Background: an optimization exercise with open tools, aiming at small area, a short achievable clock period and few clock cycles. Do not read the settings as production practice.
Only simulation tests tie the RTL to the original design; equivalence was not proved.
Some runs may be left out. An edit can pass the tests and still lose a function that they never use.
The flow treats the clock pin as an ideal source, which a real chip does not have.

Figure 1. Cell area per tile (run 1).
Scale bar: 100 microns. The die is cut into 38 by 38 equal tiles; dark blue is low, red is high, 0 to 100% covered.
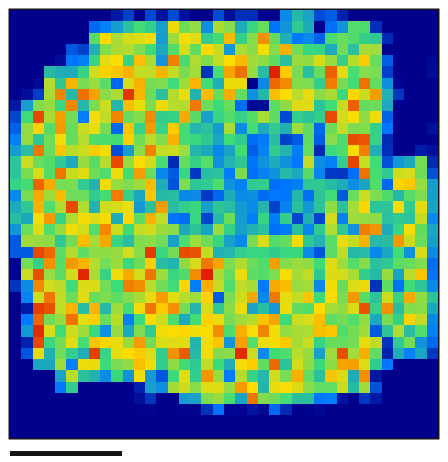
Figure 2. Routing congestion map (run 1).
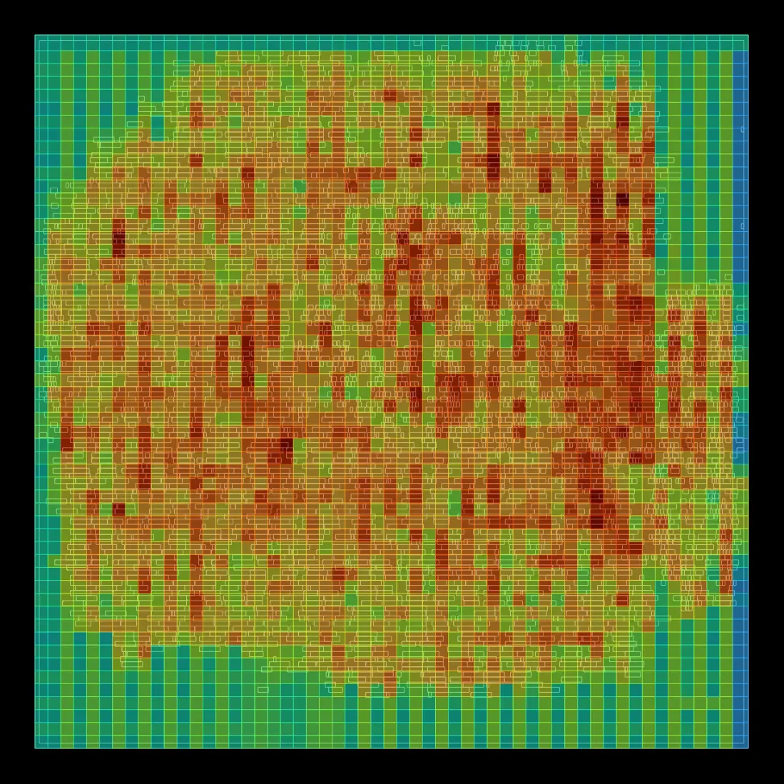
Figure 3. The whole layout, all layers (run 1).
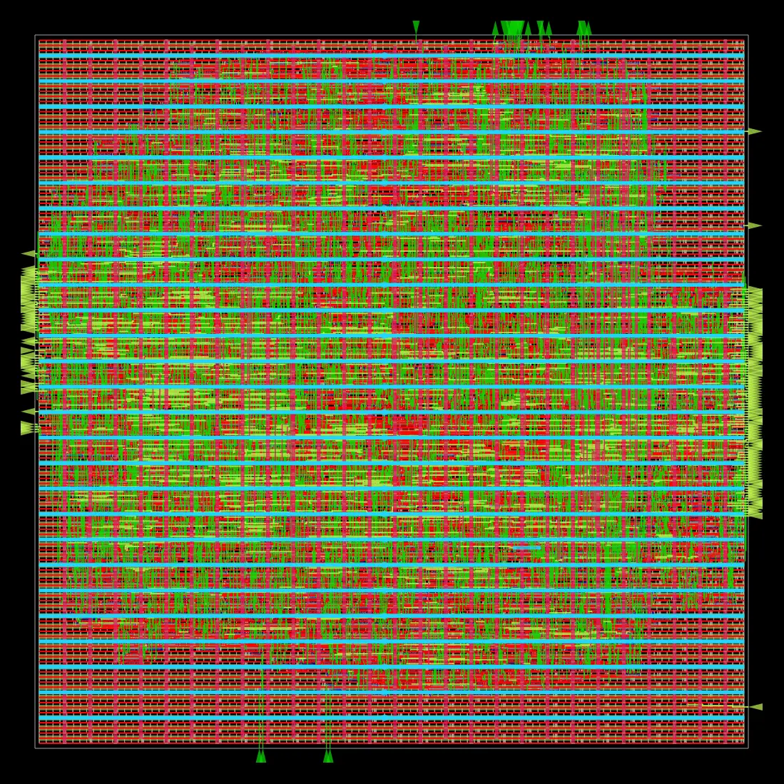
Figure 4. Gate-type map (run 1).
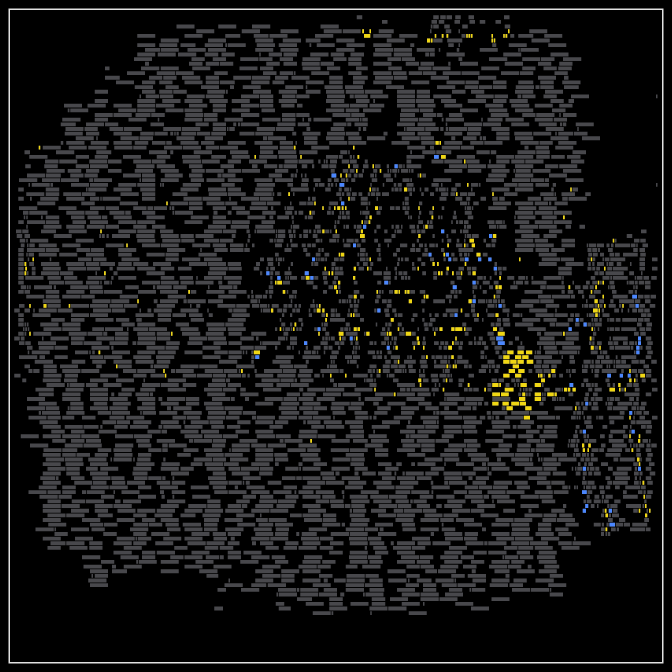
## flow/design.v

```verilog
module adder(
    input  logic [31:0] a, b,  
    output logic [31:0] y      
);
    assign y = a + b;
endmodule
module mux2 #(parameter WIDTH = 8)
(
    input  logic [WIDTH-1:0] d0, d1,   
    input  logic             s,        
    output logic [WIDTH-1:0] y         
);
    assign y = s ? d1 : d0;   
endmodule
module signext(
    input  logic [15:0] a,   
    output logic [31:0] y    
);
    assign y = {{16{a[15]}}, a};
endmodule
module sl2(
    input  logic [31:0] a,   
    output logic [31:0] y    
);
    assign y = {a[29:0], 2'b00};
endmodule
module flopr #(parameter WIDTH = 32)
(
    input  logic             clk, reset,    
    input  logic [WIDTH-1:0] d,            
    output logic [WIDTH-1:0] q             
);
    always_ff @(posedge clk, posedge reset) begin
        if (reset) q <= 0;                 
        else q <= d;                       
    end
endmodule
module regfile(
    input  logic        clk,       
    input  logic        we3,       
    input  logic [4:0]  ra1, ra2,  
    input  logic [4:0]  wa3,       
    input  logic [31:0] wd3,       
    output logic [31:0] rd1, rd2   
);
    logic [31:0] rf[31:0];
    always_ff @(posedge clk) begin
        if (we3) begin
            if (wa3 != 0) rf[wa3] <= wd3;
        end
    end
    assign rd1 = (ra1 != 0) ? rf[ra1] : 0;
    assign rd2 = (ra2 != 0) ? rf[ra2] : 0;
endmodule
module ula(
    input  logic [31:0] a, b,          
    input  logic [2:0]  ULAcontrol,    
    output logic [31:0] result,        
    output logic        zero           
);
    always_comb begin
        case (ULAcontrol)
            3'b000:  result = a & b;                       
            3'b001:  result = a | b;                       
            3'b010:  result = a + b;                       
            3'b110:  result = a - b;                       
            3'b111:  begin
                if (a[31] != b[31])
                    result = a[31] ? 32'd1 : 32'd0;
                else
                    result = (a < b) ? 32'd1 : 32'd0;
            end
            default: begin
                if (ULAcontrol[0] == 0)
                    result = a & b;   
                else
                    result = a | b;   
            end
        endcase
    end
    assign zero = (result == 32'b0);
endmodule
module ula_control(
    input  logic [1:0] ULAop,        
    input  logic [5:0] funct,        
    output logic [2:0] ULAcontrol    
);
    always_comb begin
        case(ULAop)
            2'b00: ULAcontrol = 3'b010;   
            2'b01: ULAcontrol = 3'b110;   
            2'b10: begin
                case(funct)
                    6'b100000: ULAcontrol = 3'b010;  
                    6'b100010: ULAcontrol = 3'b110;  
                    6'b100100: ULAcontrol = 3'b000;  
                    6'b100101: ULAcontrol = 3'b001;  
                    6'b101010: ULAcontrol = 3'b111;  
                    default:   ULAcontrol = 3'b010;  
                endcase
            end
            default: ULAcontrol = 3'b010;   
        endcase
    end
endmodule
module main_control(
    input  logic [5:0] op,     
    output logic regdst,       
    output logic ULAsrc,       
    output logic memtoreg,     
    output logic regwrite,     
    output logic memread,      
    output logic memwrite,     
    output logic branch,       
    output logic [1:0] ULAop   
);
    parameter R_FORMAT = 6'b000000;   
    parameter LW       = 6'b100011;   
    parameter SW       = 6'b101011;   
    parameter BEQ      = 6'b000100;   
    parameter ADDI     = 6'b001000;   
    parameter J        = 6'b000010;   
    always_comb begin
        case(op)
            R_FORMAT: begin
                regdst   = 1'b1;   
                ULAsrc   = 1'b0;   
                memtoreg = 1'b0;   
                regwrite = 1'b1;   
                memread  = 1'b0;   
                memwrite = 1'b0;   
                branch   = 1'b0;   
                ULAop    = 2'b10;  
            end
            LW: begin
                regdst   = 1'b0;   
                ULAsrc   = 1'b1;   
                memtoreg = 1'b1;   
                regwrite = 1'b1;   
                memread  = 1'b1;   
                memwrite = 1'b0;   
                branch   = 1'b0;   
                ULAop    = 2'b00;  
            end
            SW: begin
                regdst   = 1'b0;   
                ULAsrc   = 1'b1;   
                memtoreg = 1'b0;   
                regwrite = 1'b0;   
                memread  = 1'b0;   
                memwrite = 1'b1;   
                branch   = 1'b0;   
                ULAop    = 2'b00;  
            end
            BEQ: begin
                regdst   = 1'b0;   
                ULAsrc   = 1'b0;   
                memtoreg = 1'b0;   
                regwrite = 1'b0;   
                memread  = 1'b0;   
                memwrite = 1'b0;   
                branch   = 1'b1;   
                ULAop    = 2'b01;  
            end
            ADDI: begin
                regdst   = 1'b0;   
                ULAsrc   = 1'b1;   
                memtoreg = 1'b0;   
                regwrite = 1'b1;   
                memread  = 1'b0;   
                memwrite = 1'b0;   
                branch   = 1'b0;   
                ULAop    = 2'b00;  
            end
            J: begin
                regdst   = 1'b0;   
                ULAsrc   = 1'b0;   
                memtoreg = 1'b0;   
                regwrite = 1'b0;   
                memread  = 1'b0;   
                memwrite = 1'b0;   
                branch   = 1'b0;   
                ULAop    = 2'b00;  
            end
            default: begin
                regdst   = 1'b0;   
                ULAsrc   = 1'b0;   
                memtoreg = 1'b0;   
                regwrite = 1'b0;   
                memread  = 1'b0;   
                memwrite = 1'b0;   
                branch   = 1'b0;   
                ULAop    = 2'b00;  
            end
        endcase
    end
endmodule
module controller(
    input  logic [5:0] op,      
    input  logic [5:0] funct,   
    input  logic       zero,    
    output logic       memtoreg,   
    output logic       memwrite,   
    output logic       memread,    
    output logic       pcsrc,      
    output logic       ULAsrc,     
    output logic       regdst,     
    output logic       regwrite,   
    output logic [2:0] ULAcontrol,  
    output logic       jump        
);
    logic [1:0] ULAop;    
    logic       branch;    
    main_control mc(
        .op(op),
        .memread(memread),
        .memtoreg(memtoreg),
        .memwrite(memwrite),
        .branch(branch),
        .ULAsrc(ULAsrc),
        .regdst(regdst),
        .regwrite(regwrite),
        .ULAop(ULAop)
    );
    ula_control uc(
        .funct(funct),
        .ULAop(ULAop),
        .ULAcontrol(ULAcontrol)
    );
    assign pcsrc = branch & zero;
    assign jump = (op == 6'b000010);
endmodule
module datapath(
    input  logic        clk, reset,
    input  logic        memtoreg, pcsrc,      
    input  logic        ULAsrc, regdst,       
    input  logic        regwrite, memread,
    input  logic        jump,                 
    input  logic [2:0]  ULAcontrol,           
    output logic        zero,                 
    output logic [31:0] pc,                   
    input  logic [31:0] instr,                
    output logic [31:0] ULAout, writedata,    
    input  logic [31:0] readdata              
);
    logic [4:0]  writereg;                    
    logic [31:0] pcnext, pcnextbr, pcplus4, pcbranch;   
    logic [31:0] signimm, signimmsh;          
    logic [31:0] srca, srcb;                  
    logic [31:0] result;                      
    flopr #(32) pcreg(                        
        .clk(clk),
        .reset(reset),
        .d(pcnext),     
        .q(pc)
    );
    adder pcadd1(                             
        .a(pc),
        .b(32'b100),                          
        .y(pcplus4)
    );
    sl2 immshift(                             
        .a(signimm),
        .y(signimmsh)
    );
    adder pcadd2(                             
        .a(pcplus4),
        .b(signimmsh),
        .y(pcbranch)
    );
    mux2 #(32) pcbrmux(                       
        .d0(pcplus4),
        .d1(pcbranch),
        .s(pcsrc),
        .y(pcnextbr)      
    );
    mux2 #(32) pcmux(
        .d0(pcnextbr),
        .d1({pcplus4[31:28], instr[25:0], 2'b00}),
        .s(jump),
        .y(pcnext)
    );
    regfile rf(                               
        .clk(clk),
        .we3(regwrite),                       
        .ra1(instr[25:21]),                   
        .ra2(instr[20:16]),                   
        .wa3(writereg),                       
        .wd3(result),                         
        .rd1(srca),                           
        .rd2(writedata)                       
    );
    mux2 #(5) wrmux(                          
        .d0(instr[20:16]),                    
        .d1(instr[15:11]),                    
        .s(regdst),
        .y(writereg)
    );
    mux2 #(32) resmux(                        
        .d0(ULAout),                          
        .d1(readdata),                        
        .s(memtoreg),
        .y(result)
    );
    signext se(                               
        .a(instr[15:0]),                      
        .y(signimm)                           
    );
    mux2 #(32) srcbmux(                       
        .d0(writedata),                       
        .d1(signimm),                         
        .s(ULAsrc),       
        .y(srcb)
    );
    ula mainula(                              
        .a(srca),                             
        .b(srcb),                             
        .ULAcontrol(ULAcontrol),              
        .result(ULAout),                      
        .zero(zero)                           
    );
endmodule
module mips(
    input  logic        clk, reset,
    output logic [31:0] pc,          
    input  logic [31:0] instr,       
    output logic        memwrite,    
    output logic [31:0] dataadr,     
    output logic [31:0] writedata,   
    input  logic [31:0] readdata     
);
    logic        memtoreg, memread, regdst, regwrite, pcsrc, zero, ULAsrc, jump;
    logic [2:0]  ULAcontrol;
    controller c(
        .op(instr[31:26]),
        .funct(instr[5:0]),
        .zero(zero),
        .memtoreg(memtoreg),
        .memwrite(memwrite),
        .memread(memread),
        .pcsrc(pcsrc),
        .ULAsrc(ULAsrc),
        .regdst(regdst),
        .regwrite(regwrite),
        .ULAcontrol(ULAcontrol),
        .jump(jump)
    );
    datapath dp(
        .clk(clk),
        .reset(reset),
        .memtoreg(memtoreg),
        .pcsrc(pcsrc),
        .ULAsrc(ULAsrc),
        .regdst(regdst),
        .regwrite(regwrite),
        .memread(memread),
        .jump(jump),
        .ULAcontrol(ULAcontrol),
        .zero(zero),
        .pc(pc),
        .instr(instr),
        .ULAout(dataadr),
        .writedata(writedata),
        .readdata(readdata)
    );
endmodule
```

## flow/run.sh

```bash
#!/bin/bash
# synth_recipe.tcl (not shown) runs the flow's synth.tcl, then flattens the netlist and writes it again
# the make line also repeats each setting of config.mk as NAME=value (left out here)
make -C /OpenROAD-flow-scripts/flow DESIGN_CONFIG=/design/flow/config.mk WORK_HOME=/design/flow/orfs CLKGATE_MAP_FILE= SYNTH_SCRIPT=/design/flow/synth_recipe.tcl finish
```

## flow/config.mk

```make
export PLATFORM = sky130hd
export DESIGN_NAME = mips
export DESIGN_NICKNAME = mips
export VERILOG_FILES = /design/flow/design.v
export SDC_FILE = /design/flow/constraint.sdc
export NUM_CORES = 4
export LEC_CHECK = 0
export CAP_MARGIN = 20
export CORE_MARGIN = 2
export CORE_UTILIZATION = 40
export SLEW_MARGIN = 20
```

## flow/constraint.sdc

```tcl
create_clock -name core_clock -period 11.0 [get_ports {clk}]
set_input_delay 2.2000 -clock core_clock [delete_from_list [all_inputs] [get_ports {clk}]]
set_output_delay 2.2000 -clock core_clock [all_outputs]
set_load 0.01 [all_outputs]
```

==> impl_metrics.tcl, run 1 <==
set metrics [dict create \
    final_max_slew_viol_count 0 \
    cap_violations 0 \
    dieWidth_microns 381 \
    highest_layer "met5" \
    cts_resized 0 \
    seq_area_sq_mm 0.0315 \
    grt_pass1_vias 36100 \
    p_total_mw 11.8 \
    final.setup.tns_ns 0 \
    grt_use_met2_pct 40.5 \
    place_ws_ns 0.210 \
    seq-cell-share_pct 47.8 \
    p_seq_mw 5.06 \
    dp.final_hpwl_mm 123 \
    worstSetupEndpointType "output pin" \
    ys_ff_latch 1054 \
    ys.flop_type "edfxtp_1" \
    status "timing/DRC/antenna clean" \
    cts_tree "done" \
    busiest_layer "met2" \
    relSlewSlack_pct 23.3 \
    yosysSeqAreaShare_pct 55.4 \
    antenna_found_initial 4 \
    synth_compound_area_share_pct 6.29 \
    ant_nets 0 \
    internal_power_mw 8.22 \
    synthMuxAreaShare_pct 26.4 \
    cp_data_required_time_ns 8.80 \
    nFillCells 12200 \
    multi_input_gates 2080 \
    synth_cells 3468 \
    reg2reg_depth 22 \
    regMostFlops "dp.rf.rf" \
    taps 1890 \
    yosys.cell_types.count 89 \
    rsz0062_at_grt "no" \
    worst_slew_pin_slew_ns 1.15 \
    buffer_area_share_pct 5.48 \
    yosys.area_share.simple_pct 5.27 \
    pg_comb_mw 2.95 \
    hold_viol 0 \
    grt-ovfl-total 0 \
    track_usage_pct 26.2 \
    power_frac_seq_pct 43.1 \
    power_density_mw_per_mm2 178 \
    syn_area_sq_mm 0.0568 \
    syn_area_per_cell_sq_um 16.4 \
    largest_reg_flops 1024 \
    worstSetupPathDepth 22 \
    dpl-instance-area_sq_mm 0.0623 \
    dp.cells 5526 \
    gp_congestion 0.987 \
]
Testbench counts for the RTL of run 1, summed over its fixed seeds: cycles 17,920.
Back to the opening pictures, Figure 1:
18% of the tiles are nearly empty. The fullest tile reaches 96%. 12% of the tiles are over 75% full. The mean over all tiles is 44%.
core footprint: 0.141 sq mm
Final Util: 46.7%
initial core utilization: 40.2%

Back to the opening pictures, Figure 2:
met1 Use GR: 37.7%
met3 usage: 5.04%

Back to the opening pictures, Figure 3:
Die Y: 381 microns
Placement Rows: 138

Back to the opening pictures, Figure 4:
Key: yellow = NOR gates [cells 284, most used nor2_1]; blue = AND and OR gates [cells 59, most used and3_1]
most common cell after layout, fill and taps aside: edfxtp_1
multi-input combinational area share: 37.0%
Finished Layout Cells: 5,725

Figure 5. Met2 routing (run 1).
Scale bar: 100 microns. Cells faint in the background.
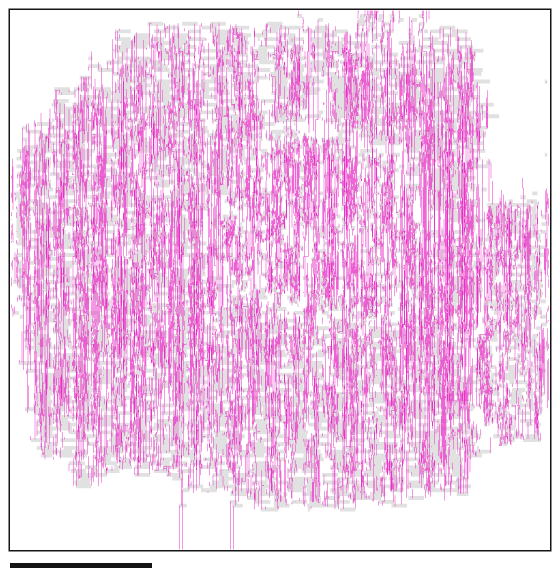

--- run 2 (diff from run 1) ---
--- a/flow/design.v
+++ b/flow/design.v
@@ -329,38 +329,141 @@
     output logic [31:0] writedata,   
     input  logic [31:0] readdata     
 );
-    logic        memtoreg, memread, regdst, regwrite, pcsrc, zero, ULAsrc, jump;
-    logic [2:0]  ULAcontrol;
-    controller c(
-        .op(instr[31:26]),
-        .funct(instr[5:0]),
-        .zero(zero),
-        .memtoreg(memtoreg),
-        .memwrite(memwrite),
-        .memread(memread),
-        .pcsrc(pcsrc),
-        .ULAsrc(ULAsrc),
-        .regdst(regdst),
-        .regwrite(regwrite),
-        .ULAcontrol(ULAcontrol),
-        .jump(jump)
-    );
-    datapath dp(
+    localparam logic [5:0] OP_R = 6'h00, OP_J = 6'h02, OP_BEQ = 6'h04,
+                           OP_ADDI = 6'h08, OP_LW = 6'h23, OP_SW = 6'h2B;
+    logic        d_valid;
+    logic [31:0] d_instr;
+    logic [31:0] d_pc4;
+    logic        e_wr, e_load, e_store, e_beq;    
+    logic [4:0]  e_dest;
+    logic [31:0] e_a, e_b;
+    logic [15:0] e_imm;
+    logic        e_useimm, e_fwda, e_fwdb;
+    logic        e_sub, e_and, e_or, e_slt;
+    logic [31:0] e_btarget;
+    logic        m_wr, m_load;
+    logic [4:0]  m_dest;
+    logic [31:0] m_res, m_wd;
+    logic [31:0] pc4, pcnext;
+    logic        redirect_e, redirect_d, stall_d, jump_f;
+    logic [31:0] btarget_d;
+    assign pc4    = pc + 32'd4;
+    assign jump_f = (instr[31:26] == OP_J);
+    always_comb begin
+        if (redirect_e)      pcnext = e_btarget;
+        else if (redirect_d) pcnext = btarget_d;
+        else if (stall_d)    pcnext = pc;
+        else if (jump_f)     pcnext = {pc4[31:28], instr[25:0], 2'b00};
+        else                 pcnext = pc4;
+    end
+    always_ff @(posedge clk, posedge reset)
+        if (reset) pc <= 32'd0;
+        else       pc <= pcnext;
+    always_ff @(posedge clk, posedge reset)
+        if (reset) d_valid <= 1'b0;
+        else if (redirect_e | redirect_d) d_valid <= 1'b0;
+        else if (!stall_d) d_valid <= !jump_f;
+    always_ff @(posedge clk)
+        if (!stall_d) begin
+            d_instr <= instr;
+            d_pc4   <= pc4;
+        end
+    logic [5:0]  d_op, d_funct;
+    logic [4:0]  d_rs, d_rt, d_rd;
+    logic [31:0] d_simm;
+    logic        d_isr, d_isaddi, d_islw, d_issw, d_isbeq;
+    logic        d_use_rs, d_use_rt, d_wr;
+    logic [4:0]  d_dest;
+    logic [31:0] rf_a, rf_b, d_a, d_b, wb_data;
+    assign d_op    = d_instr[31:26];
+    assign d_rs    = d_instr[25:21];
+    assign d_rt    = d_instr[20:16];
+    assign d_rd    = d_instr[15:11];
+    assign d_funct = d_instr[5:0];
+    assign d_simm  = {{16{d_instr[15]}}, d_instr[15:0]};
+    assign d_isr    = (d_op == OP_R);
+    assign d_isaddi = (d_op == OP_ADDI);
+    assign d_islw   = (d_op == OP_LW);
+    assign d_issw   = (d_op == OP_SW);
+    assign d_isbeq  = (d_op == OP_BEQ);
+    assign d_dest   = d_isr ? d_rd : d_rt;
+    assign d_wr     = (d_isr | d_isaddi | d_islw) & (d_dest != 5'd0);
+    assign d_use_rs = d_isr | d_isaddi | d_islw | d_issw | (d_isbeq & (d_rs != d_rt));
+    assign d_use_rt = d_isr | d_issw | (d_isbeq & (d_rs != d_rt));
+    assign btarget_d = d_pc4 + {d_simm[29:0], 2'b00};
+    assign stall_d = d_valid & e_load &
+                     ((d_use_rs & (d_rs == e_dest)) | (d_use_rt & (d_rt == e_dest)));
+    assign redirect_d = d_valid & d_isbeq & (d_rs == d_rt) & !redirect_e;
+    assign wb_data = m_load ? readdata : m_res;
+    regfile rf(
         .clk(clk),
-        .reset(reset),
-        .memtoreg(memtoreg),
-        .pcsrc(pcsrc),
-        .ULAsrc(ULAsrc),
-        .regdst(regdst),
-        .regwrite(regwrite),
-        .memread(memread),
-        .jump(jump),
-        .ULAcontrol(ULAcontrol),
-        .zero(zero),
-        .pc(pc),
-        .instr(instr),
-        .ULAout(dataadr),
-        .writedata(writedata),
-        .readdata(readdata)
+        .we3(m_wr),
+        .ra1(d_rs),
+        .ra2(d_rt),
+        .wa3(m_dest),
+        .wd3(wb_data),
+        .rd1(rf_a),
+        .rd2(rf_b)
     );
+    assign d_a = (m_wr & (m_dest == d_rs)) ? wb_data : rf_a;
+    assign d_b = (m_wr & (m_dest == d_rt)) ? wb_data : rf_b;
+    logic d_go;
+    assign d_go = d_valid & !stall_d & !redirect_e;
+    always_ff @(posedge clk, posedge reset)
+        if (reset) begin
+            e_wr    <= 1'b0;
+            e_load  <= 1'b0;
+            e_store <= 1'b0;
+            e_beq   <= 1'b0;
+        end else begin
+            e_wr    <= d_go & d_wr;
+            e_load  <= d_go & d_islw & (d_dest != 5'd0);
+            e_store <= d_go & d_issw;
+            e_beq   <= d_go & d_isbeq & (d_rs != d_rt);
+        end
+    always_ff @(posedge clk) begin
+        e_dest    <= d_dest;
+        e_a       <= d_a;
+        e_b       <= d_b;
+        e_imm     <= d_instr[15:0];
+        e_useimm  <= !d_isr;
+        e_fwda    <= e_wr & !e_load & (e_dest == d_rs);
+        e_fwdb    <= e_wr & !e_load & (e_dest == d_rt);
+        e_sub     <= d_isr & (d_funct == 6'h22);
+        e_and     <= d_isr & (d_funct == 6'h24);
+        e_or      <= d_isr & (d_funct == 6'h25);
+        e_slt     <= d_isr & (d_funct == 6'h2A);
+        e_btarget <= btarget_d;
+    end
+    logic [31:0] a, b, srcb, sum, res;
+    logic        lt;
+    assign a    = e_fwda ? m_res : e_a;
+    assign b    = e_fwdb ? m_res : e_b;
+    assign srcb = e_useimm ? {{16{e_imm[15]}}, e_imm} : b;
+    assign sum  = a + ((e_sub | e_slt) ? ~srcb : srcb) + {31'd0, e_sub | e_slt};
+    assign lt   = (a[31] != srcb[31]) ? a[31] : sum[31];
+    always_comb begin
+        if (e_and)      res = a & srcb;
+        else if (e_or)  res = a | srcb;
+        else if (e_slt) res = {31'd0, lt};
+        else            res = sum;
+    end
+    assign redirect_e = e_beq & (a == b);
+    always_ff @(posedge clk, posedge reset)
+        if (reset) begin
+            memwrite <= 1'b0;
+            m_wr     <= 1'b0;
+            m_load   <= 1'b0;
+        end else begin
+            memwrite <= e_store;
+            m_wr     <= e_wr;
+            m_load   <= e_load;
+        end
+    always_ff @(posedge clk) begin
+        m_dest <= e_dest;
+        m_res  <= res;
+        m_wd   <= b;
+    end
+    assign dataadr   = m_res;
+    assign writedata = m_wd;
 endmodule
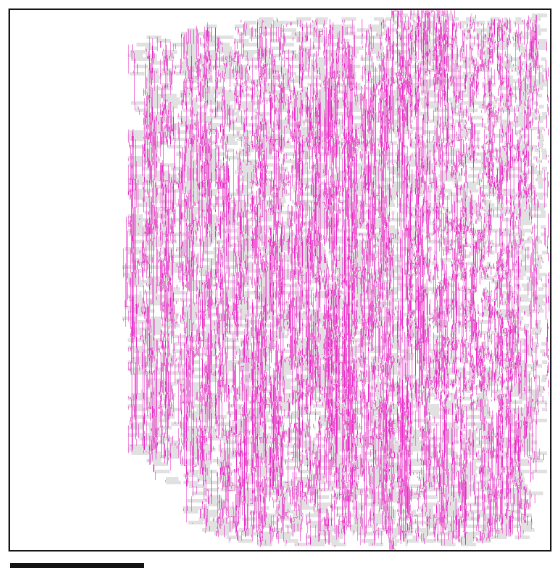
Figure 6: run 2, met2 routing.
Scale bar: 100 microns. Cells faint in the background.
The longest straight run is 210 microns. The wires run mostly vertical.
drt total wl: 188 mm
Vias: 37,300

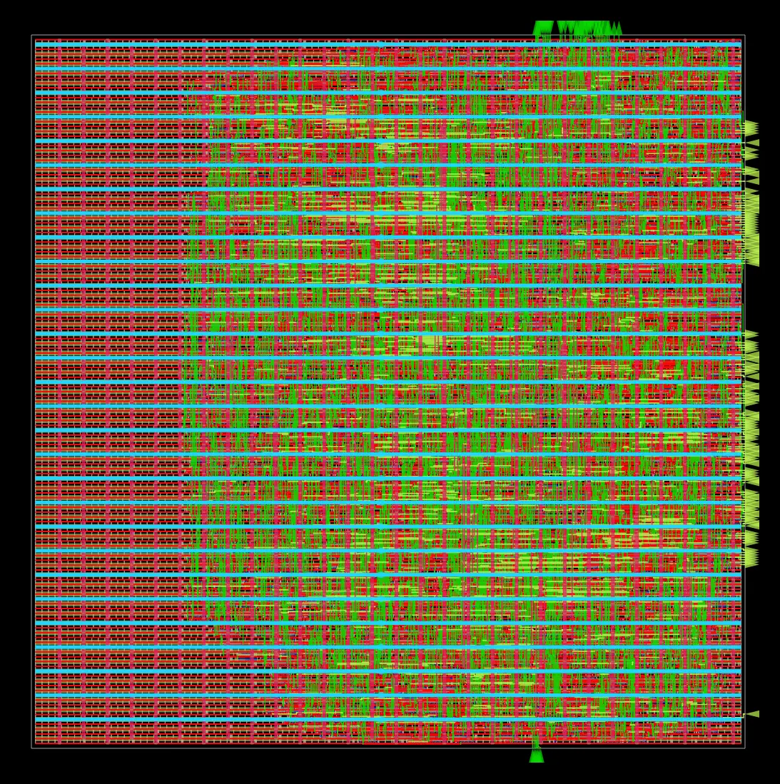
Figure 7: run 2, the whole layout, all layers.
IO Pins: 163
Placement Rows: 146

==> impl_metrics.tcl, run 2 <==
set metrics [dict create \
    reg2reg_depth 15 \
    yosysSeqAreaShare_pct 59.4 \
    cts_tree "done" \
    syn_area_sq_mm 0.0635 \
    final.setup.tns_ns 0 \
    yosys_warnings 2 \
    drc_errors 0 \
    relSlewSlack_pct 21.3 \
    synth_top_family_by_area "multiplexers" \
    cp_data_required_time_ns 11.65 \
    multi_input_gates 2009 \
    async_flop_share_pct 3.01 \
    seq-cell-share_pct 52.1 \
    largest_reg_flops 1024 \
    worstSetupEndpointType "flop" \
    highest_layer "met4" \
    power.leakage_nw 24.0 \
    track_usage_pct 23.1 \
    seq_cells 1331 \
    synthMuxAreaShare_pct 26.3 \
    yosys.cell_types.count 98 \
    gr-usage-met1_pct 32.0 \
    cp.buffers_inverters 2 \
    ant_nets 0 \
    cp-endpoint "m_res[28]" \
    finalSetupViolCount 0 \
    finalCriticalPeriod_ns 4.51 \
    crit_arrival_ns 5.16 \
    final_cells 6035 \
    worstSetupPathDepth 15 \
    final_common_cell "edfxtp_1" \
    startpoint_type "flop" \
    nFillCells 13400 \
    grt_max_degree 122 \
    p_total_mw 13.9 \
    crit_path_start "e_fwdb" \
    power_density_mw_per_mm2 191 \
    grt-ovfl-total 0 \
    synth_adder_area_share_pct 1.28 \
    critPathMaxStageDelay_ns 0.55 \
    synthTopCellsByCount "edfxtp_1, mux4_2, dfxtp_1" \
    cap_violations 0 \
    hold_viol 0 \
    cts.hold.buffers_added 0 \
    clock_power_share_pct 35.3 \
    antenna_found_initial 2 \
    peakVddDrop_mv 0.111 \
    dieWidth_microns 403 \
    portBuffers 162 \
    gp_congestion 0.937 \
    yosys.area_share.simple_pct 3.30 \
    worst_slack_ns 6.49 \
    ys_top_cells_by_area "edfxtp_1, mux4_2, dfxtp_1" \
    place_ws_ns 6.40 \
    largestClassByArea "registers" \
    clock_latency_ns 0.79 \
    cts_max_path_buffers 3 \
    seq_area_sq_mm 0.0378 \
    synth_edf_count 1088 \
    clkTransAtPathRegs_ns 0.06 \
    numCtsBuffers 139 \
    hp-class "flop to flop" \
    buffer_area_share_pct 3.14 \
    synth_compound_area_share_pct 4.76 \
    status "timing/DRC/antenna clean" \
    most-common-layout-cells "edfxtp_1, mux4_2, dfxtp_1, clkdlybuf4s50_1, mux2i_1" \
    grt_pass1_vias 37200 \
    fin_nets 3976 \
    cts_resized 0 \
    pg_comb_mw 2.40 \
    n_all_buffers 240 \
    yosysTopAreaCell "edfxtp_1" \
    syn_area_per_cell_sq_um 17.3 \
    ys_ff_latch 1331 \
    power_frac_seq_pct 47.4 \
    fin_area_sq_mm 0.0725 \
    die_y_microns 403 \
    ys.flop_type "edfxtp_1" \
    reg2reg_slack_ns 6.49 \
    synth_cells 3672 \
    final_max_slew_viol_count 0 \
    grtUsageMet3_pct 4.02 \
    clock_sinks 1331 \
    internal_power_mw 10.0 \
    worst_slew_pin_slew_ns 1.15 \
    regMostFlops "rf.rf" \
    met2_length_mm 90.0 \
    pg_clk_mw 4.89 \
    cp_slowest_cell "buf_4" \
    sw_frac_of_total_pct 27.9 \
    diodes 1 \
    multi_input_area_share_pct 34.0 \
    start_util_pct 40.2 \
    coreArea_sq_mm 0.158 \
    switchingPower_mw 3.87 \
    worstSetupPathType "flop to flop" \
    rsz0062_at_grt "no" \
    cts_setup_buffers 0 \
    dp.final_hpwl_mm 110 \
    dpl-instance-area_sq_mm 0.0678 \
    taps 2072 \
    path_common_cell "mux2i_1" \
    p_seq_mw 6.58 \
    dp.cells 5777 \
    area_delta_synth_final_pct 14.1 \
]
Testbench counts for the RTL of run 2, summed over its fixed seeds: cycles 20,218.
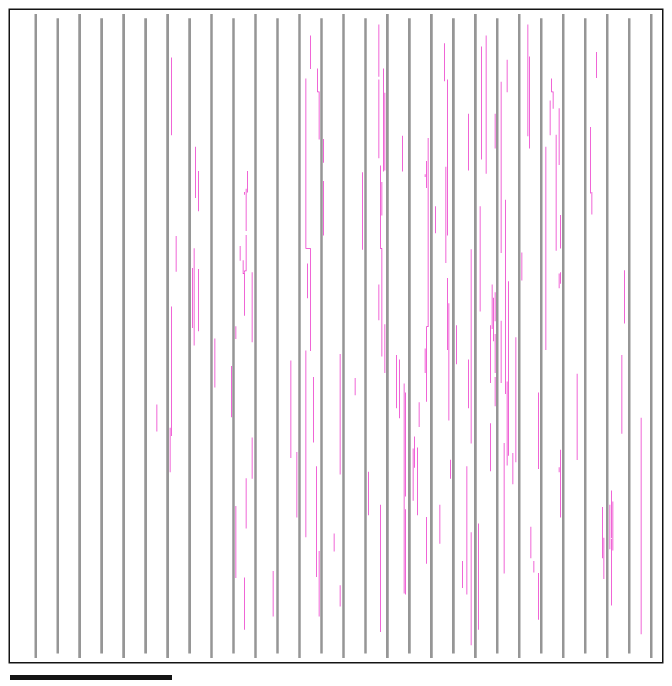
Figure 8: run 2, metal 4.
Scale bar: 100 microns. Supply wires on this layer in gray.
The wires run mostly vertical. 79 nets have wire on it. The layer holds 3.0% of the routed length. The layer carries 5,680 microns of wire. The longest straight run is 133 microns.

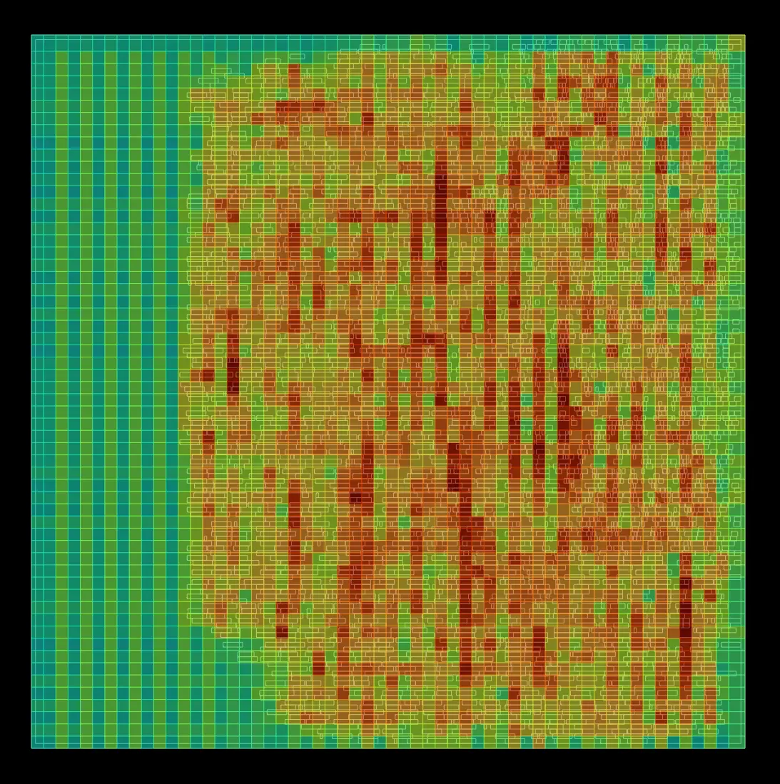
Figure 9: run 2, routing congestion map.
global route hottest layer: met2
Final Util: 45.9%
GRT met2 Usage: 37.3%

Figure 10. Gate-type map (run 2).
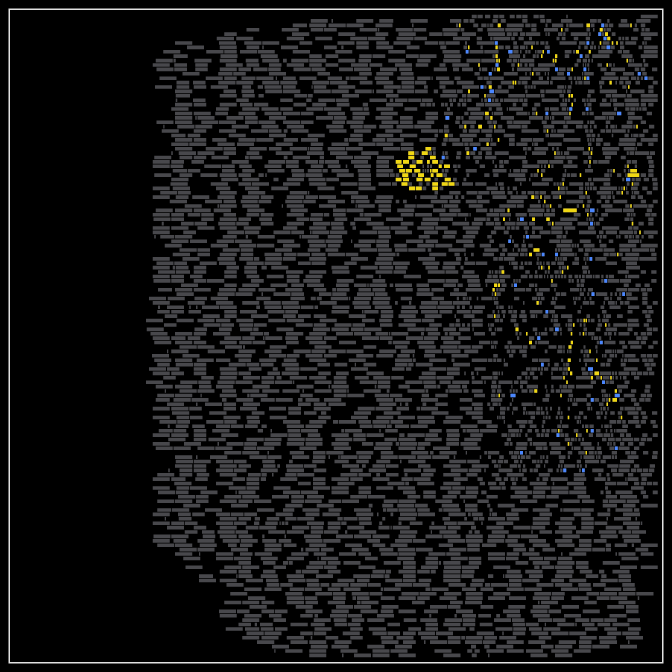

--- run 3 (diff from run 2) ---
--- a/flow/design.v
+++ b/flow/design.v
@@ -43,14 +43,20 @@
     input  logic [31:0] wd3,       
     output logic [31:0] rd1, rd2   
 );
-    logic [31:0] rf[31:0];
-    always_ff @(posedge clk) begin
-        if (we3) begin
-            if (wa3 != 0) rf[wa3] <= wd3;
+    logic [31:0] rf [1:31];
+    logic [31:1] sel1, sel2;
+    always_ff @(posedge clk)
+        if (we3 && wa3 != 5'd0) rf[wa3] <= wd3;
+    always_comb begin
+        rd1 = 32'd0;
+        rd2 = 32'd0;
+        for (int i = 1; i < 32; i++) begin
+            sel1[i] = (ra1 == 5'(i));
+            sel2[i] = (ra2 == 5'(i));
+            rd1 = rd1 | ({32{sel1[i]}} & rf[i]);
+            rd2 = rd2 | ({32{sel2[i]}} & rf[i]);
         end
     end
-    assign rd1 = (ra1 != 0) ? rf[ra1] : 0;
-    assign rd2 = (ra2 != 0) ? rf[ra2] : 0;
 endmodule
 module ula(
     input  logic [31:0] a, b,          
@@ -333,7 +339,6 @@
                            OP_ADDI = 6'h08, OP_LW = 6'h23, OP_SW = 6'h2B;
     logic        d_valid;
     logic [31:0] d_instr;
-    logic [31:0] d_pc4;
     logic        e_wr, e_load, e_store, e_beq;    
     logic [4:0]  e_dest;
     logic [31:0] e_a, e_b;
@@ -364,10 +369,7 @@
         else if (redirect_e | redirect_d) d_valid <= 1'b0;
         else if (!stall_d) d_valid <= !jump_f;
     always_ff @(posedge clk)
-        if (!stall_d) begin
-            d_instr <= instr;
-            d_pc4   <= pc4;
-        end
+        if (!stall_d) d_instr <= instr;
     logic [5:0]  d_op, d_funct;
     logic [4:0]  d_rs, d_rt, d_rd;
     logic [31:0] d_simm;
@@ -390,7 +392,7 @@
     assign d_wr     = (d_isr | d_isaddi | d_islw) & (d_dest != 5'd0);
     assign d_use_rs = d_isr | d_isaddi | d_islw | d_issw | (d_isbeq & (d_rs != d_rt));
     assign d_use_rt = d_isr | d_issw | (d_isbeq & (d_rs != d_rt));
-    assign btarget_d = d_pc4 + {d_simm[29:0], 2'b00};
+    assign btarget_d = pc + {d_simm[29:0], 2'b00};
     assign stall_d = d_valid & e_load &
                      ((d_use_rs & (d_rs == e_dest)) | (d_use_rt & (d_rt == e_dest)));
     assign redirect_d = d_valid & d_isbeq & (d_rs == d_rt) & !redirect_e;
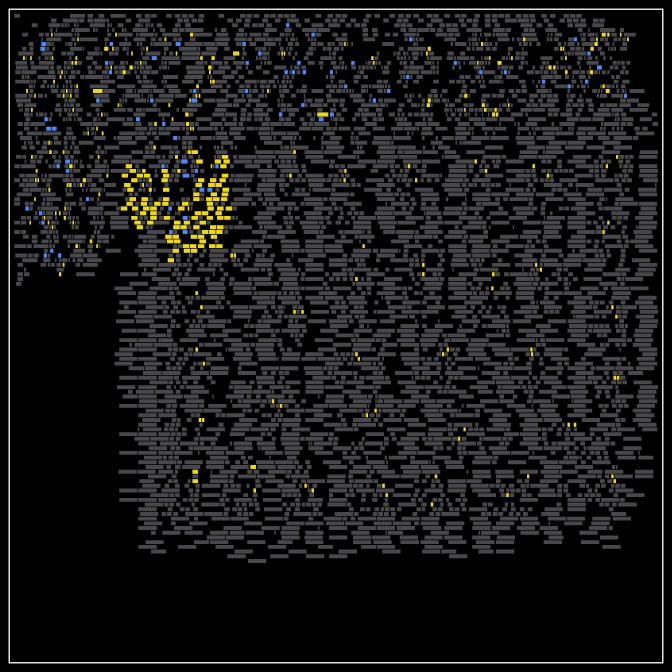
Figure 11: run 3, gate-type map.
Key: blue = AND and OR gates [cells 69, most used and3_1]; yellow = NOR gates [cells 294, most used nor2_4]
Finished Layout Cells: 6,291
multi-input combinational area share: 30.0%

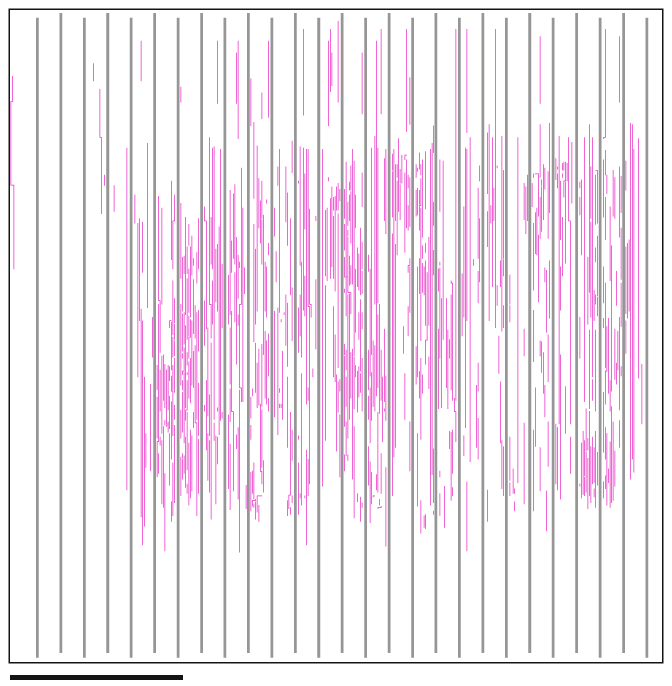
Figure 12: run 3, metal 4.
Scale bar: 100 microns. Supply wires on this layer in gray.
The layer holds 8.5% of the routed length. The layer carries 22.2 mm of wire. The longest straight run is 215 microns. The wires run mostly vertical.
Vias: 46,800
drt total wl: 261 mm

==> impl_metrics.tcl, run 3 <==
set metrics [dict create \
    start_util_pct 40.1 \
    peakVddDrop_mv 0.119 \
    n_all_buffers 302 \
    final_max_slew_viol_count 0 \
    io_pins 163 \
    num_rows 137 \
    critPathMaxStageDelay_ns 1.00 \
    pg_comb_mw 2.22 \
    relSlewSlack_pct 8.48 \
    dp.cells 6037 \
    seq_area_sq_mm 0.0356 \
    yosysSeqAreaShare_pct 63.9 \
    grt_pass1_vias 43600 \
    ys_ff_latch 1257 \
    yosys_warnings 2 \
    power_frac_seq_pct 47.5 \
    dpl-instance-area_sq_mm 0.0604 \
    clkTransAtPathRegs_ns 0.06 \
    multi_input_gates 2502 \
    startpoint_type "flop" \
    taps 1876 \
    ys_top_cells_by_area "edfxtp_1, a221oi_1, a22o_1" \
    power_density_mw_per_mm2 199 \
    yosysTopAreaCell "edfxtp_1" \
    highest_layer "met5" \
    crit_arrival_ns 6.56 \
    internal_power_mw 9.11 \
    worstSetupPathDepth 13 \
    power.leakage_nw 21.5 \
    yosys.area_share.simple_pct 6.52 \
    largest_reg_flops 992 \
    area_delta_synth_final_pct 16.2 \
    pg_clk_mw 4.56 \
    buffer_area_share_pct 4.13 \
    ys.flop_type "edfxtp_1" \
    fin_util_pct 46.6 \
    antenna_found_initial 7 \
    worst_slew_pin_slew_ns 1.36 \
    fin_nets 4430 \
    final.setup.tns_ns 0 \
    seq_cells 1257 \
    status "timing/DRC/antenna clean" \
    cap_violations 0 \
    finalSetupViolCount 0 \
    gp_congestion 0.945 \
    grt-ovfl-total 0 \
    cp-endpoint "m_res[30]" \
]
Testbench counts for the RTL of run 3, summed over its fixed seeds: cycles 20,218.
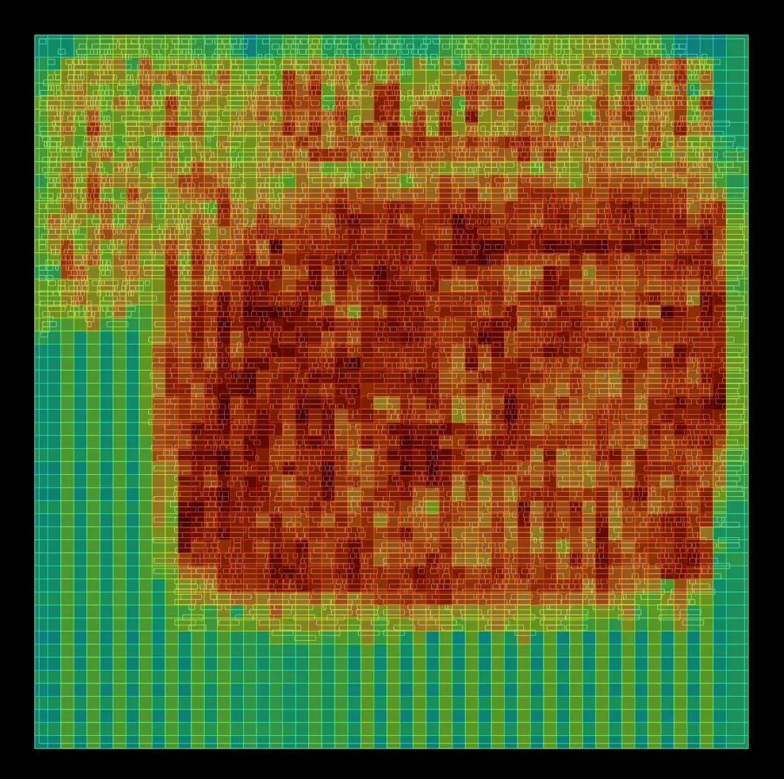
Figure 13: run 3, routing congestion map.
GRT met2 Usage: 47.9%
met1 Use GR: 45.8%
met3 usage: 16.4%

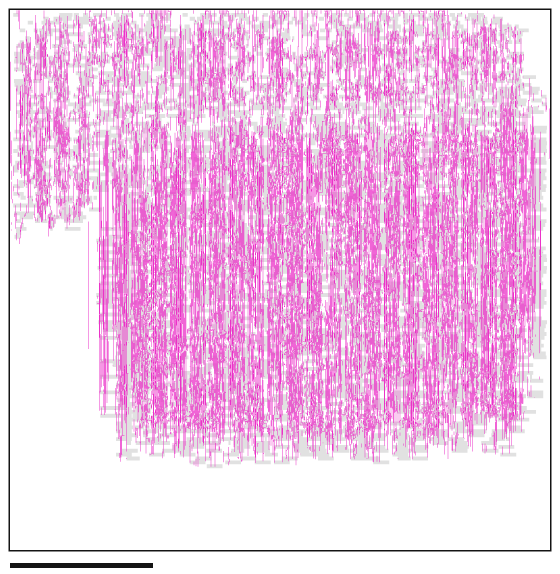
Figure 14: run 3, met2 routing.
Scale bar: 100 microns. Cells faint in the background.
The layer holds 39% of the routed length. The wires run mostly vertical. The layer carries 101 mm of wire. The longest straight run is 187 microns. 3,861 nets have wire on it.

Figure 15. Cell area per tile (run 3).
Scale bar: 100 microns. The die is cut into 38 by 38 equal tiles; dark blue is low, red is high, 0 to 100% covered.
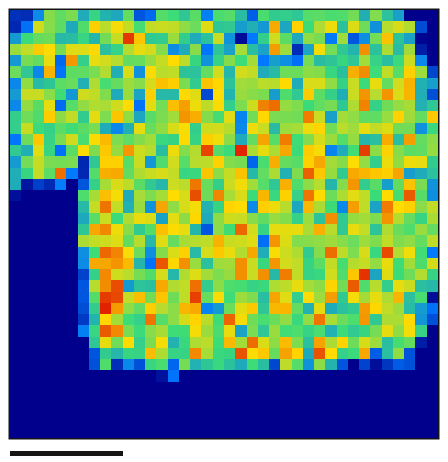

--- run 4 (diff from run 3) ---
--- a/flow/design.v
+++ b/flow/design.v
@@ -1,8 +1,29 @@
 module adder(
-    input  logic [31:0] a, b,  
-    output logic [31:0] y      
-);
-    assign y = a + b;
+    input  logic [31:0] a, b,
+    input  logic        cin,
+    output logic [31:0] y
+);
+    logic [31:0] g [0:5];
+    logic [31:0] p [0:5];
+    logic [31:0] c;
+    always_comb begin
+        g[0] = a & b;
+        p[0] = a ^ b;
+        g[0][0] = (a[0] & b[0]) | (cin & (a[0] ^ b[0]));
+        for (int l = 0; l < 5; l++) begin
+            for (int i = 0; i < 32; i++) begin
+                if ((i >> l) & 1) begin
+                    g[l+1][i] = g[l][i] | (p[l][i] & g[l][((i >> l) << l) - 1]);
+                    p[l+1][i] = p[l][i] & p[l][((i >> l) << l) - 1];
+                end else begin
+                    g[l+1][i] = g[l][i];
+                    p[l+1][i] = p[l][i];
+                end
+            end
+        end
+        c = {g[5][30:0], cin};
+        y = p[0] ^ c;
+    end
 endmodule
 module mux2 #(parameter WIDTH = 8)
 (
@@ -442,7 +463,12 @@
     assign a    = e_fwda ? m_res : e_a;
     assign b    = e_fwdb ? m_res : e_b;
     assign srcb = e_useimm ? {{16{e_imm[15]}}, e_imm} : b;
-    assign sum  = a + ((e_sub | e_slt) ? ~srcb : srcb) + {31'd0, e_sub | e_slt};
+    adder alu_add(
+        .a(a),
+        .b((e_sub | e_slt) ? ~srcb : srcb),
+        .cin(e_sub | e_slt),
+        .y(sum)
+    );
     assign lt   = (a[31] != srcb[31]) ? a[31] : sum[31];
     always_comb begin
         if (e_and)      res = a & srcb;
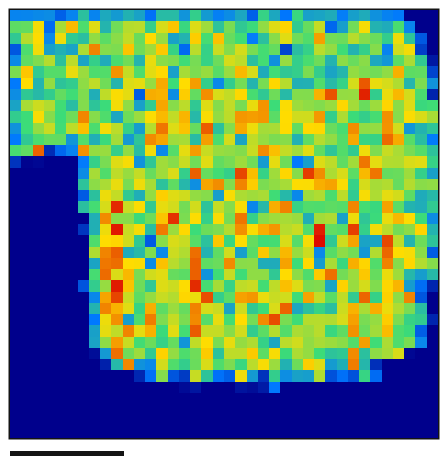
Figure 16: run 4, cell area per tile.
Scale bar: 100 microns. The die is cut into 38 by 38 equal tiles; dark blue is low, red is high, 0 to 100% covered.
24% of the tiles are nearly empty. 12% of the tiles are over 75% full. The mean over all tiles is 44%.
core footprint: 0.138 sq mm
initial core utilization: 40.3%
Final Util: 46.7%

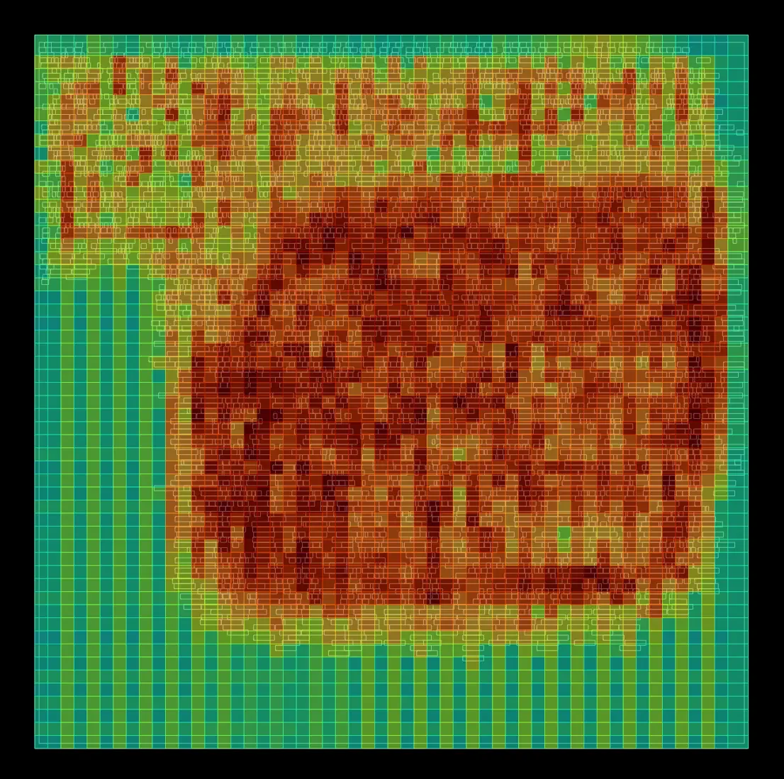
Figure 17: run 4, routing congestion map.
met1 Use GR: 44.8%
met3 usage: 16.5%
GRT met2 Usage: 47.7%
DR WL/cell: 41.8 microns
Global Route Usage Sum: 35.2%

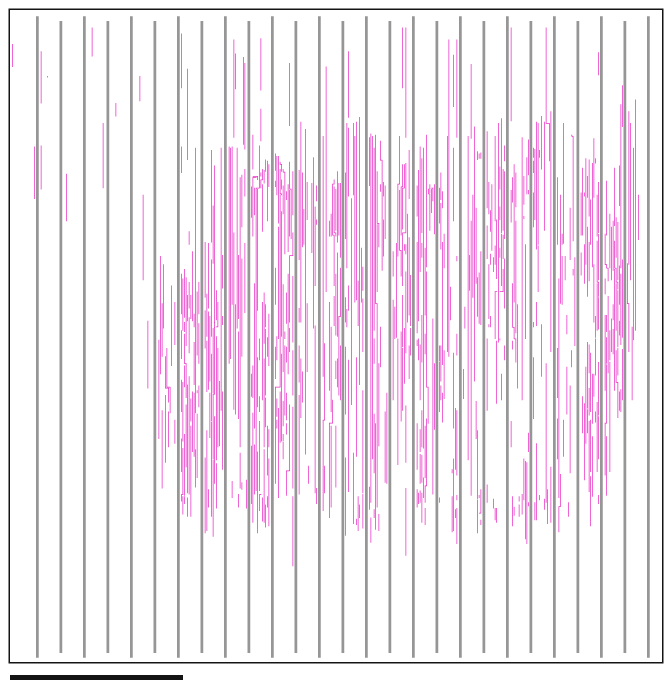
Figure 18: run 4, metal 4.
Scale bar: 100 microns. Supply wires on this layer in gray.
269 nets have wire on it. The longest straight run is 213 microns. The layer carries 21.8 mm of wire. The wires run mostly vertical. The layer holds 8.5% of the routed length.
Vias: 46,000
drt total wl: 256 mm

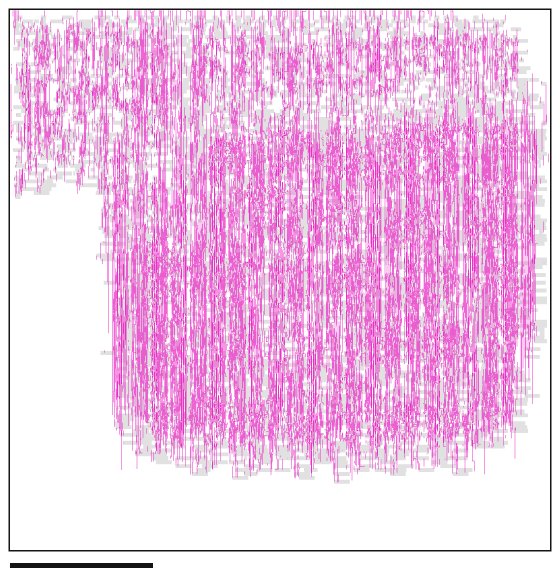
Figure 19: run 4, met2 routing.
Scale bar: 100 microns. Cells faint in the background.
The wires run mostly vertical. The layer carries 100 mm of wire. The layer holds 39% of the routed length. The longest straight run is 177 microns.

==> impl_metrics.tcl, run 4 <==
set metrics [dict create \
    status "timing/DRC/antenna clean" \
    numCtsBuffers 133 \
    power_frac_seq_pct 48.0 \
    reg2reg_slack_ns 6.35 \
    async_flop_share_pct 3.18 \
    cp_slowest_cell "a211oi_1" \
    place_ws_ns 6.23 \
    cts_resized 0 \
    holdCritStartpoint "e_store" \
    regMostFlops "rf.rf" \
    htreeDepth 4 \
    clock_sinks 1257 \
    seq_area_sq_mm 0.0356 \
    buffer_area_share_pct 4.17 \
    ys_ff_latch 1257 \
    dp.final_hpwl_mm 139 \
    internal_power_mw 9.03 \
    final_max_slew_viol_count 0 \
    power_density_mw_per_mm2 197 \
    synth_top_cell_area_share_pct 55.4 \
    startpoint_type "flop" \
    cp.buffers_inverters 2 \
    fin_nets 4369 \
    worstSetupEndpointType "flop" \
    grt_pass1_vias 43300 \
    synthTopCellsByCount "edfxtp_1, a221oi_1, a22o_1" \
    relSlewSlack_pct 8.99 \
    p_seq_mw 6.08 \
    critPathMaxStageDelay_ns 0.57 \
    finalSetupViolCount 0 \
    antenna_found_initial 6 \
    dp.cells 5893 \
    crit_path_start "e_fwdb" \
    worst_slack_ns 6.35 \
    synth_compound_area_share_pct 20.0 \
    synth_adder_area_share_pct 1.59 \
    p_total_mw 12.7 \
    largest_reg_flops 992 \
    taps 1794 \
    multi_input_gates 2449 \
    syn_area_sq_mm 0.0555 \
    worstSetupPathType "flop to flop" \
    dpl-instance-area_sq_mm 0.0600 \
    yosysTopAreaCell "edfxtp_1" \
    dieArea_sq_mm 0.142 \
    dieWidth_microns 377 \
    multi_input_area_share_pct 29.8 \
    cts_max_path_buffers 3 \
    sw_frac_of_total_pct 28.8 \
    cap_violations 0 \
    ys_top_cells_by_area "edfxtp_1, a221oi_1, a22o_1" \
    area_delta_synth_final_pct 15.8 \
    pg_clk_mw 4.43 \
    die_y_microns 377 \
    finalCriticalPeriod_ns 4.65 \
    highest_layer "met5" \
    pg_comb_mw 2.17 \
    yosys_warnings 5 \
    seq_cells 1257 \
    clkTransAtPathRegs_ns 0.06 \
    seq-cell-share_pct 55.4 \
    portBuffers 162 \
    crit_arrival_ns 5.32 \
    ys.flop_type "edfxtp_1" \
    yosys.cell_types.count 78 \
    met2_length_mm 100 \
    ant_nets 0 \
    hp-class "flop to flop" \
    io_pins 163 \
    worst_slew_pin_slew_ns 1.36 \
    cts_setup_buffers 0 \
    synthMuxAreaShare_pct 2.34 \
    drc_errors 0 \
    synth_top_family_by_area "compound AO/OA/AOI/OAI gates" \
    hold_viol 0 \
    final.setup.tns_ns 0 \
    reg2reg_depth 15 \
    nFillCells 12000 \
    yosys.area_share.simple_pct 6.49 \
    syn_area_per_cell_sq_um 13.6 \
    rsz0062_at_grt "no" \
    most-common-layout-cells "edfxtp_1, a221oi_1, a22o_1, dfxtp_1, clkdlybuf4s50_1" \
    power.leakage_nw 21.2 \
    clock_latency_ns 0.80 \
    num_rows 136 \
    cp_data_required_time_ns 11.67 \
    cp-endpoint "m_res[31]" \
    yosysSeqAreaShare_pct 64.2 \
    n_all_buffers 302 \
    diodes 6 \
    worstSetupPathDepth 15 \
    wirelength_met1_mm 88.5 \
    final_cells 6142 \
    final_common_cell "edfxtp_1" \
    synth_cells 4085 \
    peakVddDrop_mv 0.155 \
    cts.hold.buffers_added 0 \
    grt_max_degree 67 \
    switchingPower_mw 3.65 \
    synth_edf_count 1024 \
    gp_congestion 0.945 \
    cts_tree "done" \
    clock_power_share_pct 34.9 \
    grt-ovfl-total 0 \
    crit_chain "buf_4 > mux2_2 > mux2i_1 > mux2i_1 > fa_1 > a211oi_1 > o21ai_0 > nand3_1 > a21boi_0 > buf_4 > a41o_1 > a21o_1 > a211oi_1 > or4_1 > o211ai_1" \
    fin_area_sq_mm 0.0643 \
    busiest_layer "met2" \
    largestClassByArea "registers" \
]
Testbench counts for the RTL of run 4, summed over its fixed seeds: cycles 20,218.
Figure 20. Gate-type map (run 4).
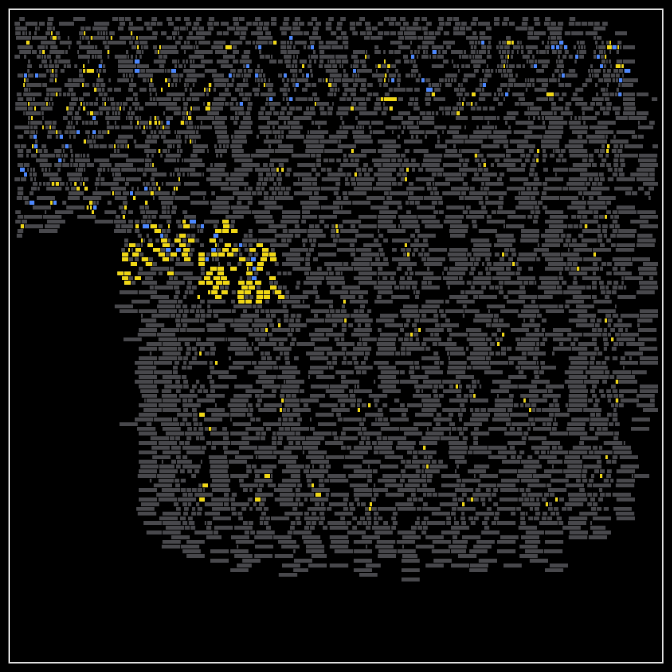

## Run 5: files that changed since run 4, shown whole
removed: flow/run.sh
==> flow/design.v <==
module adder #(parameter W = 32)
(
    input  logic [W-1:0] a, b,
    input  logic         cin,
    output logic [W-1:0] y,
    output logic         cout
);
    localparam L = (W > 32) ? 6 : (W > 16) ? 5 : (W > 8) ? 4 : (W > 4) ? 3 : (W > 2) ? 2 : 1;
    logic [W-1:0] g [0:L];
    logic [W-1:0] p [0:L];
    logic [W:0]   c;
    always_comb begin
        g[0] = a & b;
        p[0] = a ^ b;
        for (int l = 0; l < L; l++) begin
            for (int i = 0; i < W; i++) begin
                if ((i >> l) & 1) begin
                    g[l+1][i] = g[l][i] | (p[l][i] & g[l][((i >> l) << l) - 1]);
                    p[l+1][i] = p[l][i] & p[l][((i >> l) << l) - 1];
                end else begin
                    g[l+1][i] = g[l][i];
                    p[l+1][i] = p[l][i];
                end
            end
        end
        c[0] = cin;
        for (int i = 0; i < W; i++) c[i+1] = g[L][i] | (p[L][i] & cin);
        y    = p[0] ^ c[W-1:0];
        cout = c[W];
    end
endmodule
module mux2 #(parameter WIDTH = 8)
(
    input  logic [WIDTH-1:0] d0, d1,   
    input  logic             s,        
    output logic [WIDTH-1:0] y         
);
    assign y = s ? d1 : d0;   
endmodule
module signext(
    input  logic [15:0] a,   
    output logic [31:0] y    
);
    assign y = {{16{a[15]}}, a};
endmodule
module sl2(
    input  logic [31:0] a,   
    output logic [31:0] y    
);
    assign y = {a[29:0], 2'b00};
endmodule
module flopr #(parameter WIDTH = 32)
(
    input  logic             clk, reset,    
    input  logic [WIDTH-1:0] d,            
    output logic [WIDTH-1:0] q             
);
    always_ff @(posedge clk, posedge reset) begin
        if (reset) q <= 0;                 
        else q <= d;                       
    end
endmodule
module regfile(
    input  logic        clk,       
    input  logic        we3,       
    input  logic [4:0]  ra1, ra2,  
    input  logic [4:0]  wa3,       
    input  logic [31:0] wd3,       
    output logic [31:0] rd1, rd2   
);
    logic [31:0] rf [1:31];
    always_ff @(posedge clk)
        if (we3 && wa3 != 5'd0) rf[wa3] <= wd3;
    assign rd1 = (ra1 != 5'd0) ? rf[ra1] : 32'd0;
    assign rd2 = (ra2 != 5'd0) ? rf[ra2] : 32'd0;
endmodule
module ula(
    input  logic [31:0] a, bx,
    input  logic        inv,
    input  logic        op_and, op_or, op_slt,    
    output logic [31:0] result
);
    logic [31:0] sum;
    logic        lt;
    adder add(
        .a(a),
        .b(bx),
        .cin(inv),
        .y(sum),
        .cout()
    );
    assign lt = (a[31] == bx[31]) ? a[31] : sum[31];
    always_comb begin
        if (op_and)      result = a & bx;
        else if (op_or)  result = a | bx;
        else if (op_slt) result = {31'd0, lt};
        else             result = sum;
    end
endmodule
module ula_control(
    input  logic [1:0] ULAop,        
    input  logic [5:0] funct,        
    output logic [2:0] ULAcontrol    
);
    always_comb begin
        case(ULAop)
            2'b00: ULAcontrol = 3'b010;   
            2'b01: ULAcontrol = 3'b110;   
            2'b10: begin
                case(funct)
                    6'b100000: ULAcontrol = 3'b010;  
                    6'b100010: ULAcontrol = 3'b110;  
                    6'b100100: ULAcontrol = 3'b000;  
                    6'b100101: ULAcontrol = 3'b001;  
                    6'b101010: ULAcontrol = 3'b111;  
                    default:   ULAcontrol = 3'b010;  
                endcase
            end
            default: ULAcontrol = 3'b010;   
        endcase
    end
endmodule
module main_control(
    input  logic [5:0] op,     
    output logic regdst,       
    output logic ULAsrc,       
    output logic memtoreg,     
    output logic regwrite,     
    output logic memread,      
    output logic memwrite,     
    output logic branch,       
    output logic [1:0] ULAop   
);
    parameter R_FORMAT = 6'b000000;   
    parameter LW       = 6'b100011;   
    parameter SW       = 6'b101011;   
    parameter BEQ      = 6'b000100;   
    parameter ADDI     = 6'b001000;   
    parameter J        = 6'b000010;   
    always_comb begin
        case(op)
            R_FORMAT: begin
                regdst   = 1'b1;   
                ULAsrc   = 1'b0;   
                memtoreg = 1'b0;   
                regwrite = 1'b1;   
                memread  = 1'b0;   
                memwrite = 1'b0;   
                branch   = 1'b0;   
                ULAop    = 2'b10;  
            end
            LW: begin
                regdst   = 1'b0;   
                ULAsrc   = 1'b1;   
                memtoreg = 1'b1;   
                regwrite = 1'b1;   
                memread  = 1'b1;   
                memwrite = 1'b0;   
                branch   = 1'b0;   
                ULAop    = 2'b00;  
            end
            SW: begin
                regdst   = 1'b0;   
                ULAsrc   = 1'b1;   
                memtoreg = 1'b0;   
                regwrite = 1'b0;   
                memread  = 1'b0;   
                memwrite = 1'b1;   
                branch   = 1'b0;   
                ULAop    = 2'b00;  
            end
            BEQ: begin
                regdst   = 1'b0;   
                ULAsrc   = 1'b0;   
                memtoreg = 1'b0;   
                regwrite = 1'b0;   
                memread  = 1'b0;   
                memwrite = 1'b0;   
                branch   = 1'b1;   
                ULAop    = 2'b01;  
            end
            ADDI: begin
                regdst   = 1'b0;   
                ULAsrc   = 1'b1;   
                memtoreg = 1'b0;   
                regwrite = 1'b1;   
                memread  = 1'b0;   
                memwrite = 1'b0;   
                branch   = 1'b0;   
                ULAop    = 2'b00;  
            end
            J: begin
                regdst   = 1'b0;   
                ULAsrc   = 1'b0;   
                memtoreg = 1'b0;   
                regwrite = 1'b0;   
                memread  = 1'b0;   
                memwrite = 1'b0;   
                branch   = 1'b0;   
                ULAop    = 2'b00;  
            end
            default: begin
                regdst   = 1'b0;   
                ULAsrc   = 1'b0;   
                memtoreg = 1'b0;   
                regwrite = 1'b0;   
                memread  = 1'b0;   
                memwrite = 1'b0;   
                branch   = 1'b0;   
                ULAop    = 2'b00;  
            end
        endcase
    end
endmodule
module controller(
    input  logic [5:0] op,      
    input  logic [5:0] funct,   
    input  logic       zero,    
    output logic       memtoreg,   
    output logic       memwrite,   
    output logic       memread,    
    output logic       pcsrc,      
    output logic       ULAsrc,     
    output logic       regdst,     
    output logic       regwrite,   
    output logic [2:0] ULAcontrol,  
    output logic       jump        
);
    logic [1:0] ULAop;    
    logic       branch;    
    main_control mc(
        .op(op),
        .memread(memread),
        .memtoreg(memtoreg),
        .memwrite(memwrite),
        .branch(branch),
        .ULAsrc(ULAsrc),
        .regdst(regdst),
        .regwrite(regwrite),
        .ULAop(ULAop)
    );
    ula_control uc(
        .funct(funct),
        .ULAop(ULAop),
        .ULAcontrol(ULAcontrol)
    );
    assign pcsrc = branch & zero;
    assign jump = (op == 6'b000010);
endmodule
module datapath(
    input  logic        clk, reset,
    input  logic        memtoreg, pcsrc,      
    input  logic        ULAsrc, regdst,       
    input  logic        regwrite, memread,
    input  logic        jump,                 
    input  logic [2:0]  ULAcontrol,           
    output logic        zero,                 
    output logic [31:0] pc,                   
    input  logic [31:0] instr,                
    output logic [31:0] ULAout, writedata,    
    input  logic [31:0] readdata              
);
    logic [4:0]  writereg;                    
    logic [31:0] pcnext, pcnextbr, pcplus4, pcbranch;   
    logic [31:0] signimm, signimmsh;          
    logic [31:0] srca, srcb;                  
    logic [31:0] result;                      
    flopr #(32) pcreg(                        
        .clk(clk),
        .reset(reset),
        .d(pcnext),     
        .q(pc)
    );
    adder pcadd1(                             
        .a(pc),
        .b(32'b100),                          
        .y(pcplus4)
    );
    sl2 immshift(                             
        .a(signimm),
        .y(signimmsh)
    );
    adder pcadd2(                             
        .a(pcplus4),
        .b(signimmsh),
        .y(pcbranch)
    );
    mux2 #(32) pcbrmux(                       
        .d0(pcplus4),
        .d1(pcbranch),
        .s(pcsrc),
        .y(pcnextbr)      
    );
    mux2 #(32) pcmux(
        .d0(pcnextbr),
        .d1({pcplus4[31:28], instr[25:0], 2'b00}),
        .s(jump),
        .y(pcnext)
    );
    regfile rf(                               
        .clk(clk),
        .we3(regwrite),                       
        .ra1(instr[25:21]),                   
        .ra2(instr[20:16]),                   
        .wa3(writereg),                       
        .wd3(result),                         
        .rd1(srca),                           
        .rd2(writedata)                       
    );
    mux2 #(5) wrmux(                          
        .d0(instr[20:16]),                    
        .d1(instr[15:11]),                    
        .s(regdst),
        .y(writereg)
    );
    mux2 #(32) resmux(                        
        .d0(ULAout),                          
        .d1(readdata),                        
        .s(memtoreg),
        .y(result)
    );
    signext se(                               
        .a(instr[15:0]),                      
        .y(signimm)                           
    );
    mux2 #(32) srcbmux(                       
        .d0(writedata),                       
        .d1(signimm),                         
        .s(ULAsrc),       
        .y(srcb)
    );
    ula mainula(                              
        .a(srca),                             
        .b(srcb),                             
        .ULAcontrol(ULAcontrol),              
        .result(ULAout),                      
        .zero(zero)                           
    );
endmodule
module mips(
    input  logic        clk, reset,
    output logic [31:0] pc,          
    input  logic [31:0] instr,       
    output logic        memwrite,    
    output logic [31:0] dataadr,     
    output logic [31:0] writedata,   
    input  logic [31:0] readdata     
);
    localparam logic [5:0] OP_R = 6'h00, OP_J = 6'h02, OP_BEQ = 6'h04,
                           OP_ADDI = 6'h08, OP_LW = 6'h23, OP_SW = 6'h2B;
    logic        d_valid;
    logic [31:0] d_instr;
    logic        e_wr, e_load, e_store, e_beq;    
    logic [4:0]  e_dest;
    logic [31:0] e_a, e_b;                        
    logic [31:0] e_bi;                            
    logic        e_inv;
    logic        e_fwda, e_fwdb, e_fwdbi;         
    logic        e_fwda_l, e_fwdb_l;              
    logic        e_and, e_or, e_slt;
    logic [31:0] e_btarget;
    logic        m_wr, m_load;
    logic [4:0]  m_dest;
    logic [31:0] m_res, m_wd;
    logic [31:0] pc4, pcnext, btarget_d;
    logic        redirect_e, redirect_d, stall_d, jump_f;
    assign pc4    = pc + 32'd4;
    assign jump_f = (instr[31:26] == OP_J);
    logic [31:0] pcnext_e;
    logic        sel_f;
    assign pcnext_e = redirect_e ? e_btarget :
                      redirect_d ? btarget_d :
                      stall_d    ? pc : pc4;
    assign sel_f    = jump_f & !redirect_e & !redirect_d & !stall_d;
    assign pcnext   = sel_f ? {pc4[31:28], instr[25:0], 2'b00} : pcnext_e;
    always_ff @(posedge clk, posedge reset)
        if (reset) pc <= 32'd0;
        else       pc <= pcnext;
    always_ff @(posedge clk, posedge reset)
        if (reset) d_valid <= 1'b0;
        else if (redirect_e | redirect_d) d_valid <= 1'b0;
        else if (!stall_d) d_valid <= !jump_f;
    always_ff @(posedge clk)
        if (!stall_d) d_instr <= instr;
    logic [5:0]  d_op, d_funct;
    logic [4:0]  d_rs, d_rt, d_rd;
    logic [31:0] d_simm;
    logic        d_isr, d_isaddi, d_islw, d_issw, d_isbeq;
    logic        d_alu_rs, d_alu_rt, d_wr, d_inv;
    logic [4:0]  d_dest;
    logic [31:0] rf_a, rf_b, d_a, d_b, d_bi, wb_data;
    assign d_op    = d_instr[31:26];
    assign d_rs    = d_instr[25:21];
    assign d_rt    = d_instr[20:16];
    assign d_rd    = d_instr[15:11];
    assign d_funct = d_instr[5:0];
    assign d_simm  = {{16{d_instr[15]}}, d_instr[15:0]};
    assign d_isr    = (d_op == OP_R);
    assign d_isaddi = (d_op == OP_ADDI);
    assign d_islw   = (d_op == OP_LW);
    assign d_issw   = (d_op == OP_SW);
    assign d_isbeq  = (d_op == OP_BEQ);
    assign d_dest   = d_isr ? d_rd : d_rt;
    assign d_wr     = (d_isr | d_isaddi | d_islw) & (d_dest != 5'd0);
    assign d_alu_rs = d_isr | d_isaddi | d_islw | d_issw;
    assign d_alu_rt = d_isr;
    adder d_badd(
        .a(pc),
        .b({d_simm[29:0], 2'b00}),
        .cin(1'b0),
        .y(btarget_d),
        .cout()
    );
    assign redirect_d = d_valid & d_isbeq & (d_rs == d_rt) & !redirect_e;
    assign stall_d = d_valid & e_load &
                     ((d_alu_rs & (d_rs == e_dest)) | (d_alu_rt & (d_rt == e_dest)));
    assign wb_data = m_load ? readdata : m_res;
    regfile rf(
        .clk(clk),
        .we3(m_wr),
        .ra1(d_rs),
        .ra2(d_rt),
        .wa3(m_dest),
        .wd3(wb_data),
        .rd1(rf_a),
        .rd2(rf_b)
    );
    assign d_a = (m_wr & (m_dest == d_rs)) ? wb_data : rf_a;
    assign d_b = (m_wr & (m_dest == d_rt)) ? wb_data : rf_b;
    assign d_inv = d_isr & ((d_funct == 6'h22) | (d_funct == 6'h2A));
    assign d_bi  = (d_isr ? d_b : d_simm) ^ {32{d_inv}};
    logic d_go;
    assign d_go = d_valid & !stall_d & !redirect_e;
    always_ff @(posedge clk, posedge reset)
        if (reset) begin
            e_wr    <= 1'b0;
            e_load  <= 1'b0;
            e_store <= 1'b0;
            e_beq   <= 1'b0;
        end else begin
            e_wr    <= d_go & d_wr;
            e_load  <= d_go & d_islw & (d_dest != 5'd0);
            e_store <= d_go & d_issw;
            e_beq   <= d_go & d_isbeq & (d_rs != d_rt);
        end
    always_ff @(posedge clk) begin
        e_dest    <= d_dest;
        e_a       <= d_a;
        e_b       <= d_b;
        e_bi      <= d_bi;
        e_inv     <= d_inv;
        e_fwda    <= e_wr & !e_load & (e_dest == d_rs);
        e_fwdb    <= e_wr & !e_load & (e_dest == d_rt);
        e_fwdbi   <= e_wr & !e_load & (e_dest == d_rt) & d_isr;
        e_fwda_l  <= e_load & (e_dest == d_rs);
        e_fwdb_l  <= e_load & (e_dest == d_rt);
        e_and     <= d_isr & (d_funct == 6'h24);
        e_or      <= d_isr & (d_funct == 6'h25);
        e_slt     <= d_isr & (d_funct == 6'h2A);
        e_btarget <= btarget_d;
    end
    logic [31:0] a, b, a_cmp, b_full, bx, res;
    assign a      = e_fwda ? m_res : e_a;
    assign b      = e_fwdb ? m_res : e_b;
    assign a_cmp  = e_fwda_l ? readdata : a;
    assign b_full = e_fwdb_l ? readdata : b;
    assign bx     = e_fwdbi ? (m_res ^ {32{e_inv}}) : e_bi;
    ula alu(
        .a(a),
        .bx(bx),
        .inv(e_inv),
        .op_and(e_and),
        .op_or(e_or),
        .op_slt(e_slt),
        .result(res)
    );
    assign redirect_e = e_beq & (a_cmp == b_full);
    always_ff @(posedge clk, posedge reset)
        if (reset) begin
            memwrite <= 1'b0;
            m_wr     <= 1'b0;
            m_load   <= 1'b0;
        end else begin
            memwrite <= e_store;
            m_wr     <= e_wr;
            m_load   <= e_load;
        end
    always_ff @(posedge clk) begin
        m_dest <= e_dest;
        m_res  <= res;
        m_wd   <= b_full;
    end
    assign dataadr   = m_res;
    assign writedata = m_wd;
endmodule
==> flow/flow/run.sh <==
#!/bin/bash
# Standard ORFS layout with: a stronger setup repair target, plain port buffers,
# and no dummy loads in the clock tree.
set -euo pipefail
bash standard.sh \
  SETUP_SLACK_MARGIN=7.5 \
  "BUFFER_PORTS_ARGS=-buffer_cell sky130_fd_sc_hd__buf_2" \
  "CTS_ARGS=-sink_clustering_enable -repair_clock_nets -dont_use_dummy_load" \
  finish > standard.log 2>&1
==> flow/standard.sh <==
#!/bin/bash
# synth_recipe.tcl (not shown) runs the flow's synth.tcl, then flattens the netlist and writes it again
# the make line also repeats each setting of config.mk as NAME=value (left out here)
make -C /OpenROAD-flow-scripts/flow DESIGN_CONFIG=/design/flow/config.mk WORK_HOME=/design/flow/orfs CLKGATE_MAP_FILE= SYNTH_SCRIPT=/design/flow/synth_recipe.tcl "${@:-finish}"
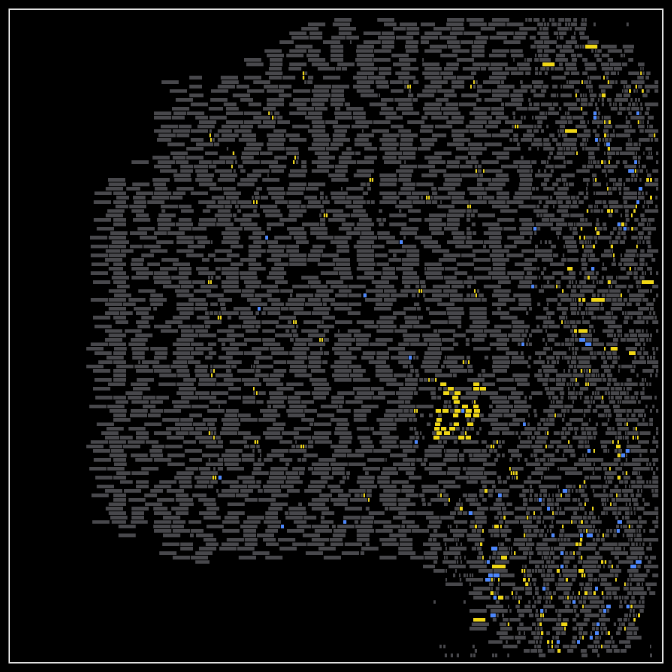
Figure 21: run 5, gate-type map.
Key: yellow = NOR gates [cells 269, most used nor2_1]; blue = AND and OR gates [cells 64, most used and2_0]
multi-input combinational area share: 35.6%
Finished Layout Cells: 6,245

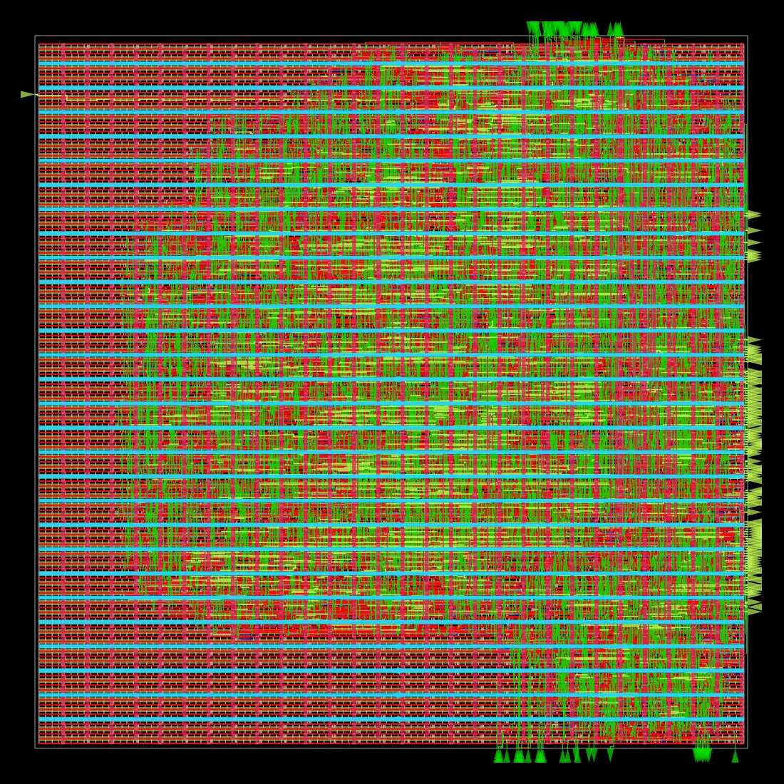
Figure 22: run 5, the whole layout, all layers.
Placement Rows: 144
Die Y: 399 microns
Final Instance Area: 0.0722 sq mm

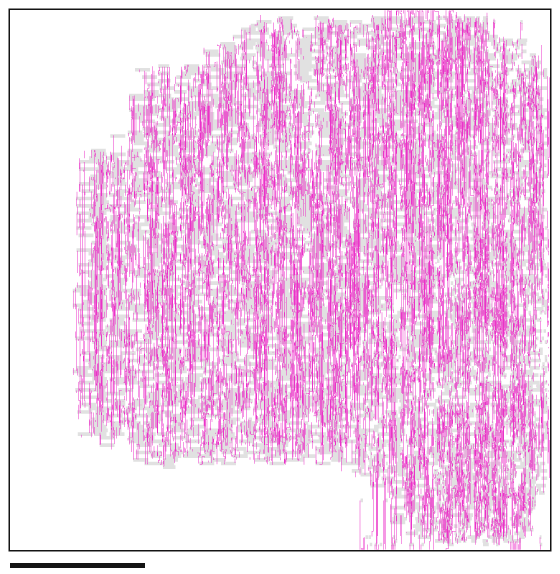
Figure 23: run 5, met2 routing.
Scale bar: 100 microns. Cells faint in the background.
The layer holds 47% of the routed length. The layer carries 91.3 mm of wire. The wires run mostly vertical.
GRT met2 Usage: 38.1%
Vias: 39,100
drt total wl: 196 mm

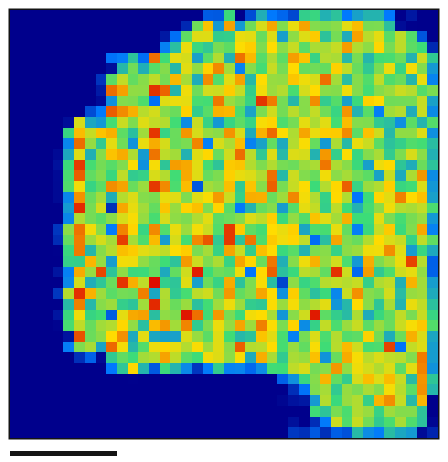
Figure 24: run 5, cell area per tile.
Scale bar: 100 microns. The die is cut into 40 by 40 equal tiles; dark blue is low, red is high, 0 to 100% covered.
13% of the tiles are over 75% full. The fullest tile reaches 99%. 25% of the tiles are nearly empty. The mean over all tiles is 44%.
initial core utilization: 40.4%
core footprint: 0.155 sq mm
Final Util: 46.7%

==> impl_metrics.tcl, run 5 <==
set metrics [dict create \
    buffer_area_share_pct 4.79 \
    worstSetupPathType "primary input to flop" \
    final_common_cell "edfxtp_1" \
    cts_setup_buffers 86 \
    grt_max_degree 87 \
    fin_nets 4366 \
    diodes 1 \
    most-common-layout-cells "edfxtp_1, mux4_2, mux2i_1, nor2_1, nand2_1" \
    ys_top_cells_by_area "edfxtp_1, mux4_2, dfxtp_1" \
    synthTopCellsByCount "edfxtp_1, mux4_2, mux2i_1" \
    syn_area_sq_mm 0.0624 \
    cts_max_path_buffers 3 \
    portBuffers 162 \
    met2_length_mm 91.3 \
    power.leakage_nw 24.4 \
    switchingPower_mw 3.46 \
    busiest_layer "met2" \
    cp_slowest_cell "nor4_4" \
    final_max_slew_viol_count 0 \
    status "timing/DRC/antenna clean" \
    power_frac_seq_pct 48.3 \
    clock_power_share_pct 31.9 \
    finalCriticalPeriod_ns 3.75 \
    yosys.cell_types.count 85 \
    largest_reg_flops 992 \
    regMostFlops "rf.rf" \
    startpoint_type "primary input" \
    worst_slack_ns 7.25 \
    cts.hold.buffers_added 0 \
    pg_clk_mw 3.98 \
    yosysTopAreaCell "edfxtp_1" \
    worst_slew_pin_slew_ns 1.12 \
    gr-usage-met1_pct 33.4 \
    dp.cells 5972 \
    yosysSeqAreaShare_pct 57.9 \
    clock_sinks 1285 \
    power_density_mw_per_mm2 173 \
    cts_tree "done" \
    n_all_buffers 376 \
    peakVddDrop_mv 0.122 \
    crit_arrival_ns 4.39 \
    cp.buffers_inverters 2 \
    rsz0062_at_grt "yes" \
    dp.final_hpwl_mm 113 \
    gp_congestion 0.856 \
    track_usage_pct 24.3 \
    synth_edf_count 1024 \
    finalSetupViolCount 0 \
    synth_cells 3962 \
    syn_area_per_cell_sq_um 15.8 \
    place_ws_ns 5.51 \
    pg_comb_mw 2.48 \
    cp_data_required_time_ns 11.63 \
    seq_cells 1285 \
    synth_compound_area_share_pct 5.68 \
]
Testbench counts for the RTL of run 5, summed over its fixed seeds: cycles 20,178.
Figure 25. Metal 4 (run 5).
Scale bar: 100 microns. Supply wires on this layer in gray.
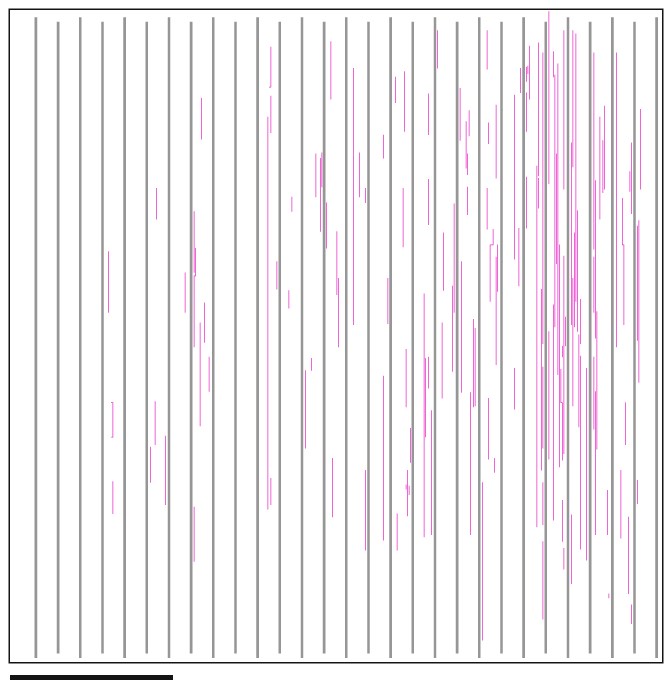

--- run 6 (diff from run 5) ---
--- a/flow/design.v
+++ b/flow/design.v
@@ -356,7 +356,7 @@
     logic [31:0] e_bi;                            
     logic        e_inv;
     logic        e_fwda, e_fwdb, e_fwdbi;         
-    logic        e_fwda_l, e_fwdb_l;              
+    logic        e_fwdb_l;                        
     logic        e_and, e_or, e_slt;
     logic [31:0] e_btarget;
     logic        m_wr, m_load;
@@ -375,7 +375,7 @@
     assign pcnext   = sel_f ? {pc4[31:28], instr[25:0], 2'b00} : pcnext_e;
     always_ff @(posedge clk, posedge reset)
         if (reset) pc <= 32'd0;
-        else       pc <= pcnext;
+        else       pc <= {pcnext[31:2], 2'b00};    
     always_ff @(posedge clk, posedge reset)
         if (reset) d_valid <= 1'b0;
         else if (redirect_e | redirect_d) d_valid <= 1'b0;
@@ -402,8 +402,8 @@
     assign d_isbeq  = (d_op == OP_BEQ);
     assign d_dest   = d_isr ? d_rd : d_rt;
     assign d_wr     = (d_isr | d_isaddi | d_islw) & (d_dest != 5'd0);
-    assign d_alu_rs = d_isr | d_isaddi | d_islw | d_issw;
-    assign d_alu_rt = d_isr;
+    assign d_alu_rs = d_isr | d_isaddi | d_islw | d_issw | d_isbeq;
+    assign d_alu_rt = d_isr | d_isbeq;
     adder d_badd(
         .a(pc),
         .b({d_simm[29:0], 2'b00}),
@@ -452,17 +452,15 @@
         e_fwda    <= e_wr & !e_load & (e_dest == d_rs);
         e_fwdb    <= e_wr & !e_load & (e_dest == d_rt);
         e_fwdbi   <= e_wr & !e_load & (e_dest == d_rt) & d_isr;
-        e_fwda_l  <= e_load & (e_dest == d_rs);
         e_fwdb_l  <= e_load & (e_dest == d_rt);
         e_and     <= d_isr & (d_funct == 6'h24);
         e_or      <= d_isr & (d_funct == 6'h25);
         e_slt     <= d_isr & (d_funct == 6'h2A);
         e_btarget <= btarget_d;
     end
-    logic [31:0] a, b, a_cmp, b_full, bx, res;
+    logic [31:0] a, b, b_full, bx, res;
     assign a      = e_fwda ? m_res : e_a;
     assign b      = e_fwdb ? m_res : e_b;
-    assign a_cmp  = e_fwda_l ? readdata : a;
     assign b_full = e_fwdb_l ? readdata : b;
     assign bx     = e_fwdbi ? (m_res ^ {32{e_inv}}) : e_bi;
     ula alu(
@@ -474,7 +472,7 @@
         .op_slt(e_slt),
         .result(res)
     );
-    assign redirect_e = e_beq & (a_cmp == b_full);
+    assign redirect_e = e_beq & (a == b);
     always_ff @(posedge clk, posedge reset)
         if (reset) begin
             memwrite <= 1'b0;
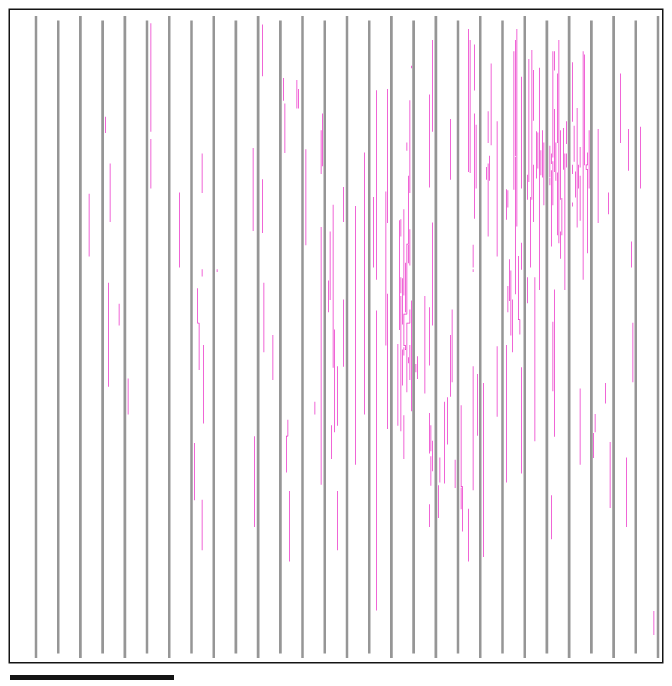
Figure 26: run 6, metal 4.
Scale bar: 100 microns. Supply wires on this layer in gray.
121 nets have wire on it. The layer carries 7,930 microns of wire. The longest straight run is 183 microns. The layer holds 3.9% of the routed length. The wires run mostly vertical.
drt total wl: 204 mm
Vias: 39,600

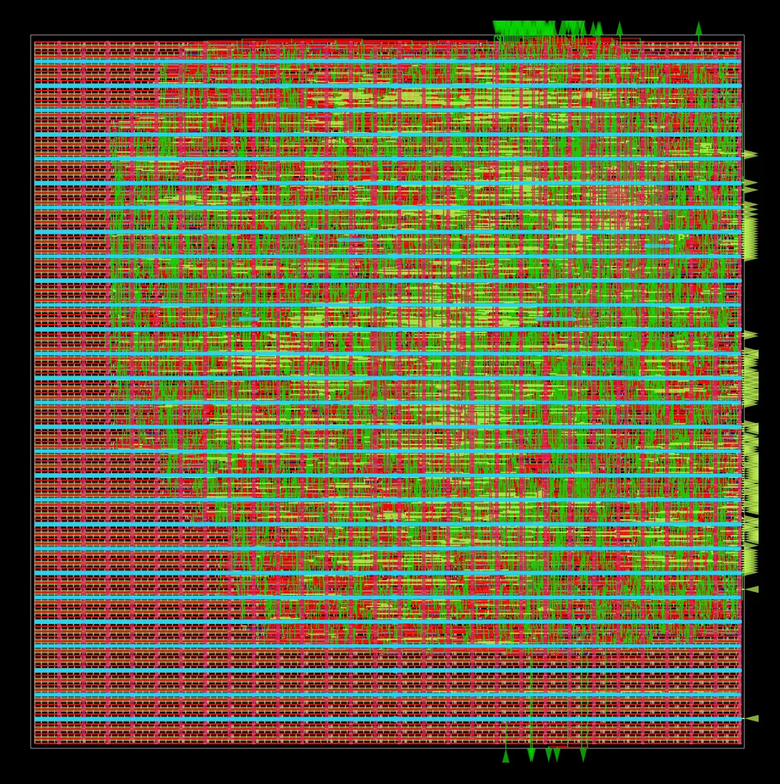
Figure 27: run 6, the whole layout, all layers.
die outline width: 398 microns
Finished Layout Cells: 6,232
Die Y: 398 microns
Final Instance Area: 0.0712 sq mm

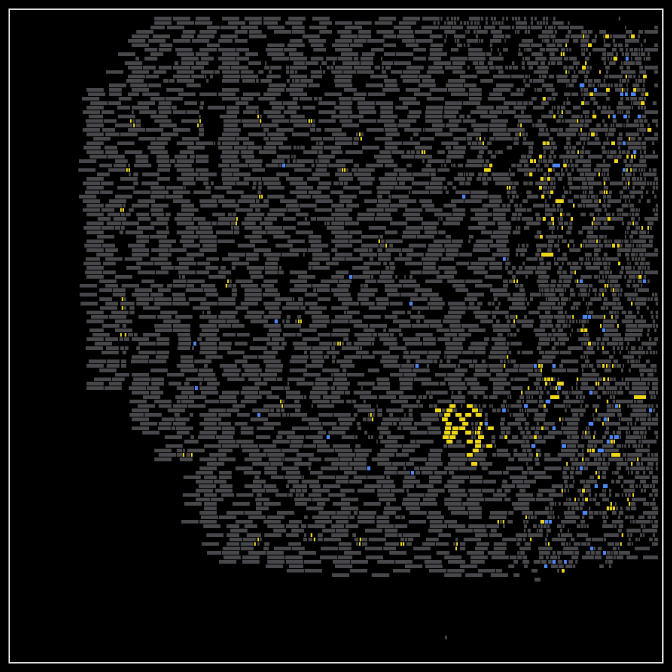
Figure 28: run 6, gate-type map.
Key: yellow = NOR gates [cells 262, most used nor2_1]; blue = AND and OR gates [cells 61, most used and3_1]
multi-input combinational area share: 35.2%

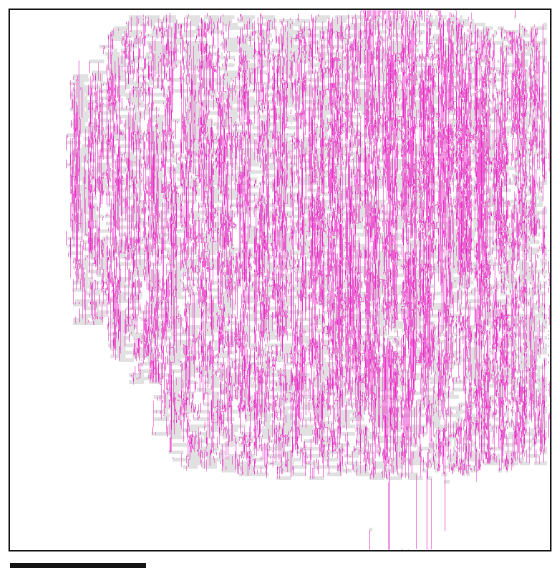
Figure 29: run 6, met2 routing.
Scale bar: 100 microns. Cells faint in the background.
The longest straight run is 137 microns. The wires run mostly vertical. The layer holds 46% of the routed length. The layer carries 93.5 mm of wire.
GRT met2 Usage: 39.2%

==> impl_metrics.tcl, run 6 <==
set metrics [dict create \
    wl_per_cell_microns 32.7 \
    reg2reg_depth 11 \
    relSlewSlack_pct 21.4 \
    clock_power_share_pct 31.6 \
    async_flop_share_pct 2.97 \
    ant_nets 0 \
    yosysTopAreaCell "edfxtp_1" \
    p_total_mw 12.6 \
    dieArea_sq_mm 0.159 \
    n_all_buffers 365 \
    worstSetupPathType "flop to output pin" \
    track_usage_pct 25.3 \
    seq_cells 1280 \
    grt_max_degree 154 \
    ys_top_cells_by_area "edfxtp_1, mux4_2, dfxtp_1" \
    fin_nets 4352 \
    cts.hold.buffers_added 0 \
    reg2reg_slack_ns 7.52 \
    htreeDepth 4 \
    crit_path_start "pc[4]" \
    switchingPower_mw 3.55 \
    synthMuxAreaShare_pct 24.0 \
    syn_area_per_cell_sq_um 15.6 \
    ys_ff_latch 1280 \
    antenna_found_initial 10 \
    diodes 2 \
    coreArea_sq_mm 0.154 \
    synthTopCellsByCount "edfxtp_1, mux4_2, mux2i_1" \
    crit_arrival_ns 1.31 \
    synth_adder_area_share_pct 2.03 \
    pg_clk_mw 3.97 \
    cp.buffers_inverters 1 \
    numCtsBuffers 139 \
    rsz0062_at_grt "yes" \
    critPathMaxStageDelay_ns 0.43 \
    cts_max_path_buffers 3 \
    highest_layer "met5" \
    worstSetupPathDepth 1 \
    grtUsageMet3_pct 5.74 \
    gp_congestion 0.909 \
    yosysSeqAreaShare_pct 58.0 \
    power.leakage_nw 24.1 \
    place_ws_ns 6.39 \
    cts_resized 214 \
    gr-usage-met1_pct 35.0 \
    met2_length_mm 93.5 \
    seq-cell-share_pct 51.0 \
    power_frac_seq_pct 48.5 \
    most-common-layout-cells "edfxtp_1, mux4_2, mux2i_1, dfxtp_1, inv_1" \
    synth_top_family_by_area "multiplexers" \
    final.setup.tns_ns 0 \
    taps 2044 \
    multi_input_gates 2233 \
    cts_tree "done" \
    grt-ovfl-total 0 \
    sw_frac_of_total_pct 28.2 \
    buffer_area_share_pct 4.44 \
    worst_slack_ns 7.49 \
    io_pins 163 \
    pg_comb_mw 2.51 \
    dpl-instance-area_sq_mm 0.0654 \
    peakVddDrop_mv 0.0908 \
    portBuffers 160 \
    seq_area_sq_mm 0.0363 \
    final_common_cell "edfxtp_1" \
    power_density_mw_per_mm2 177 \
    ys.flop_type "edfxtp_1" \
    internal_power_mw 9.02 \
    holdCritStartpoint "e_wr" \
    busiest_layer "met2" \
    p_seq_mw 6.09 \
    status "timing/DRC/antenna clean" \
    synth_cells 3974 \
    clock_latency_ns 0.77 \
    cp_slowest_cell "dfrtp_2" \
    cap_violations 0 \
    yosys.area_share.simple_pct 4.11 \
    hp-class "flop to flop" \
    dp.cells 5968 \
    worstSetupEndpointType "output pin" \
    dp.final_hpwl_mm 120 \
    finalCriticalPeriod_ns 3.51 \
    final_max_slew_viol_count 0 \
    largestClassByArea "registers" \
    nFillCells 13200 \
    clkTransAtPathRegs_ns 0.06 \
    grt_pass1_vias 38200 \
    num_rows 144 \
    area_delta_synth_final_pct 14.5 \
    synth_top_cell_area_share_pct 49.5 \
    start_util_pct 40.3 \
]
Testbench counts for the RTL of run 6, summed over its fixed seeds: cycles 20,184.
Figure 30. Routing congestion map (run 6).
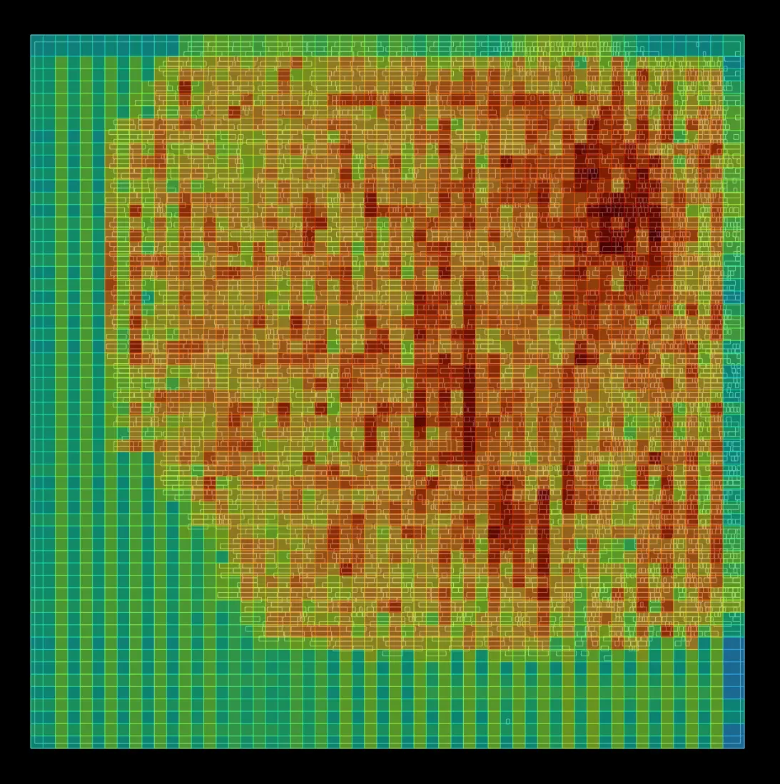

--- run 7 (diff from run 6) ---
==> flow/flow/run.sh (replaced) <==
#!/bin/bash
# Standard ORFS layout with: a stronger setup repair target, plain port buffers,
# and a clock tree of larger sink clusters without dummy loads.
set -euo pipefail
bash standard.sh \
  SETUP_SLACK_MARGIN=7.5 \
  "BUFFER_PORTS_ARGS=-buffer_cell sky130_fd_sc_hd__buf_2" \
  "CTS_ARGS=-sink_clustering_enable -repair_clock_nets -dont_use_dummy_load -sink_clustering_size 24 -sink_clustering_max_diameter 100 -buf_list sky130_fd_sc_hd__clkbuf_16" \
  finish > standard.log 2>&1
--- a/flow/config.mk
+++ b/flow/config.mk
@@ -7,5 +7,5 @@
 export LEC_CHECK = 0
 export CAP_MARGIN = 20
 export CORE_MARGIN = 2
-export CORE_UTILIZATION = 40
+export CORE_UTILIZATION = 50
 export SLEW_MARGIN = 20
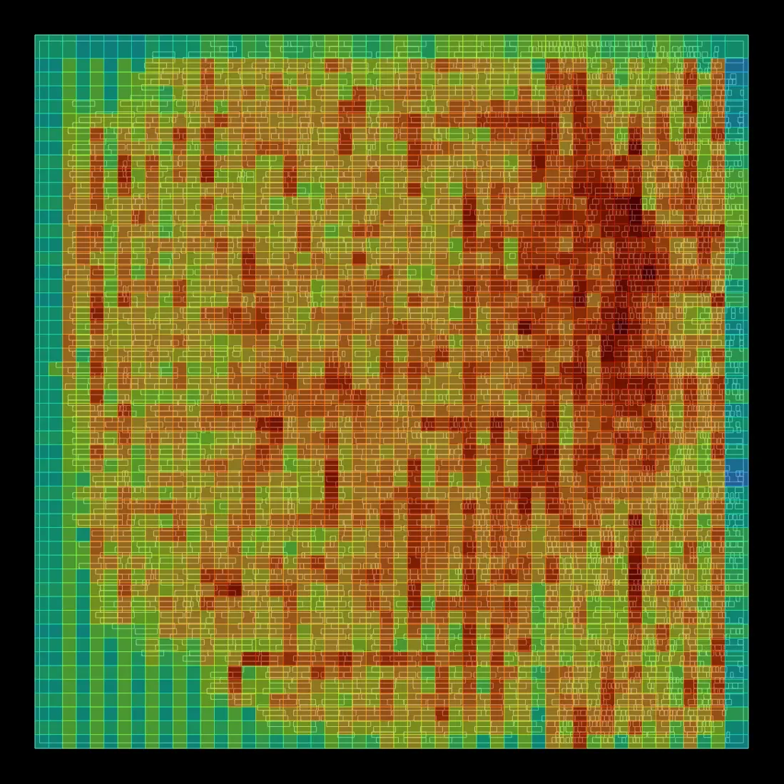
Figure 31: run 7, routing congestion map.
DR WL/cell: 34.3 microns
GRT met2 Usage: 49.1%
met1 Use GR: 42.1%
met3 usage: 6.38%
Final Util: 55.7%

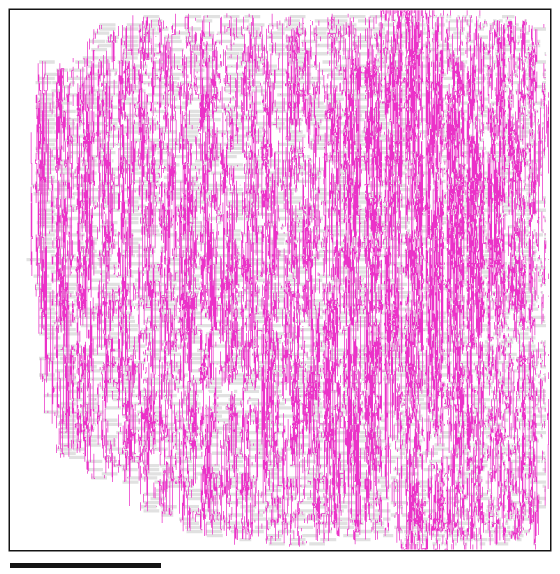
Figure 32: run 7, met2 routing.
Scale bar: 100 microns. Cells faint in the background.
3,670 nets have wire on it. The layer carries 92.8 mm of wire.
drt total wl: 197 mm
Vias: 38,100

==> impl_metrics.tcl, run 7 <==
set metrics [dict create \
    status "timing/DRC/antenna clean" \
    seq_cells 1280 \
    antenna_found_initial 4 \
    dp.final_hpwl_mm 115 \
    crit_chain "buf_2 > mux2i_1 > inv_1" \
    synth_cells 3974 \
    largest_reg_flops 992 \
    finalSetupViolCount 0 \
    gp_congestion 0.881 \
    most-common-layout-cells "edfxtp_1, mux4_2, mux2i_1, dfxtp_1, inv_1" \
    reg2reg_slack_ns 7.49 \
    wirelength_met1_mm 78.2 \
    final.setup.tns_ns 0 \
    cts_setup_buffers 72 \
    taps 1637 \
    htreeDepth 2 \
    die_y_microns 357 \
    clock_sinks 1280 \
    dp.cells 5566 \
    final_common_cell "edfxtp_1" \
    cp_data_required_time_ns 11.27 \
    fin_nets 4272 \
    grt_pass1_vias 37500 \
    nFillCells 9650 \
    fin_area_sq_mm 0.0687 \
    clock_power_share_pct 22.5 \
    final_max_slew_viol_count 0 \
    dpl-instance-area_sq_mm 0.0650 \
    busiest_layer "met2" \
    power_density_mw_per_mm2 161 \
    internal_power_mw 7.79 \
    ys.flop_type "edfxtp_1" \
    worstSetupPathDepth 3 \
    crit_arrival_ns 3.81 \
    pg_clk_mw 2.48 \
    portBuffers 160 \
    track_usage_pct 30.7 \
    finalCriticalPeriod_ns 3.53 \
    power.leakage_nw 23.2 \
    seq-cell-share_pct 52.8 \
    worstSetupEndpointType "flop" \
    cts_tree "done" \
    drc_errors 0 \
    startpoint_type "primary input" \
    clkTransAtPathRegs_ns 0.09 \
    area_delta_synth_final_pct 10.5 \
    grt_max_degree 73 \
    num_rows 129 \
]
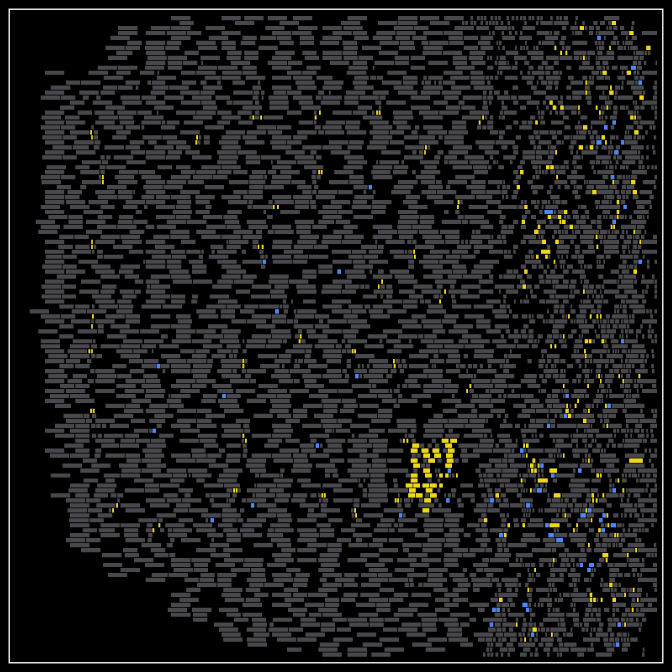
Figure 33: run 7, gate-type map.
Key: yellow = NOR gates [cells 262, most used nor2_1]; blue = AND and OR gates [cells 61, most used and3_1]
multi-input combinational area share: 36.5%
Finished Layout Cells: 5,744

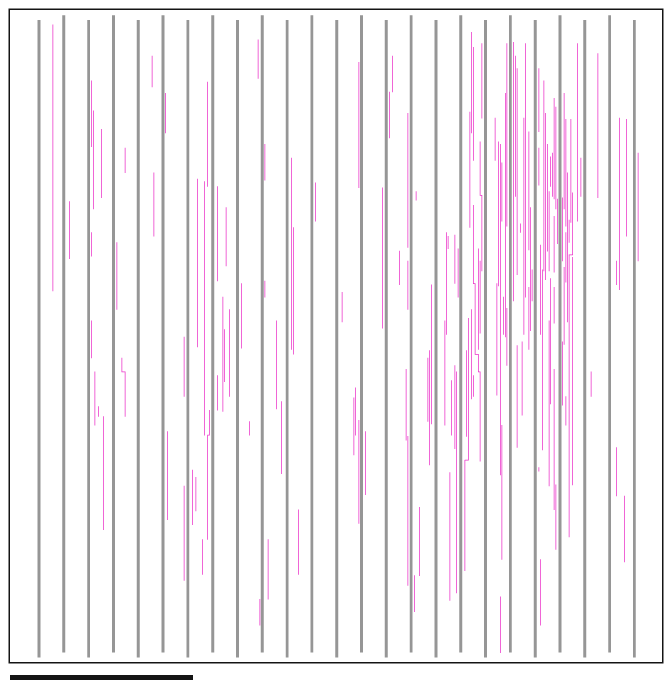
Figure 34: run 7, metal 4.
Scale bar: 100 microns. Supply wires on this layer in gray.
The wires run mostly vertical. The layer holds 4.0% of the routed length. 93 nets have wire on it.

Figure 35. The whole layout, all layers (run 7).
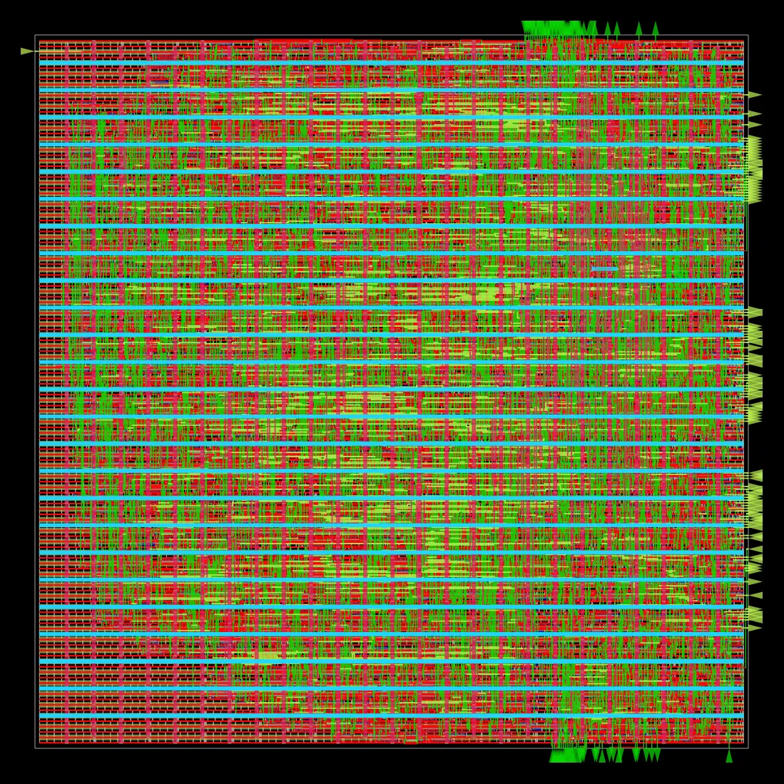

--- run 8 (diff from run 7) ---
==> flow/flow/run.sh (replaced) <==
#!/bin/bash
# Standard ORFS layout with: a stronger setup repair target (plus a second repair
# pass after CTS), plain port buffers, and a clock tree of larger sink clusters
# without dummy loads.
set -euo pipefail
bash standard.sh \
  SETUP_SLACK_MARGIN=7.5 \
  "BUFFER_PORTS_ARGS=-buffer_cell sky130_fd_sc_hd__buf_2" \
  "CTS_ARGS=-sink_clustering_enable -repair_clock_nets -dont_use_dummy_load -sink_clustering_size 24 -sink_clustering_max_diameter 100 -buf_list sky130_fd_sc_hd__clkbuf_16" \
  "POST_CTS_TCL=$PWD/flow/post_cts.tcl" \
  finish > standard.log 2>&1
==> flow/flow/post_cts.tcl (new file) <==
# Extra setup repair after clock tree synthesis: a second repair_timing pass
# that may change cell footprints, then legalise the placement again.
estimate_parasitics -placement
repair_timing -setup -setup_margin 7.5 -repair_tns 100 -verbose
detailed_placement
check_placement -verbose
estimate_parasitics -placement
report_worst_slack
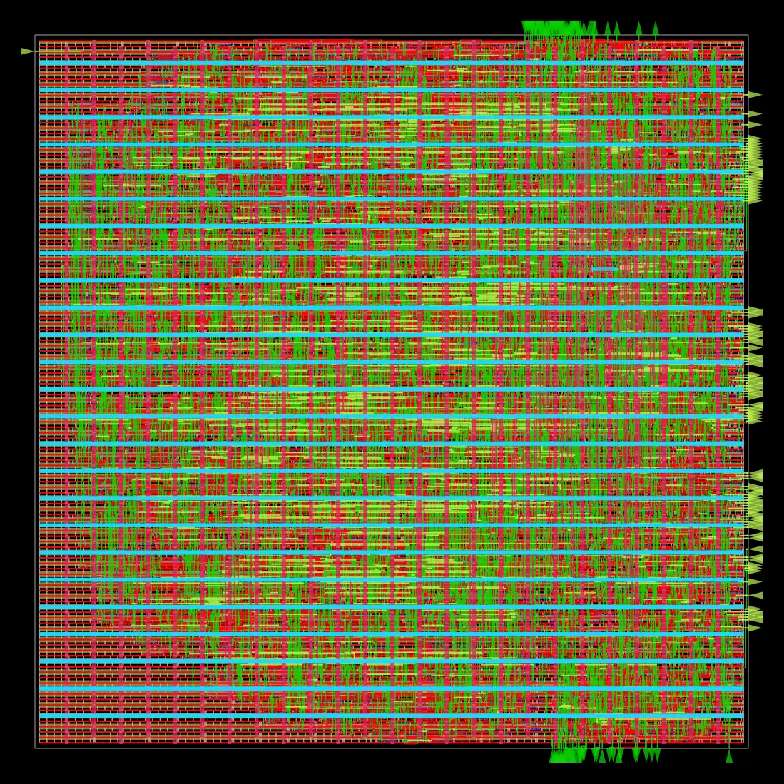
Figure 36: run 8, the whole layout, all layers.
Finished Layout Cells: 5,749
Placement Rows: 129

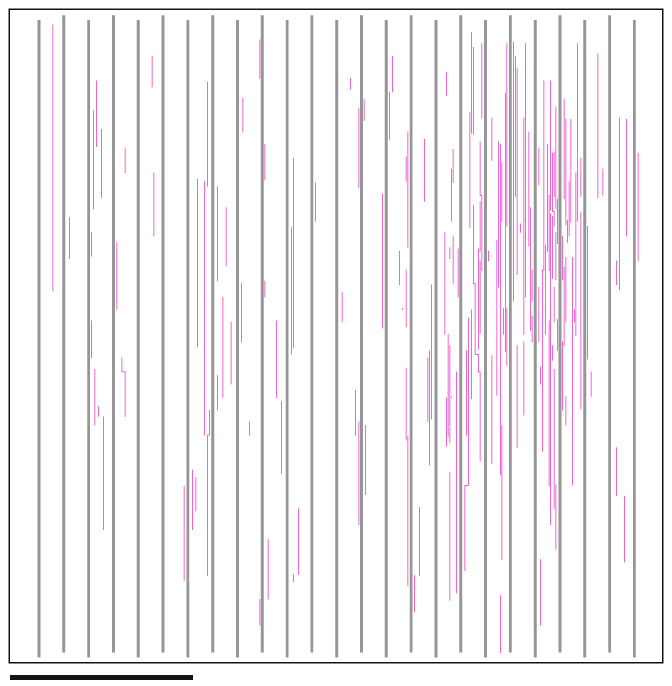
Figure 37: run 8, metal 4.
Scale bar: 100 microns. Supply wires on this layer in gray.
100 nets have wire on it. The longest straight run is 181 microns. The layer holds 4.0% of the routed length. The layer carries 7,940 microns of wire.
drt total wl: 197 mm
Vias: 38,200

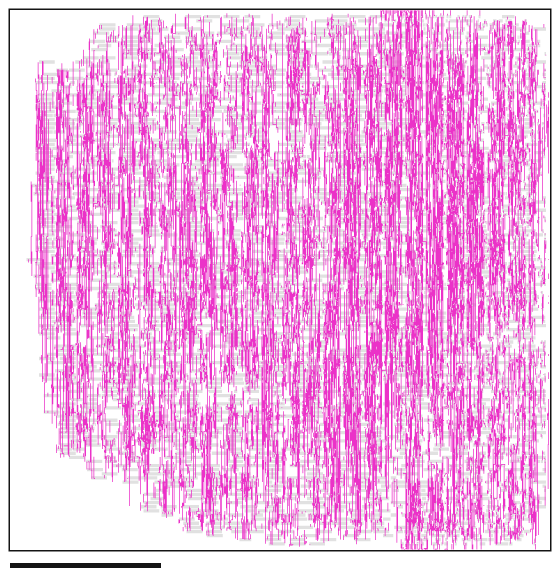
Figure 38: run 8, met2 routing.
Scale bar: 100 microns. Cells faint in the background.
The wires run mostly vertical. The layer holds 47% of the routed length.
GRT met2 Usage: 49.1%

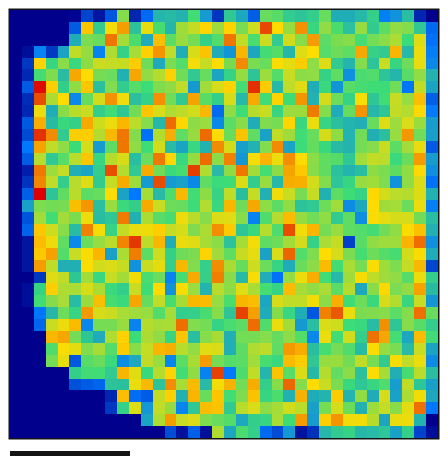
Figure 39: run 8, cell area per tile.
Scale bar: 100 microns. The die is cut into 36 by 36 equal tiles; dark blue is low, red is high, 0 to 100% covered.
The mean over all tiles is 52%. The emptiest ninth of the die: lower left. The fullest tile reaches 100%.
core footprint: 0.123 sq mm
initial core utilization: 50.4%

==> impl_metrics.tcl, run 8 <==
set metrics [dict create \
    worst_slack_ns 7.43 \
    holdCritStartpoint "e_wr" \
    clock_latency_ns 0.73 \
    ys_ff_latch 1280 \
    track_usage_pct 30.8 \
    fin_nets 4276 \
    fin_util_pct 55.6 \
    peakVddDrop_mv 0.210 \
    p_seq_mw 6.09 \
    worstSetupPathDepth 2 \
    synth_top_family_by_area "multiplexers" \
    yosysSeqAreaShare_pct 58.0 \
    syn_area_per_cell_sq_um 15.6 \
    diodes 2 \
    gp_congestion 0.881 \
    pg_comb_mw 2.46 \
    grt_max_degree 73 \
    async_flop_share_pct 2.97 \
    die_y_microns 357 \
    hp-class "flop to flop" \
    highest_layer "met5" \
    rsz0062_at_grt "yes" \
    worstSetupPathType "flop to output pin" \
    sw_frac_of_total_pct 29.4 \
    cap_violations 0 \
    drc_errors 0 \
    cp.buffers_inverters 2 \
    crit_path_start "pc[2]" \
    dieWidth_microns 357 \
    critPathMaxStageDelay_ns 0.42 \
    p_total_mw 11.0 \
    grt_pass1_vias 37500 \
    antenna_found_initial 4 \
    final.setup.tns_ns 0 \
    area_delta_synth_final_pct 10.4 \
    largest_reg_flops 992 \
    status "timing/DRC/antenna clean" \
    final_max_slew_viol_count 0 \
    seq_cells 1280 \
    ys.flop_type "edfxtp_1" \
    crit_arrival_ns 1.37 \
    cts_tree "done" \
    clock_sinks 1280 \
    finalCriticalPeriod_ns 3.57 \
]
Figure 40. Gate-type map (run 8).
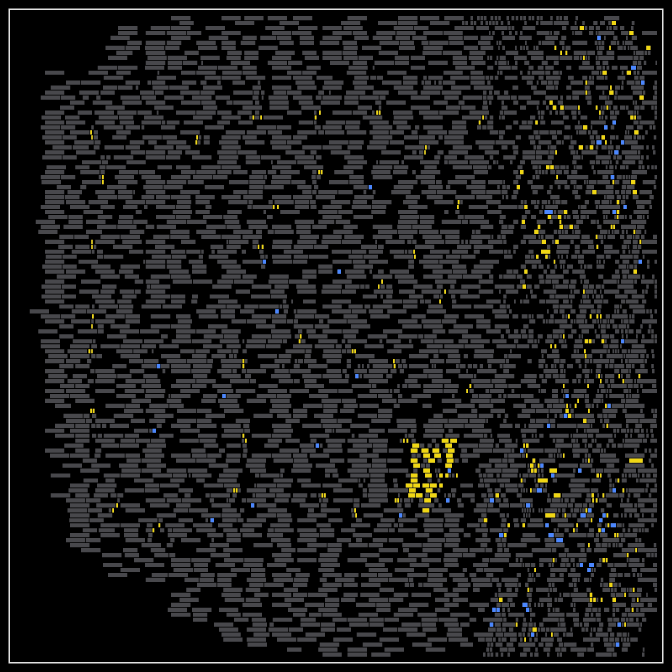

--- run 9 (diff from run 8) ---
--- a/flow/design.v
+++ b/flow/design.v
@@ -69,10 +69,19 @@
     output logic [31:0] rd1, rd2   
 );
     logic [31:0] rf [1:31];
+    logic [31:1] sel1, sel2;
     always_ff @(posedge clk)
         if (we3 && wa3 != 5'd0) rf[wa3] <= wd3;
-    assign rd1 = (ra1 != 5'd0) ? rf[ra1] : 32'd0;
-    assign rd2 = (ra2 != 5'd0) ? rf[ra2] : 32'd0;
+    always_comb begin
+        rd1 = 32'd0;
+        rd2 = 32'd0;
+        for (int i = 1; i < 32; i++) begin
+            sel1[i] = (ra1 == 5'(i));
+            sel2[i] = (ra2 == 5'(i));
+            rd1 = rd1 | ({32{sel1[i]}} & rf[i]);
+            rd2 = rd2 | ({32{sel2[i]}} & rf[i]);
+        end
+    end
 endmodule
 module ula(
     input  logic [31:0] a, bx,
--- a/flow/config.mk
+++ b/flow/config.mk
@@ -7,5 +7,6 @@
 export LEC_CHECK = 0
 export CAP_MARGIN = 20
 export CORE_MARGIN = 2
-export CORE_UTILIZATION = 50
+export CORE_UTILIZATION = 38
+export PLACE_DENSITY = 0.42
 export SLEW_MARGIN = 20
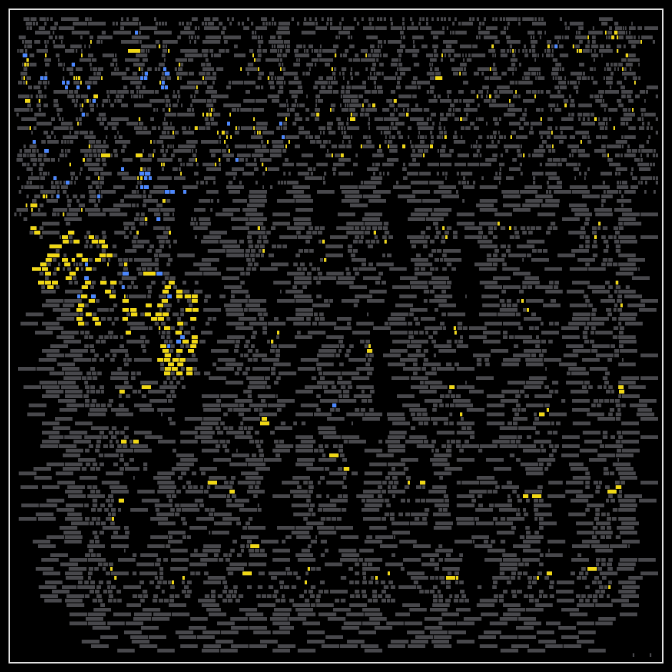
Figure 41: run 9, gate-type map.
Key: blue = AND and OR gates [cells 54, most used and3_1]; yellow = NOR gates [cells 311, most used nor2_1]
multi-input combinational area share: 31.5%
Finished Layout Cells: 6,420

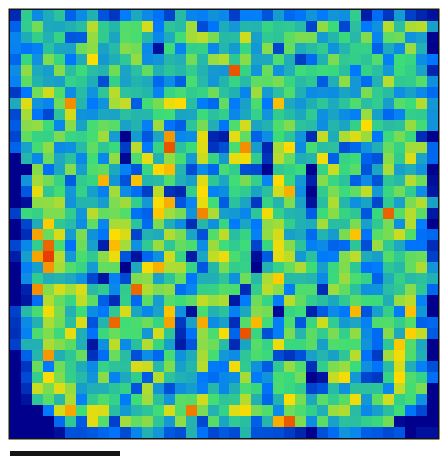
Figure 42: run 9, cell area per tile.
Scale bar: 100 microns. The die is cut into 39 by 39 equal tiles; dark blue is low, red is high, 0 to 100% covered.
The fullest tile reaches 93%. The mean over all tiles is 41%. 3.6% of the tiles are nearly empty. 3.0% of the tiles are over 75% full. The densest ninth of the die: center.
Final Util: 43.8%
core footprint: 0.148 sq mm
initial core utilization: 38.3%

==> impl_metrics.tcl, run 9 <==
set metrics [dict create \
    ys_top_cells_by_area "edfxtp_1, dfxtp_1, a221oi_1" \
    synth_adder_area_share_pct 2.23 \
    yosys.cell_types.count 77 \
    hold_viol 0 \
    dieWidth_microns 390 \
    hp-class "flop to flop" \
    highest_layer "met5" \
    dp.final_hpwl_mm 169 \
    drc_errors 0 \
    status "timing/DRC/antenna clean" \
    met2_length_mm 128 \
    relSlewSlack_pct 19.1 \
    synthMuxAreaShare_pct 2.31 \
    grt_pass1_vias 44400 \
    synth_top_cell_area_share_pct 54.2 \
    num_rows 141 \
    buffer_area_share_pct 5.68 \
    clock_sinks 1270 \
    ant_nets 0 \
    syn_area_sq_mm 0.0567 \
    gr-usage-met1_pct 52.4 \
    worstSetupEndpointType "flop" \
    synth_edf_count 1024 \
    power.leakage_nw 21.7 \
    grt_max_degree 58 \
    crit_chain "or3b_2 > nor2_4 > buf_4 > a22o_1 > a221oi_1 > nand4_1 > nor3_1 > a21oi_1" \
    wirelength_met1_mm 120 \
    finalCriticalPeriod_ns 3.61 \
    power_density_mw_per_mm2 178 \
    dp.cells 6205 \
    clkTransAtPathRegs_ns 0.10 \
    power_frac_seq_pct 53.8 \
    sw_frac_of_total_pct 31.6 \
    crit_arrival_ns 4.18 \
    ys_ff_latch 1270 \
    yosysTopAreaCell "edfxtp_1" \
    worst_slew_pin_slew_ns 1.21 \
    critPathMaxStageDelay_ns 0.72 \
    portBuffers 160 \
    holdCritStartpoint "e_dest[2]" \
    area_delta_synth_final_pct 14.3 \
    seq-cell-share_pct 55.6 \
    wl_per_cell_microns 47.6 \
    reg2reg_slack_ns 7.39 \
    pg_clk_mw 2.69 \
    fin_nets 4656 \
    peakVddDrop_mv 0.111 \
]
Testbench counts for the RTL of run 9, summed over its fixed seeds: cycles 20,184.
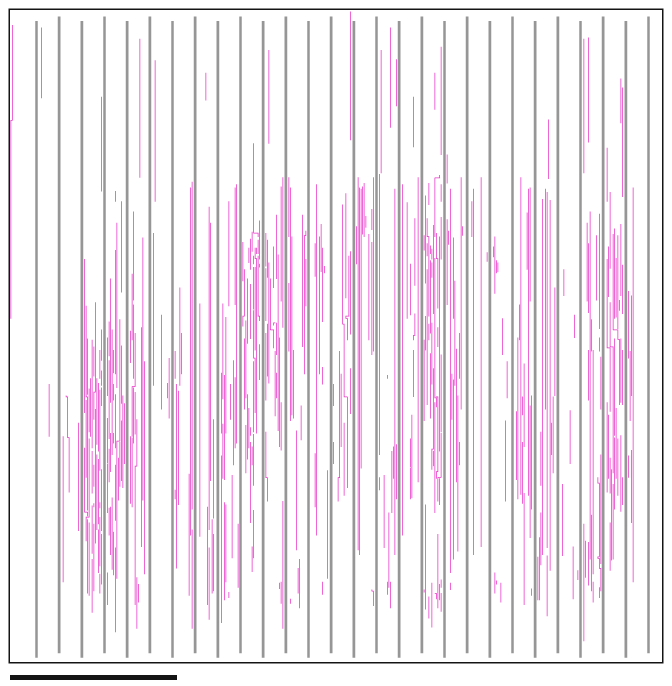
Figure 43: run 9, metal 4.
Scale bar: 100 microns. Supply wires on this layer in gray.
The longest straight run is 236 microns. The wires run mostly vertical. The layer carries 21.0 mm of wire. 211 nets have wire on it. The layer holds 6.9% of the routed length.
drt total wl: 306 mm
Vias: 46,200

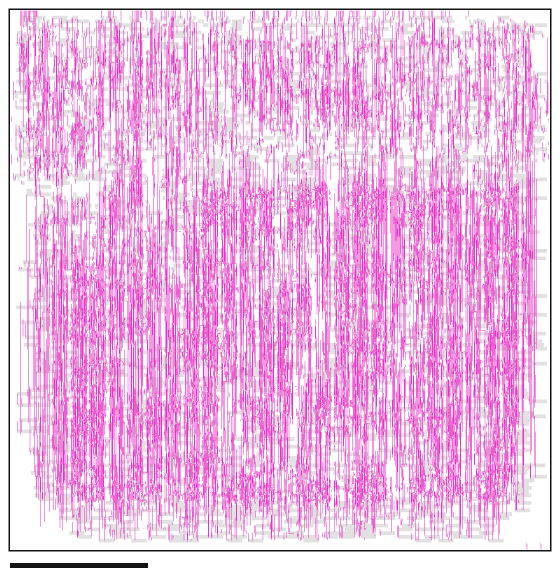
Figure 44: run 9, met2 routing.
Scale bar: 100 microns. Cells faint in the background.
3,945 nets have wire on it. The longest straight run is 223 microns. The wires run mostly vertical. The layer carries 128 mm of wire.
GRT met2 Usage: 57.0%

Figure 45. Routing congestion map (run 9).
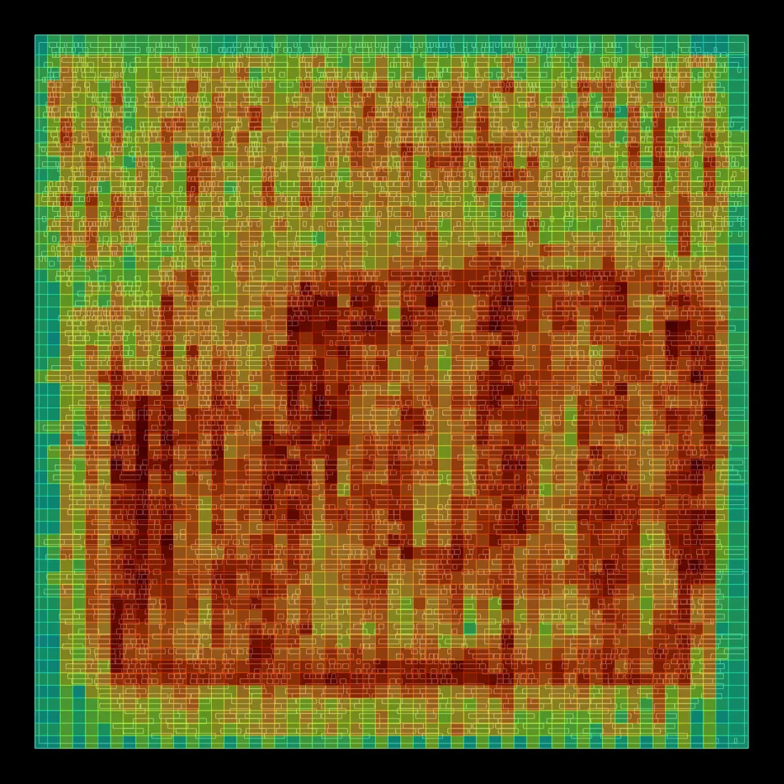

--- run 10 (diff from run 9) ---
--- a/flow/design.v
+++ b/flow/design.v
@@ -434,8 +434,11 @@
         .rd1(rf_a),
         .rd2(rf_b)
     );
-    assign d_a = (m_wr & (m_dest == d_rs)) ? wb_data : rf_a;
-    assign d_b = (m_wr & (m_dest == d_rt)) ? wb_data : rf_b;
+    logic fwd_ma, fwd_mb;
+    assign fwd_ma = m_wr & (m_dest == d_rs);
+    assign fwd_mb = m_wr & (m_dest == d_rt);
+    assign d_a = (fwd_ma & m_load) ? readdata : (fwd_ma ? m_res : rf_a);
+    assign d_b = (fwd_mb & m_load) ? readdata : (fwd_mb ? m_res : rf_b);
     assign d_inv = d_isr & ((d_funct == 6'h22) | (d_funct == 6'h2A));
     assign d_bi  = (d_isr ? d_b : d_simm) ^ {32{d_inv}};
     logic d_go;
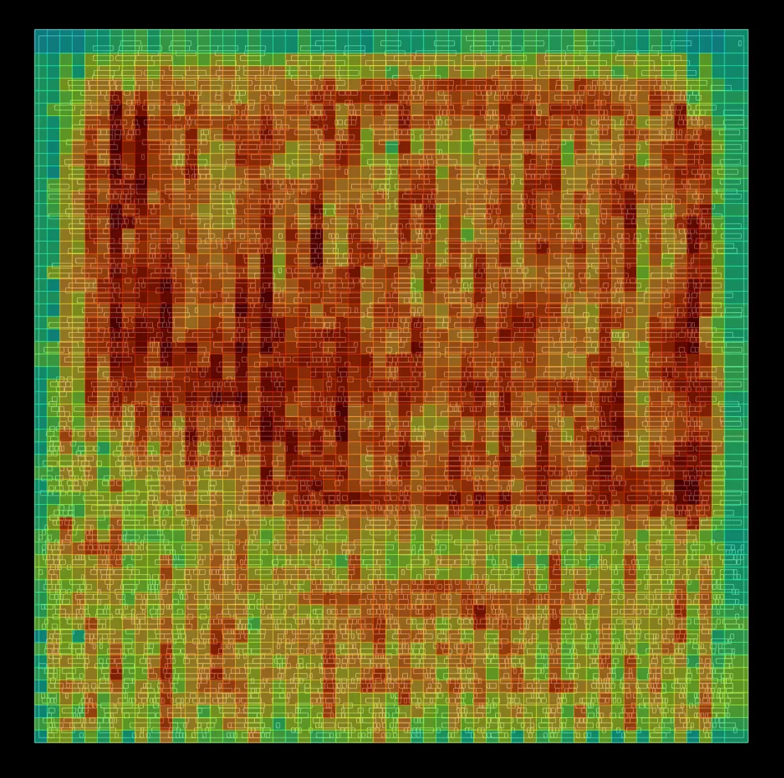
Figure 46: run 10, routing congestion map.
met3 usage: 9.90%
DR WL/cell: 45.9 microns

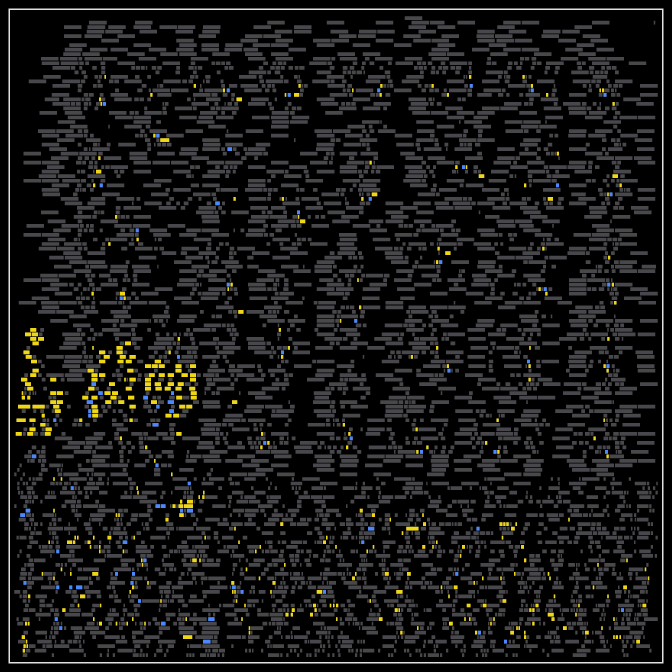
Figure 47: run 10, gate-type map.
Key: blue = AND and OR gates [cells 81, most used and3_1, where all over the die]; yellow = NOR gates [cells 378, most used nor2_1, where all over the die]
Finished Layout Cells: 6,683
multi-input combinational area share: 32.1%

==> impl_metrics.tcl, run 10 <==
set metrics [dict create \
    pg_comb_mw 2.56 \
    synth_edf_count 1024 \
    holdCritStartpoint "e_btarget[13]" \
    seq_area_sq_mm 0.0360 \
    yosys.area_share.simple_pct 7.67 \
    final.setup.tns_ns 0 \
    rsz0062_at_grt "yes" \
    worstSetupEndpointType "flop" \
    clkTransAtPathRegs_ns 0.11 \
    start_util_pct 38.3 \
    highest_layer "met5" \
    hp-class "flop to flop" \
    p_total_mw 11.4 \
    internal_power_mw 7.84 \
    p_seq_mw 6.20 \
    portBuffers 160 \
    reg2reg_slack_ns 7.37 \
    status "timing/DRC/antenna clean" \
    yosysTopAreaCell "edfxtp_1" \
    synth_cells 4467 \
    grt_max_degree 65 \
    clock_power_share_pct 23.5 \
    track_usage_pct 38.7 \
    finalSetupViolCount 0 \
    syn_area_per_cell_sq_um 12.8 \
]
Testbench counts for the RTL of run 10, summed over its fixed seeds: cycles 20,184.
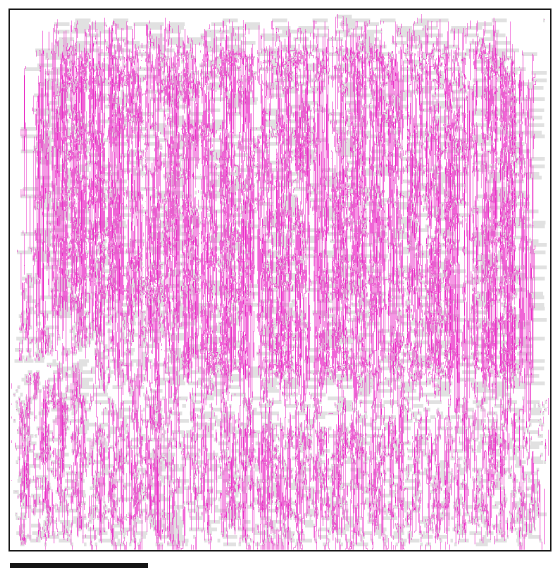
Figure 48: run 10, met2 routing.
Scale bar: 100 microns. Cells faint in the background.
The wires run mostly vertical. 4,089 nets have wire on it. The layer holds 42% of the routed length. The longest straight run is 249 microns. The layer carries 130 mm of wire.
drt total wl: 307 mm
GRT met2 Usage: 56.8%
Vias: 47,000

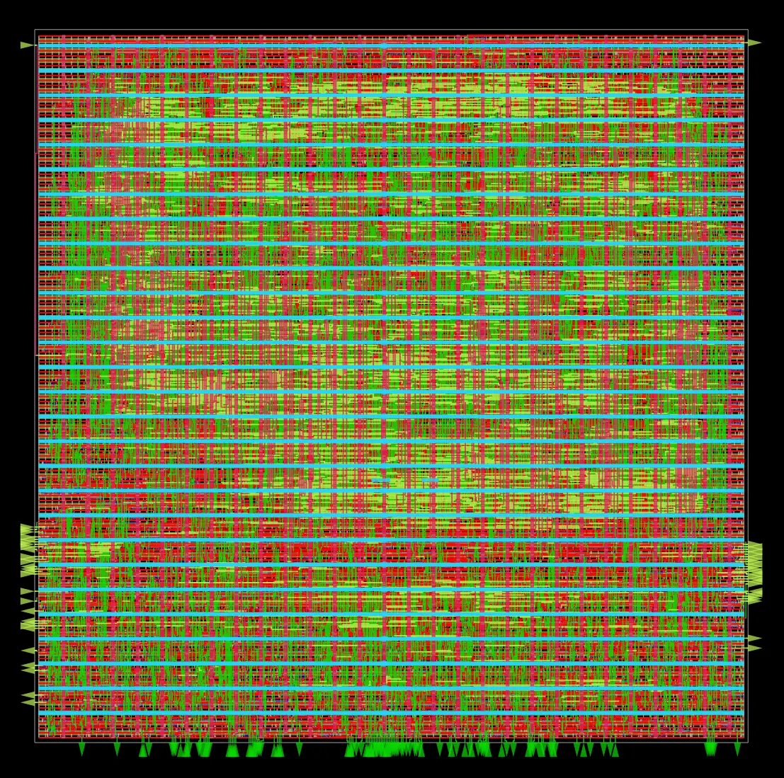
Figure 49: run 10, the whole layout, all layers.
DIE AREA: 0.154 sq mm
Placement Rows: 142
die outline width: 392 microns
Final Instance Area: 0.0652 sq mm

Check on run 10: ideal ports give 7.374 ns setup slack; a clkbuf_16 on the clock port and buf_2 on the inputs give 7.374 ns; moving port delays by the midpoint clock arrival (0.756 ns) as well gives 6.786 ns.
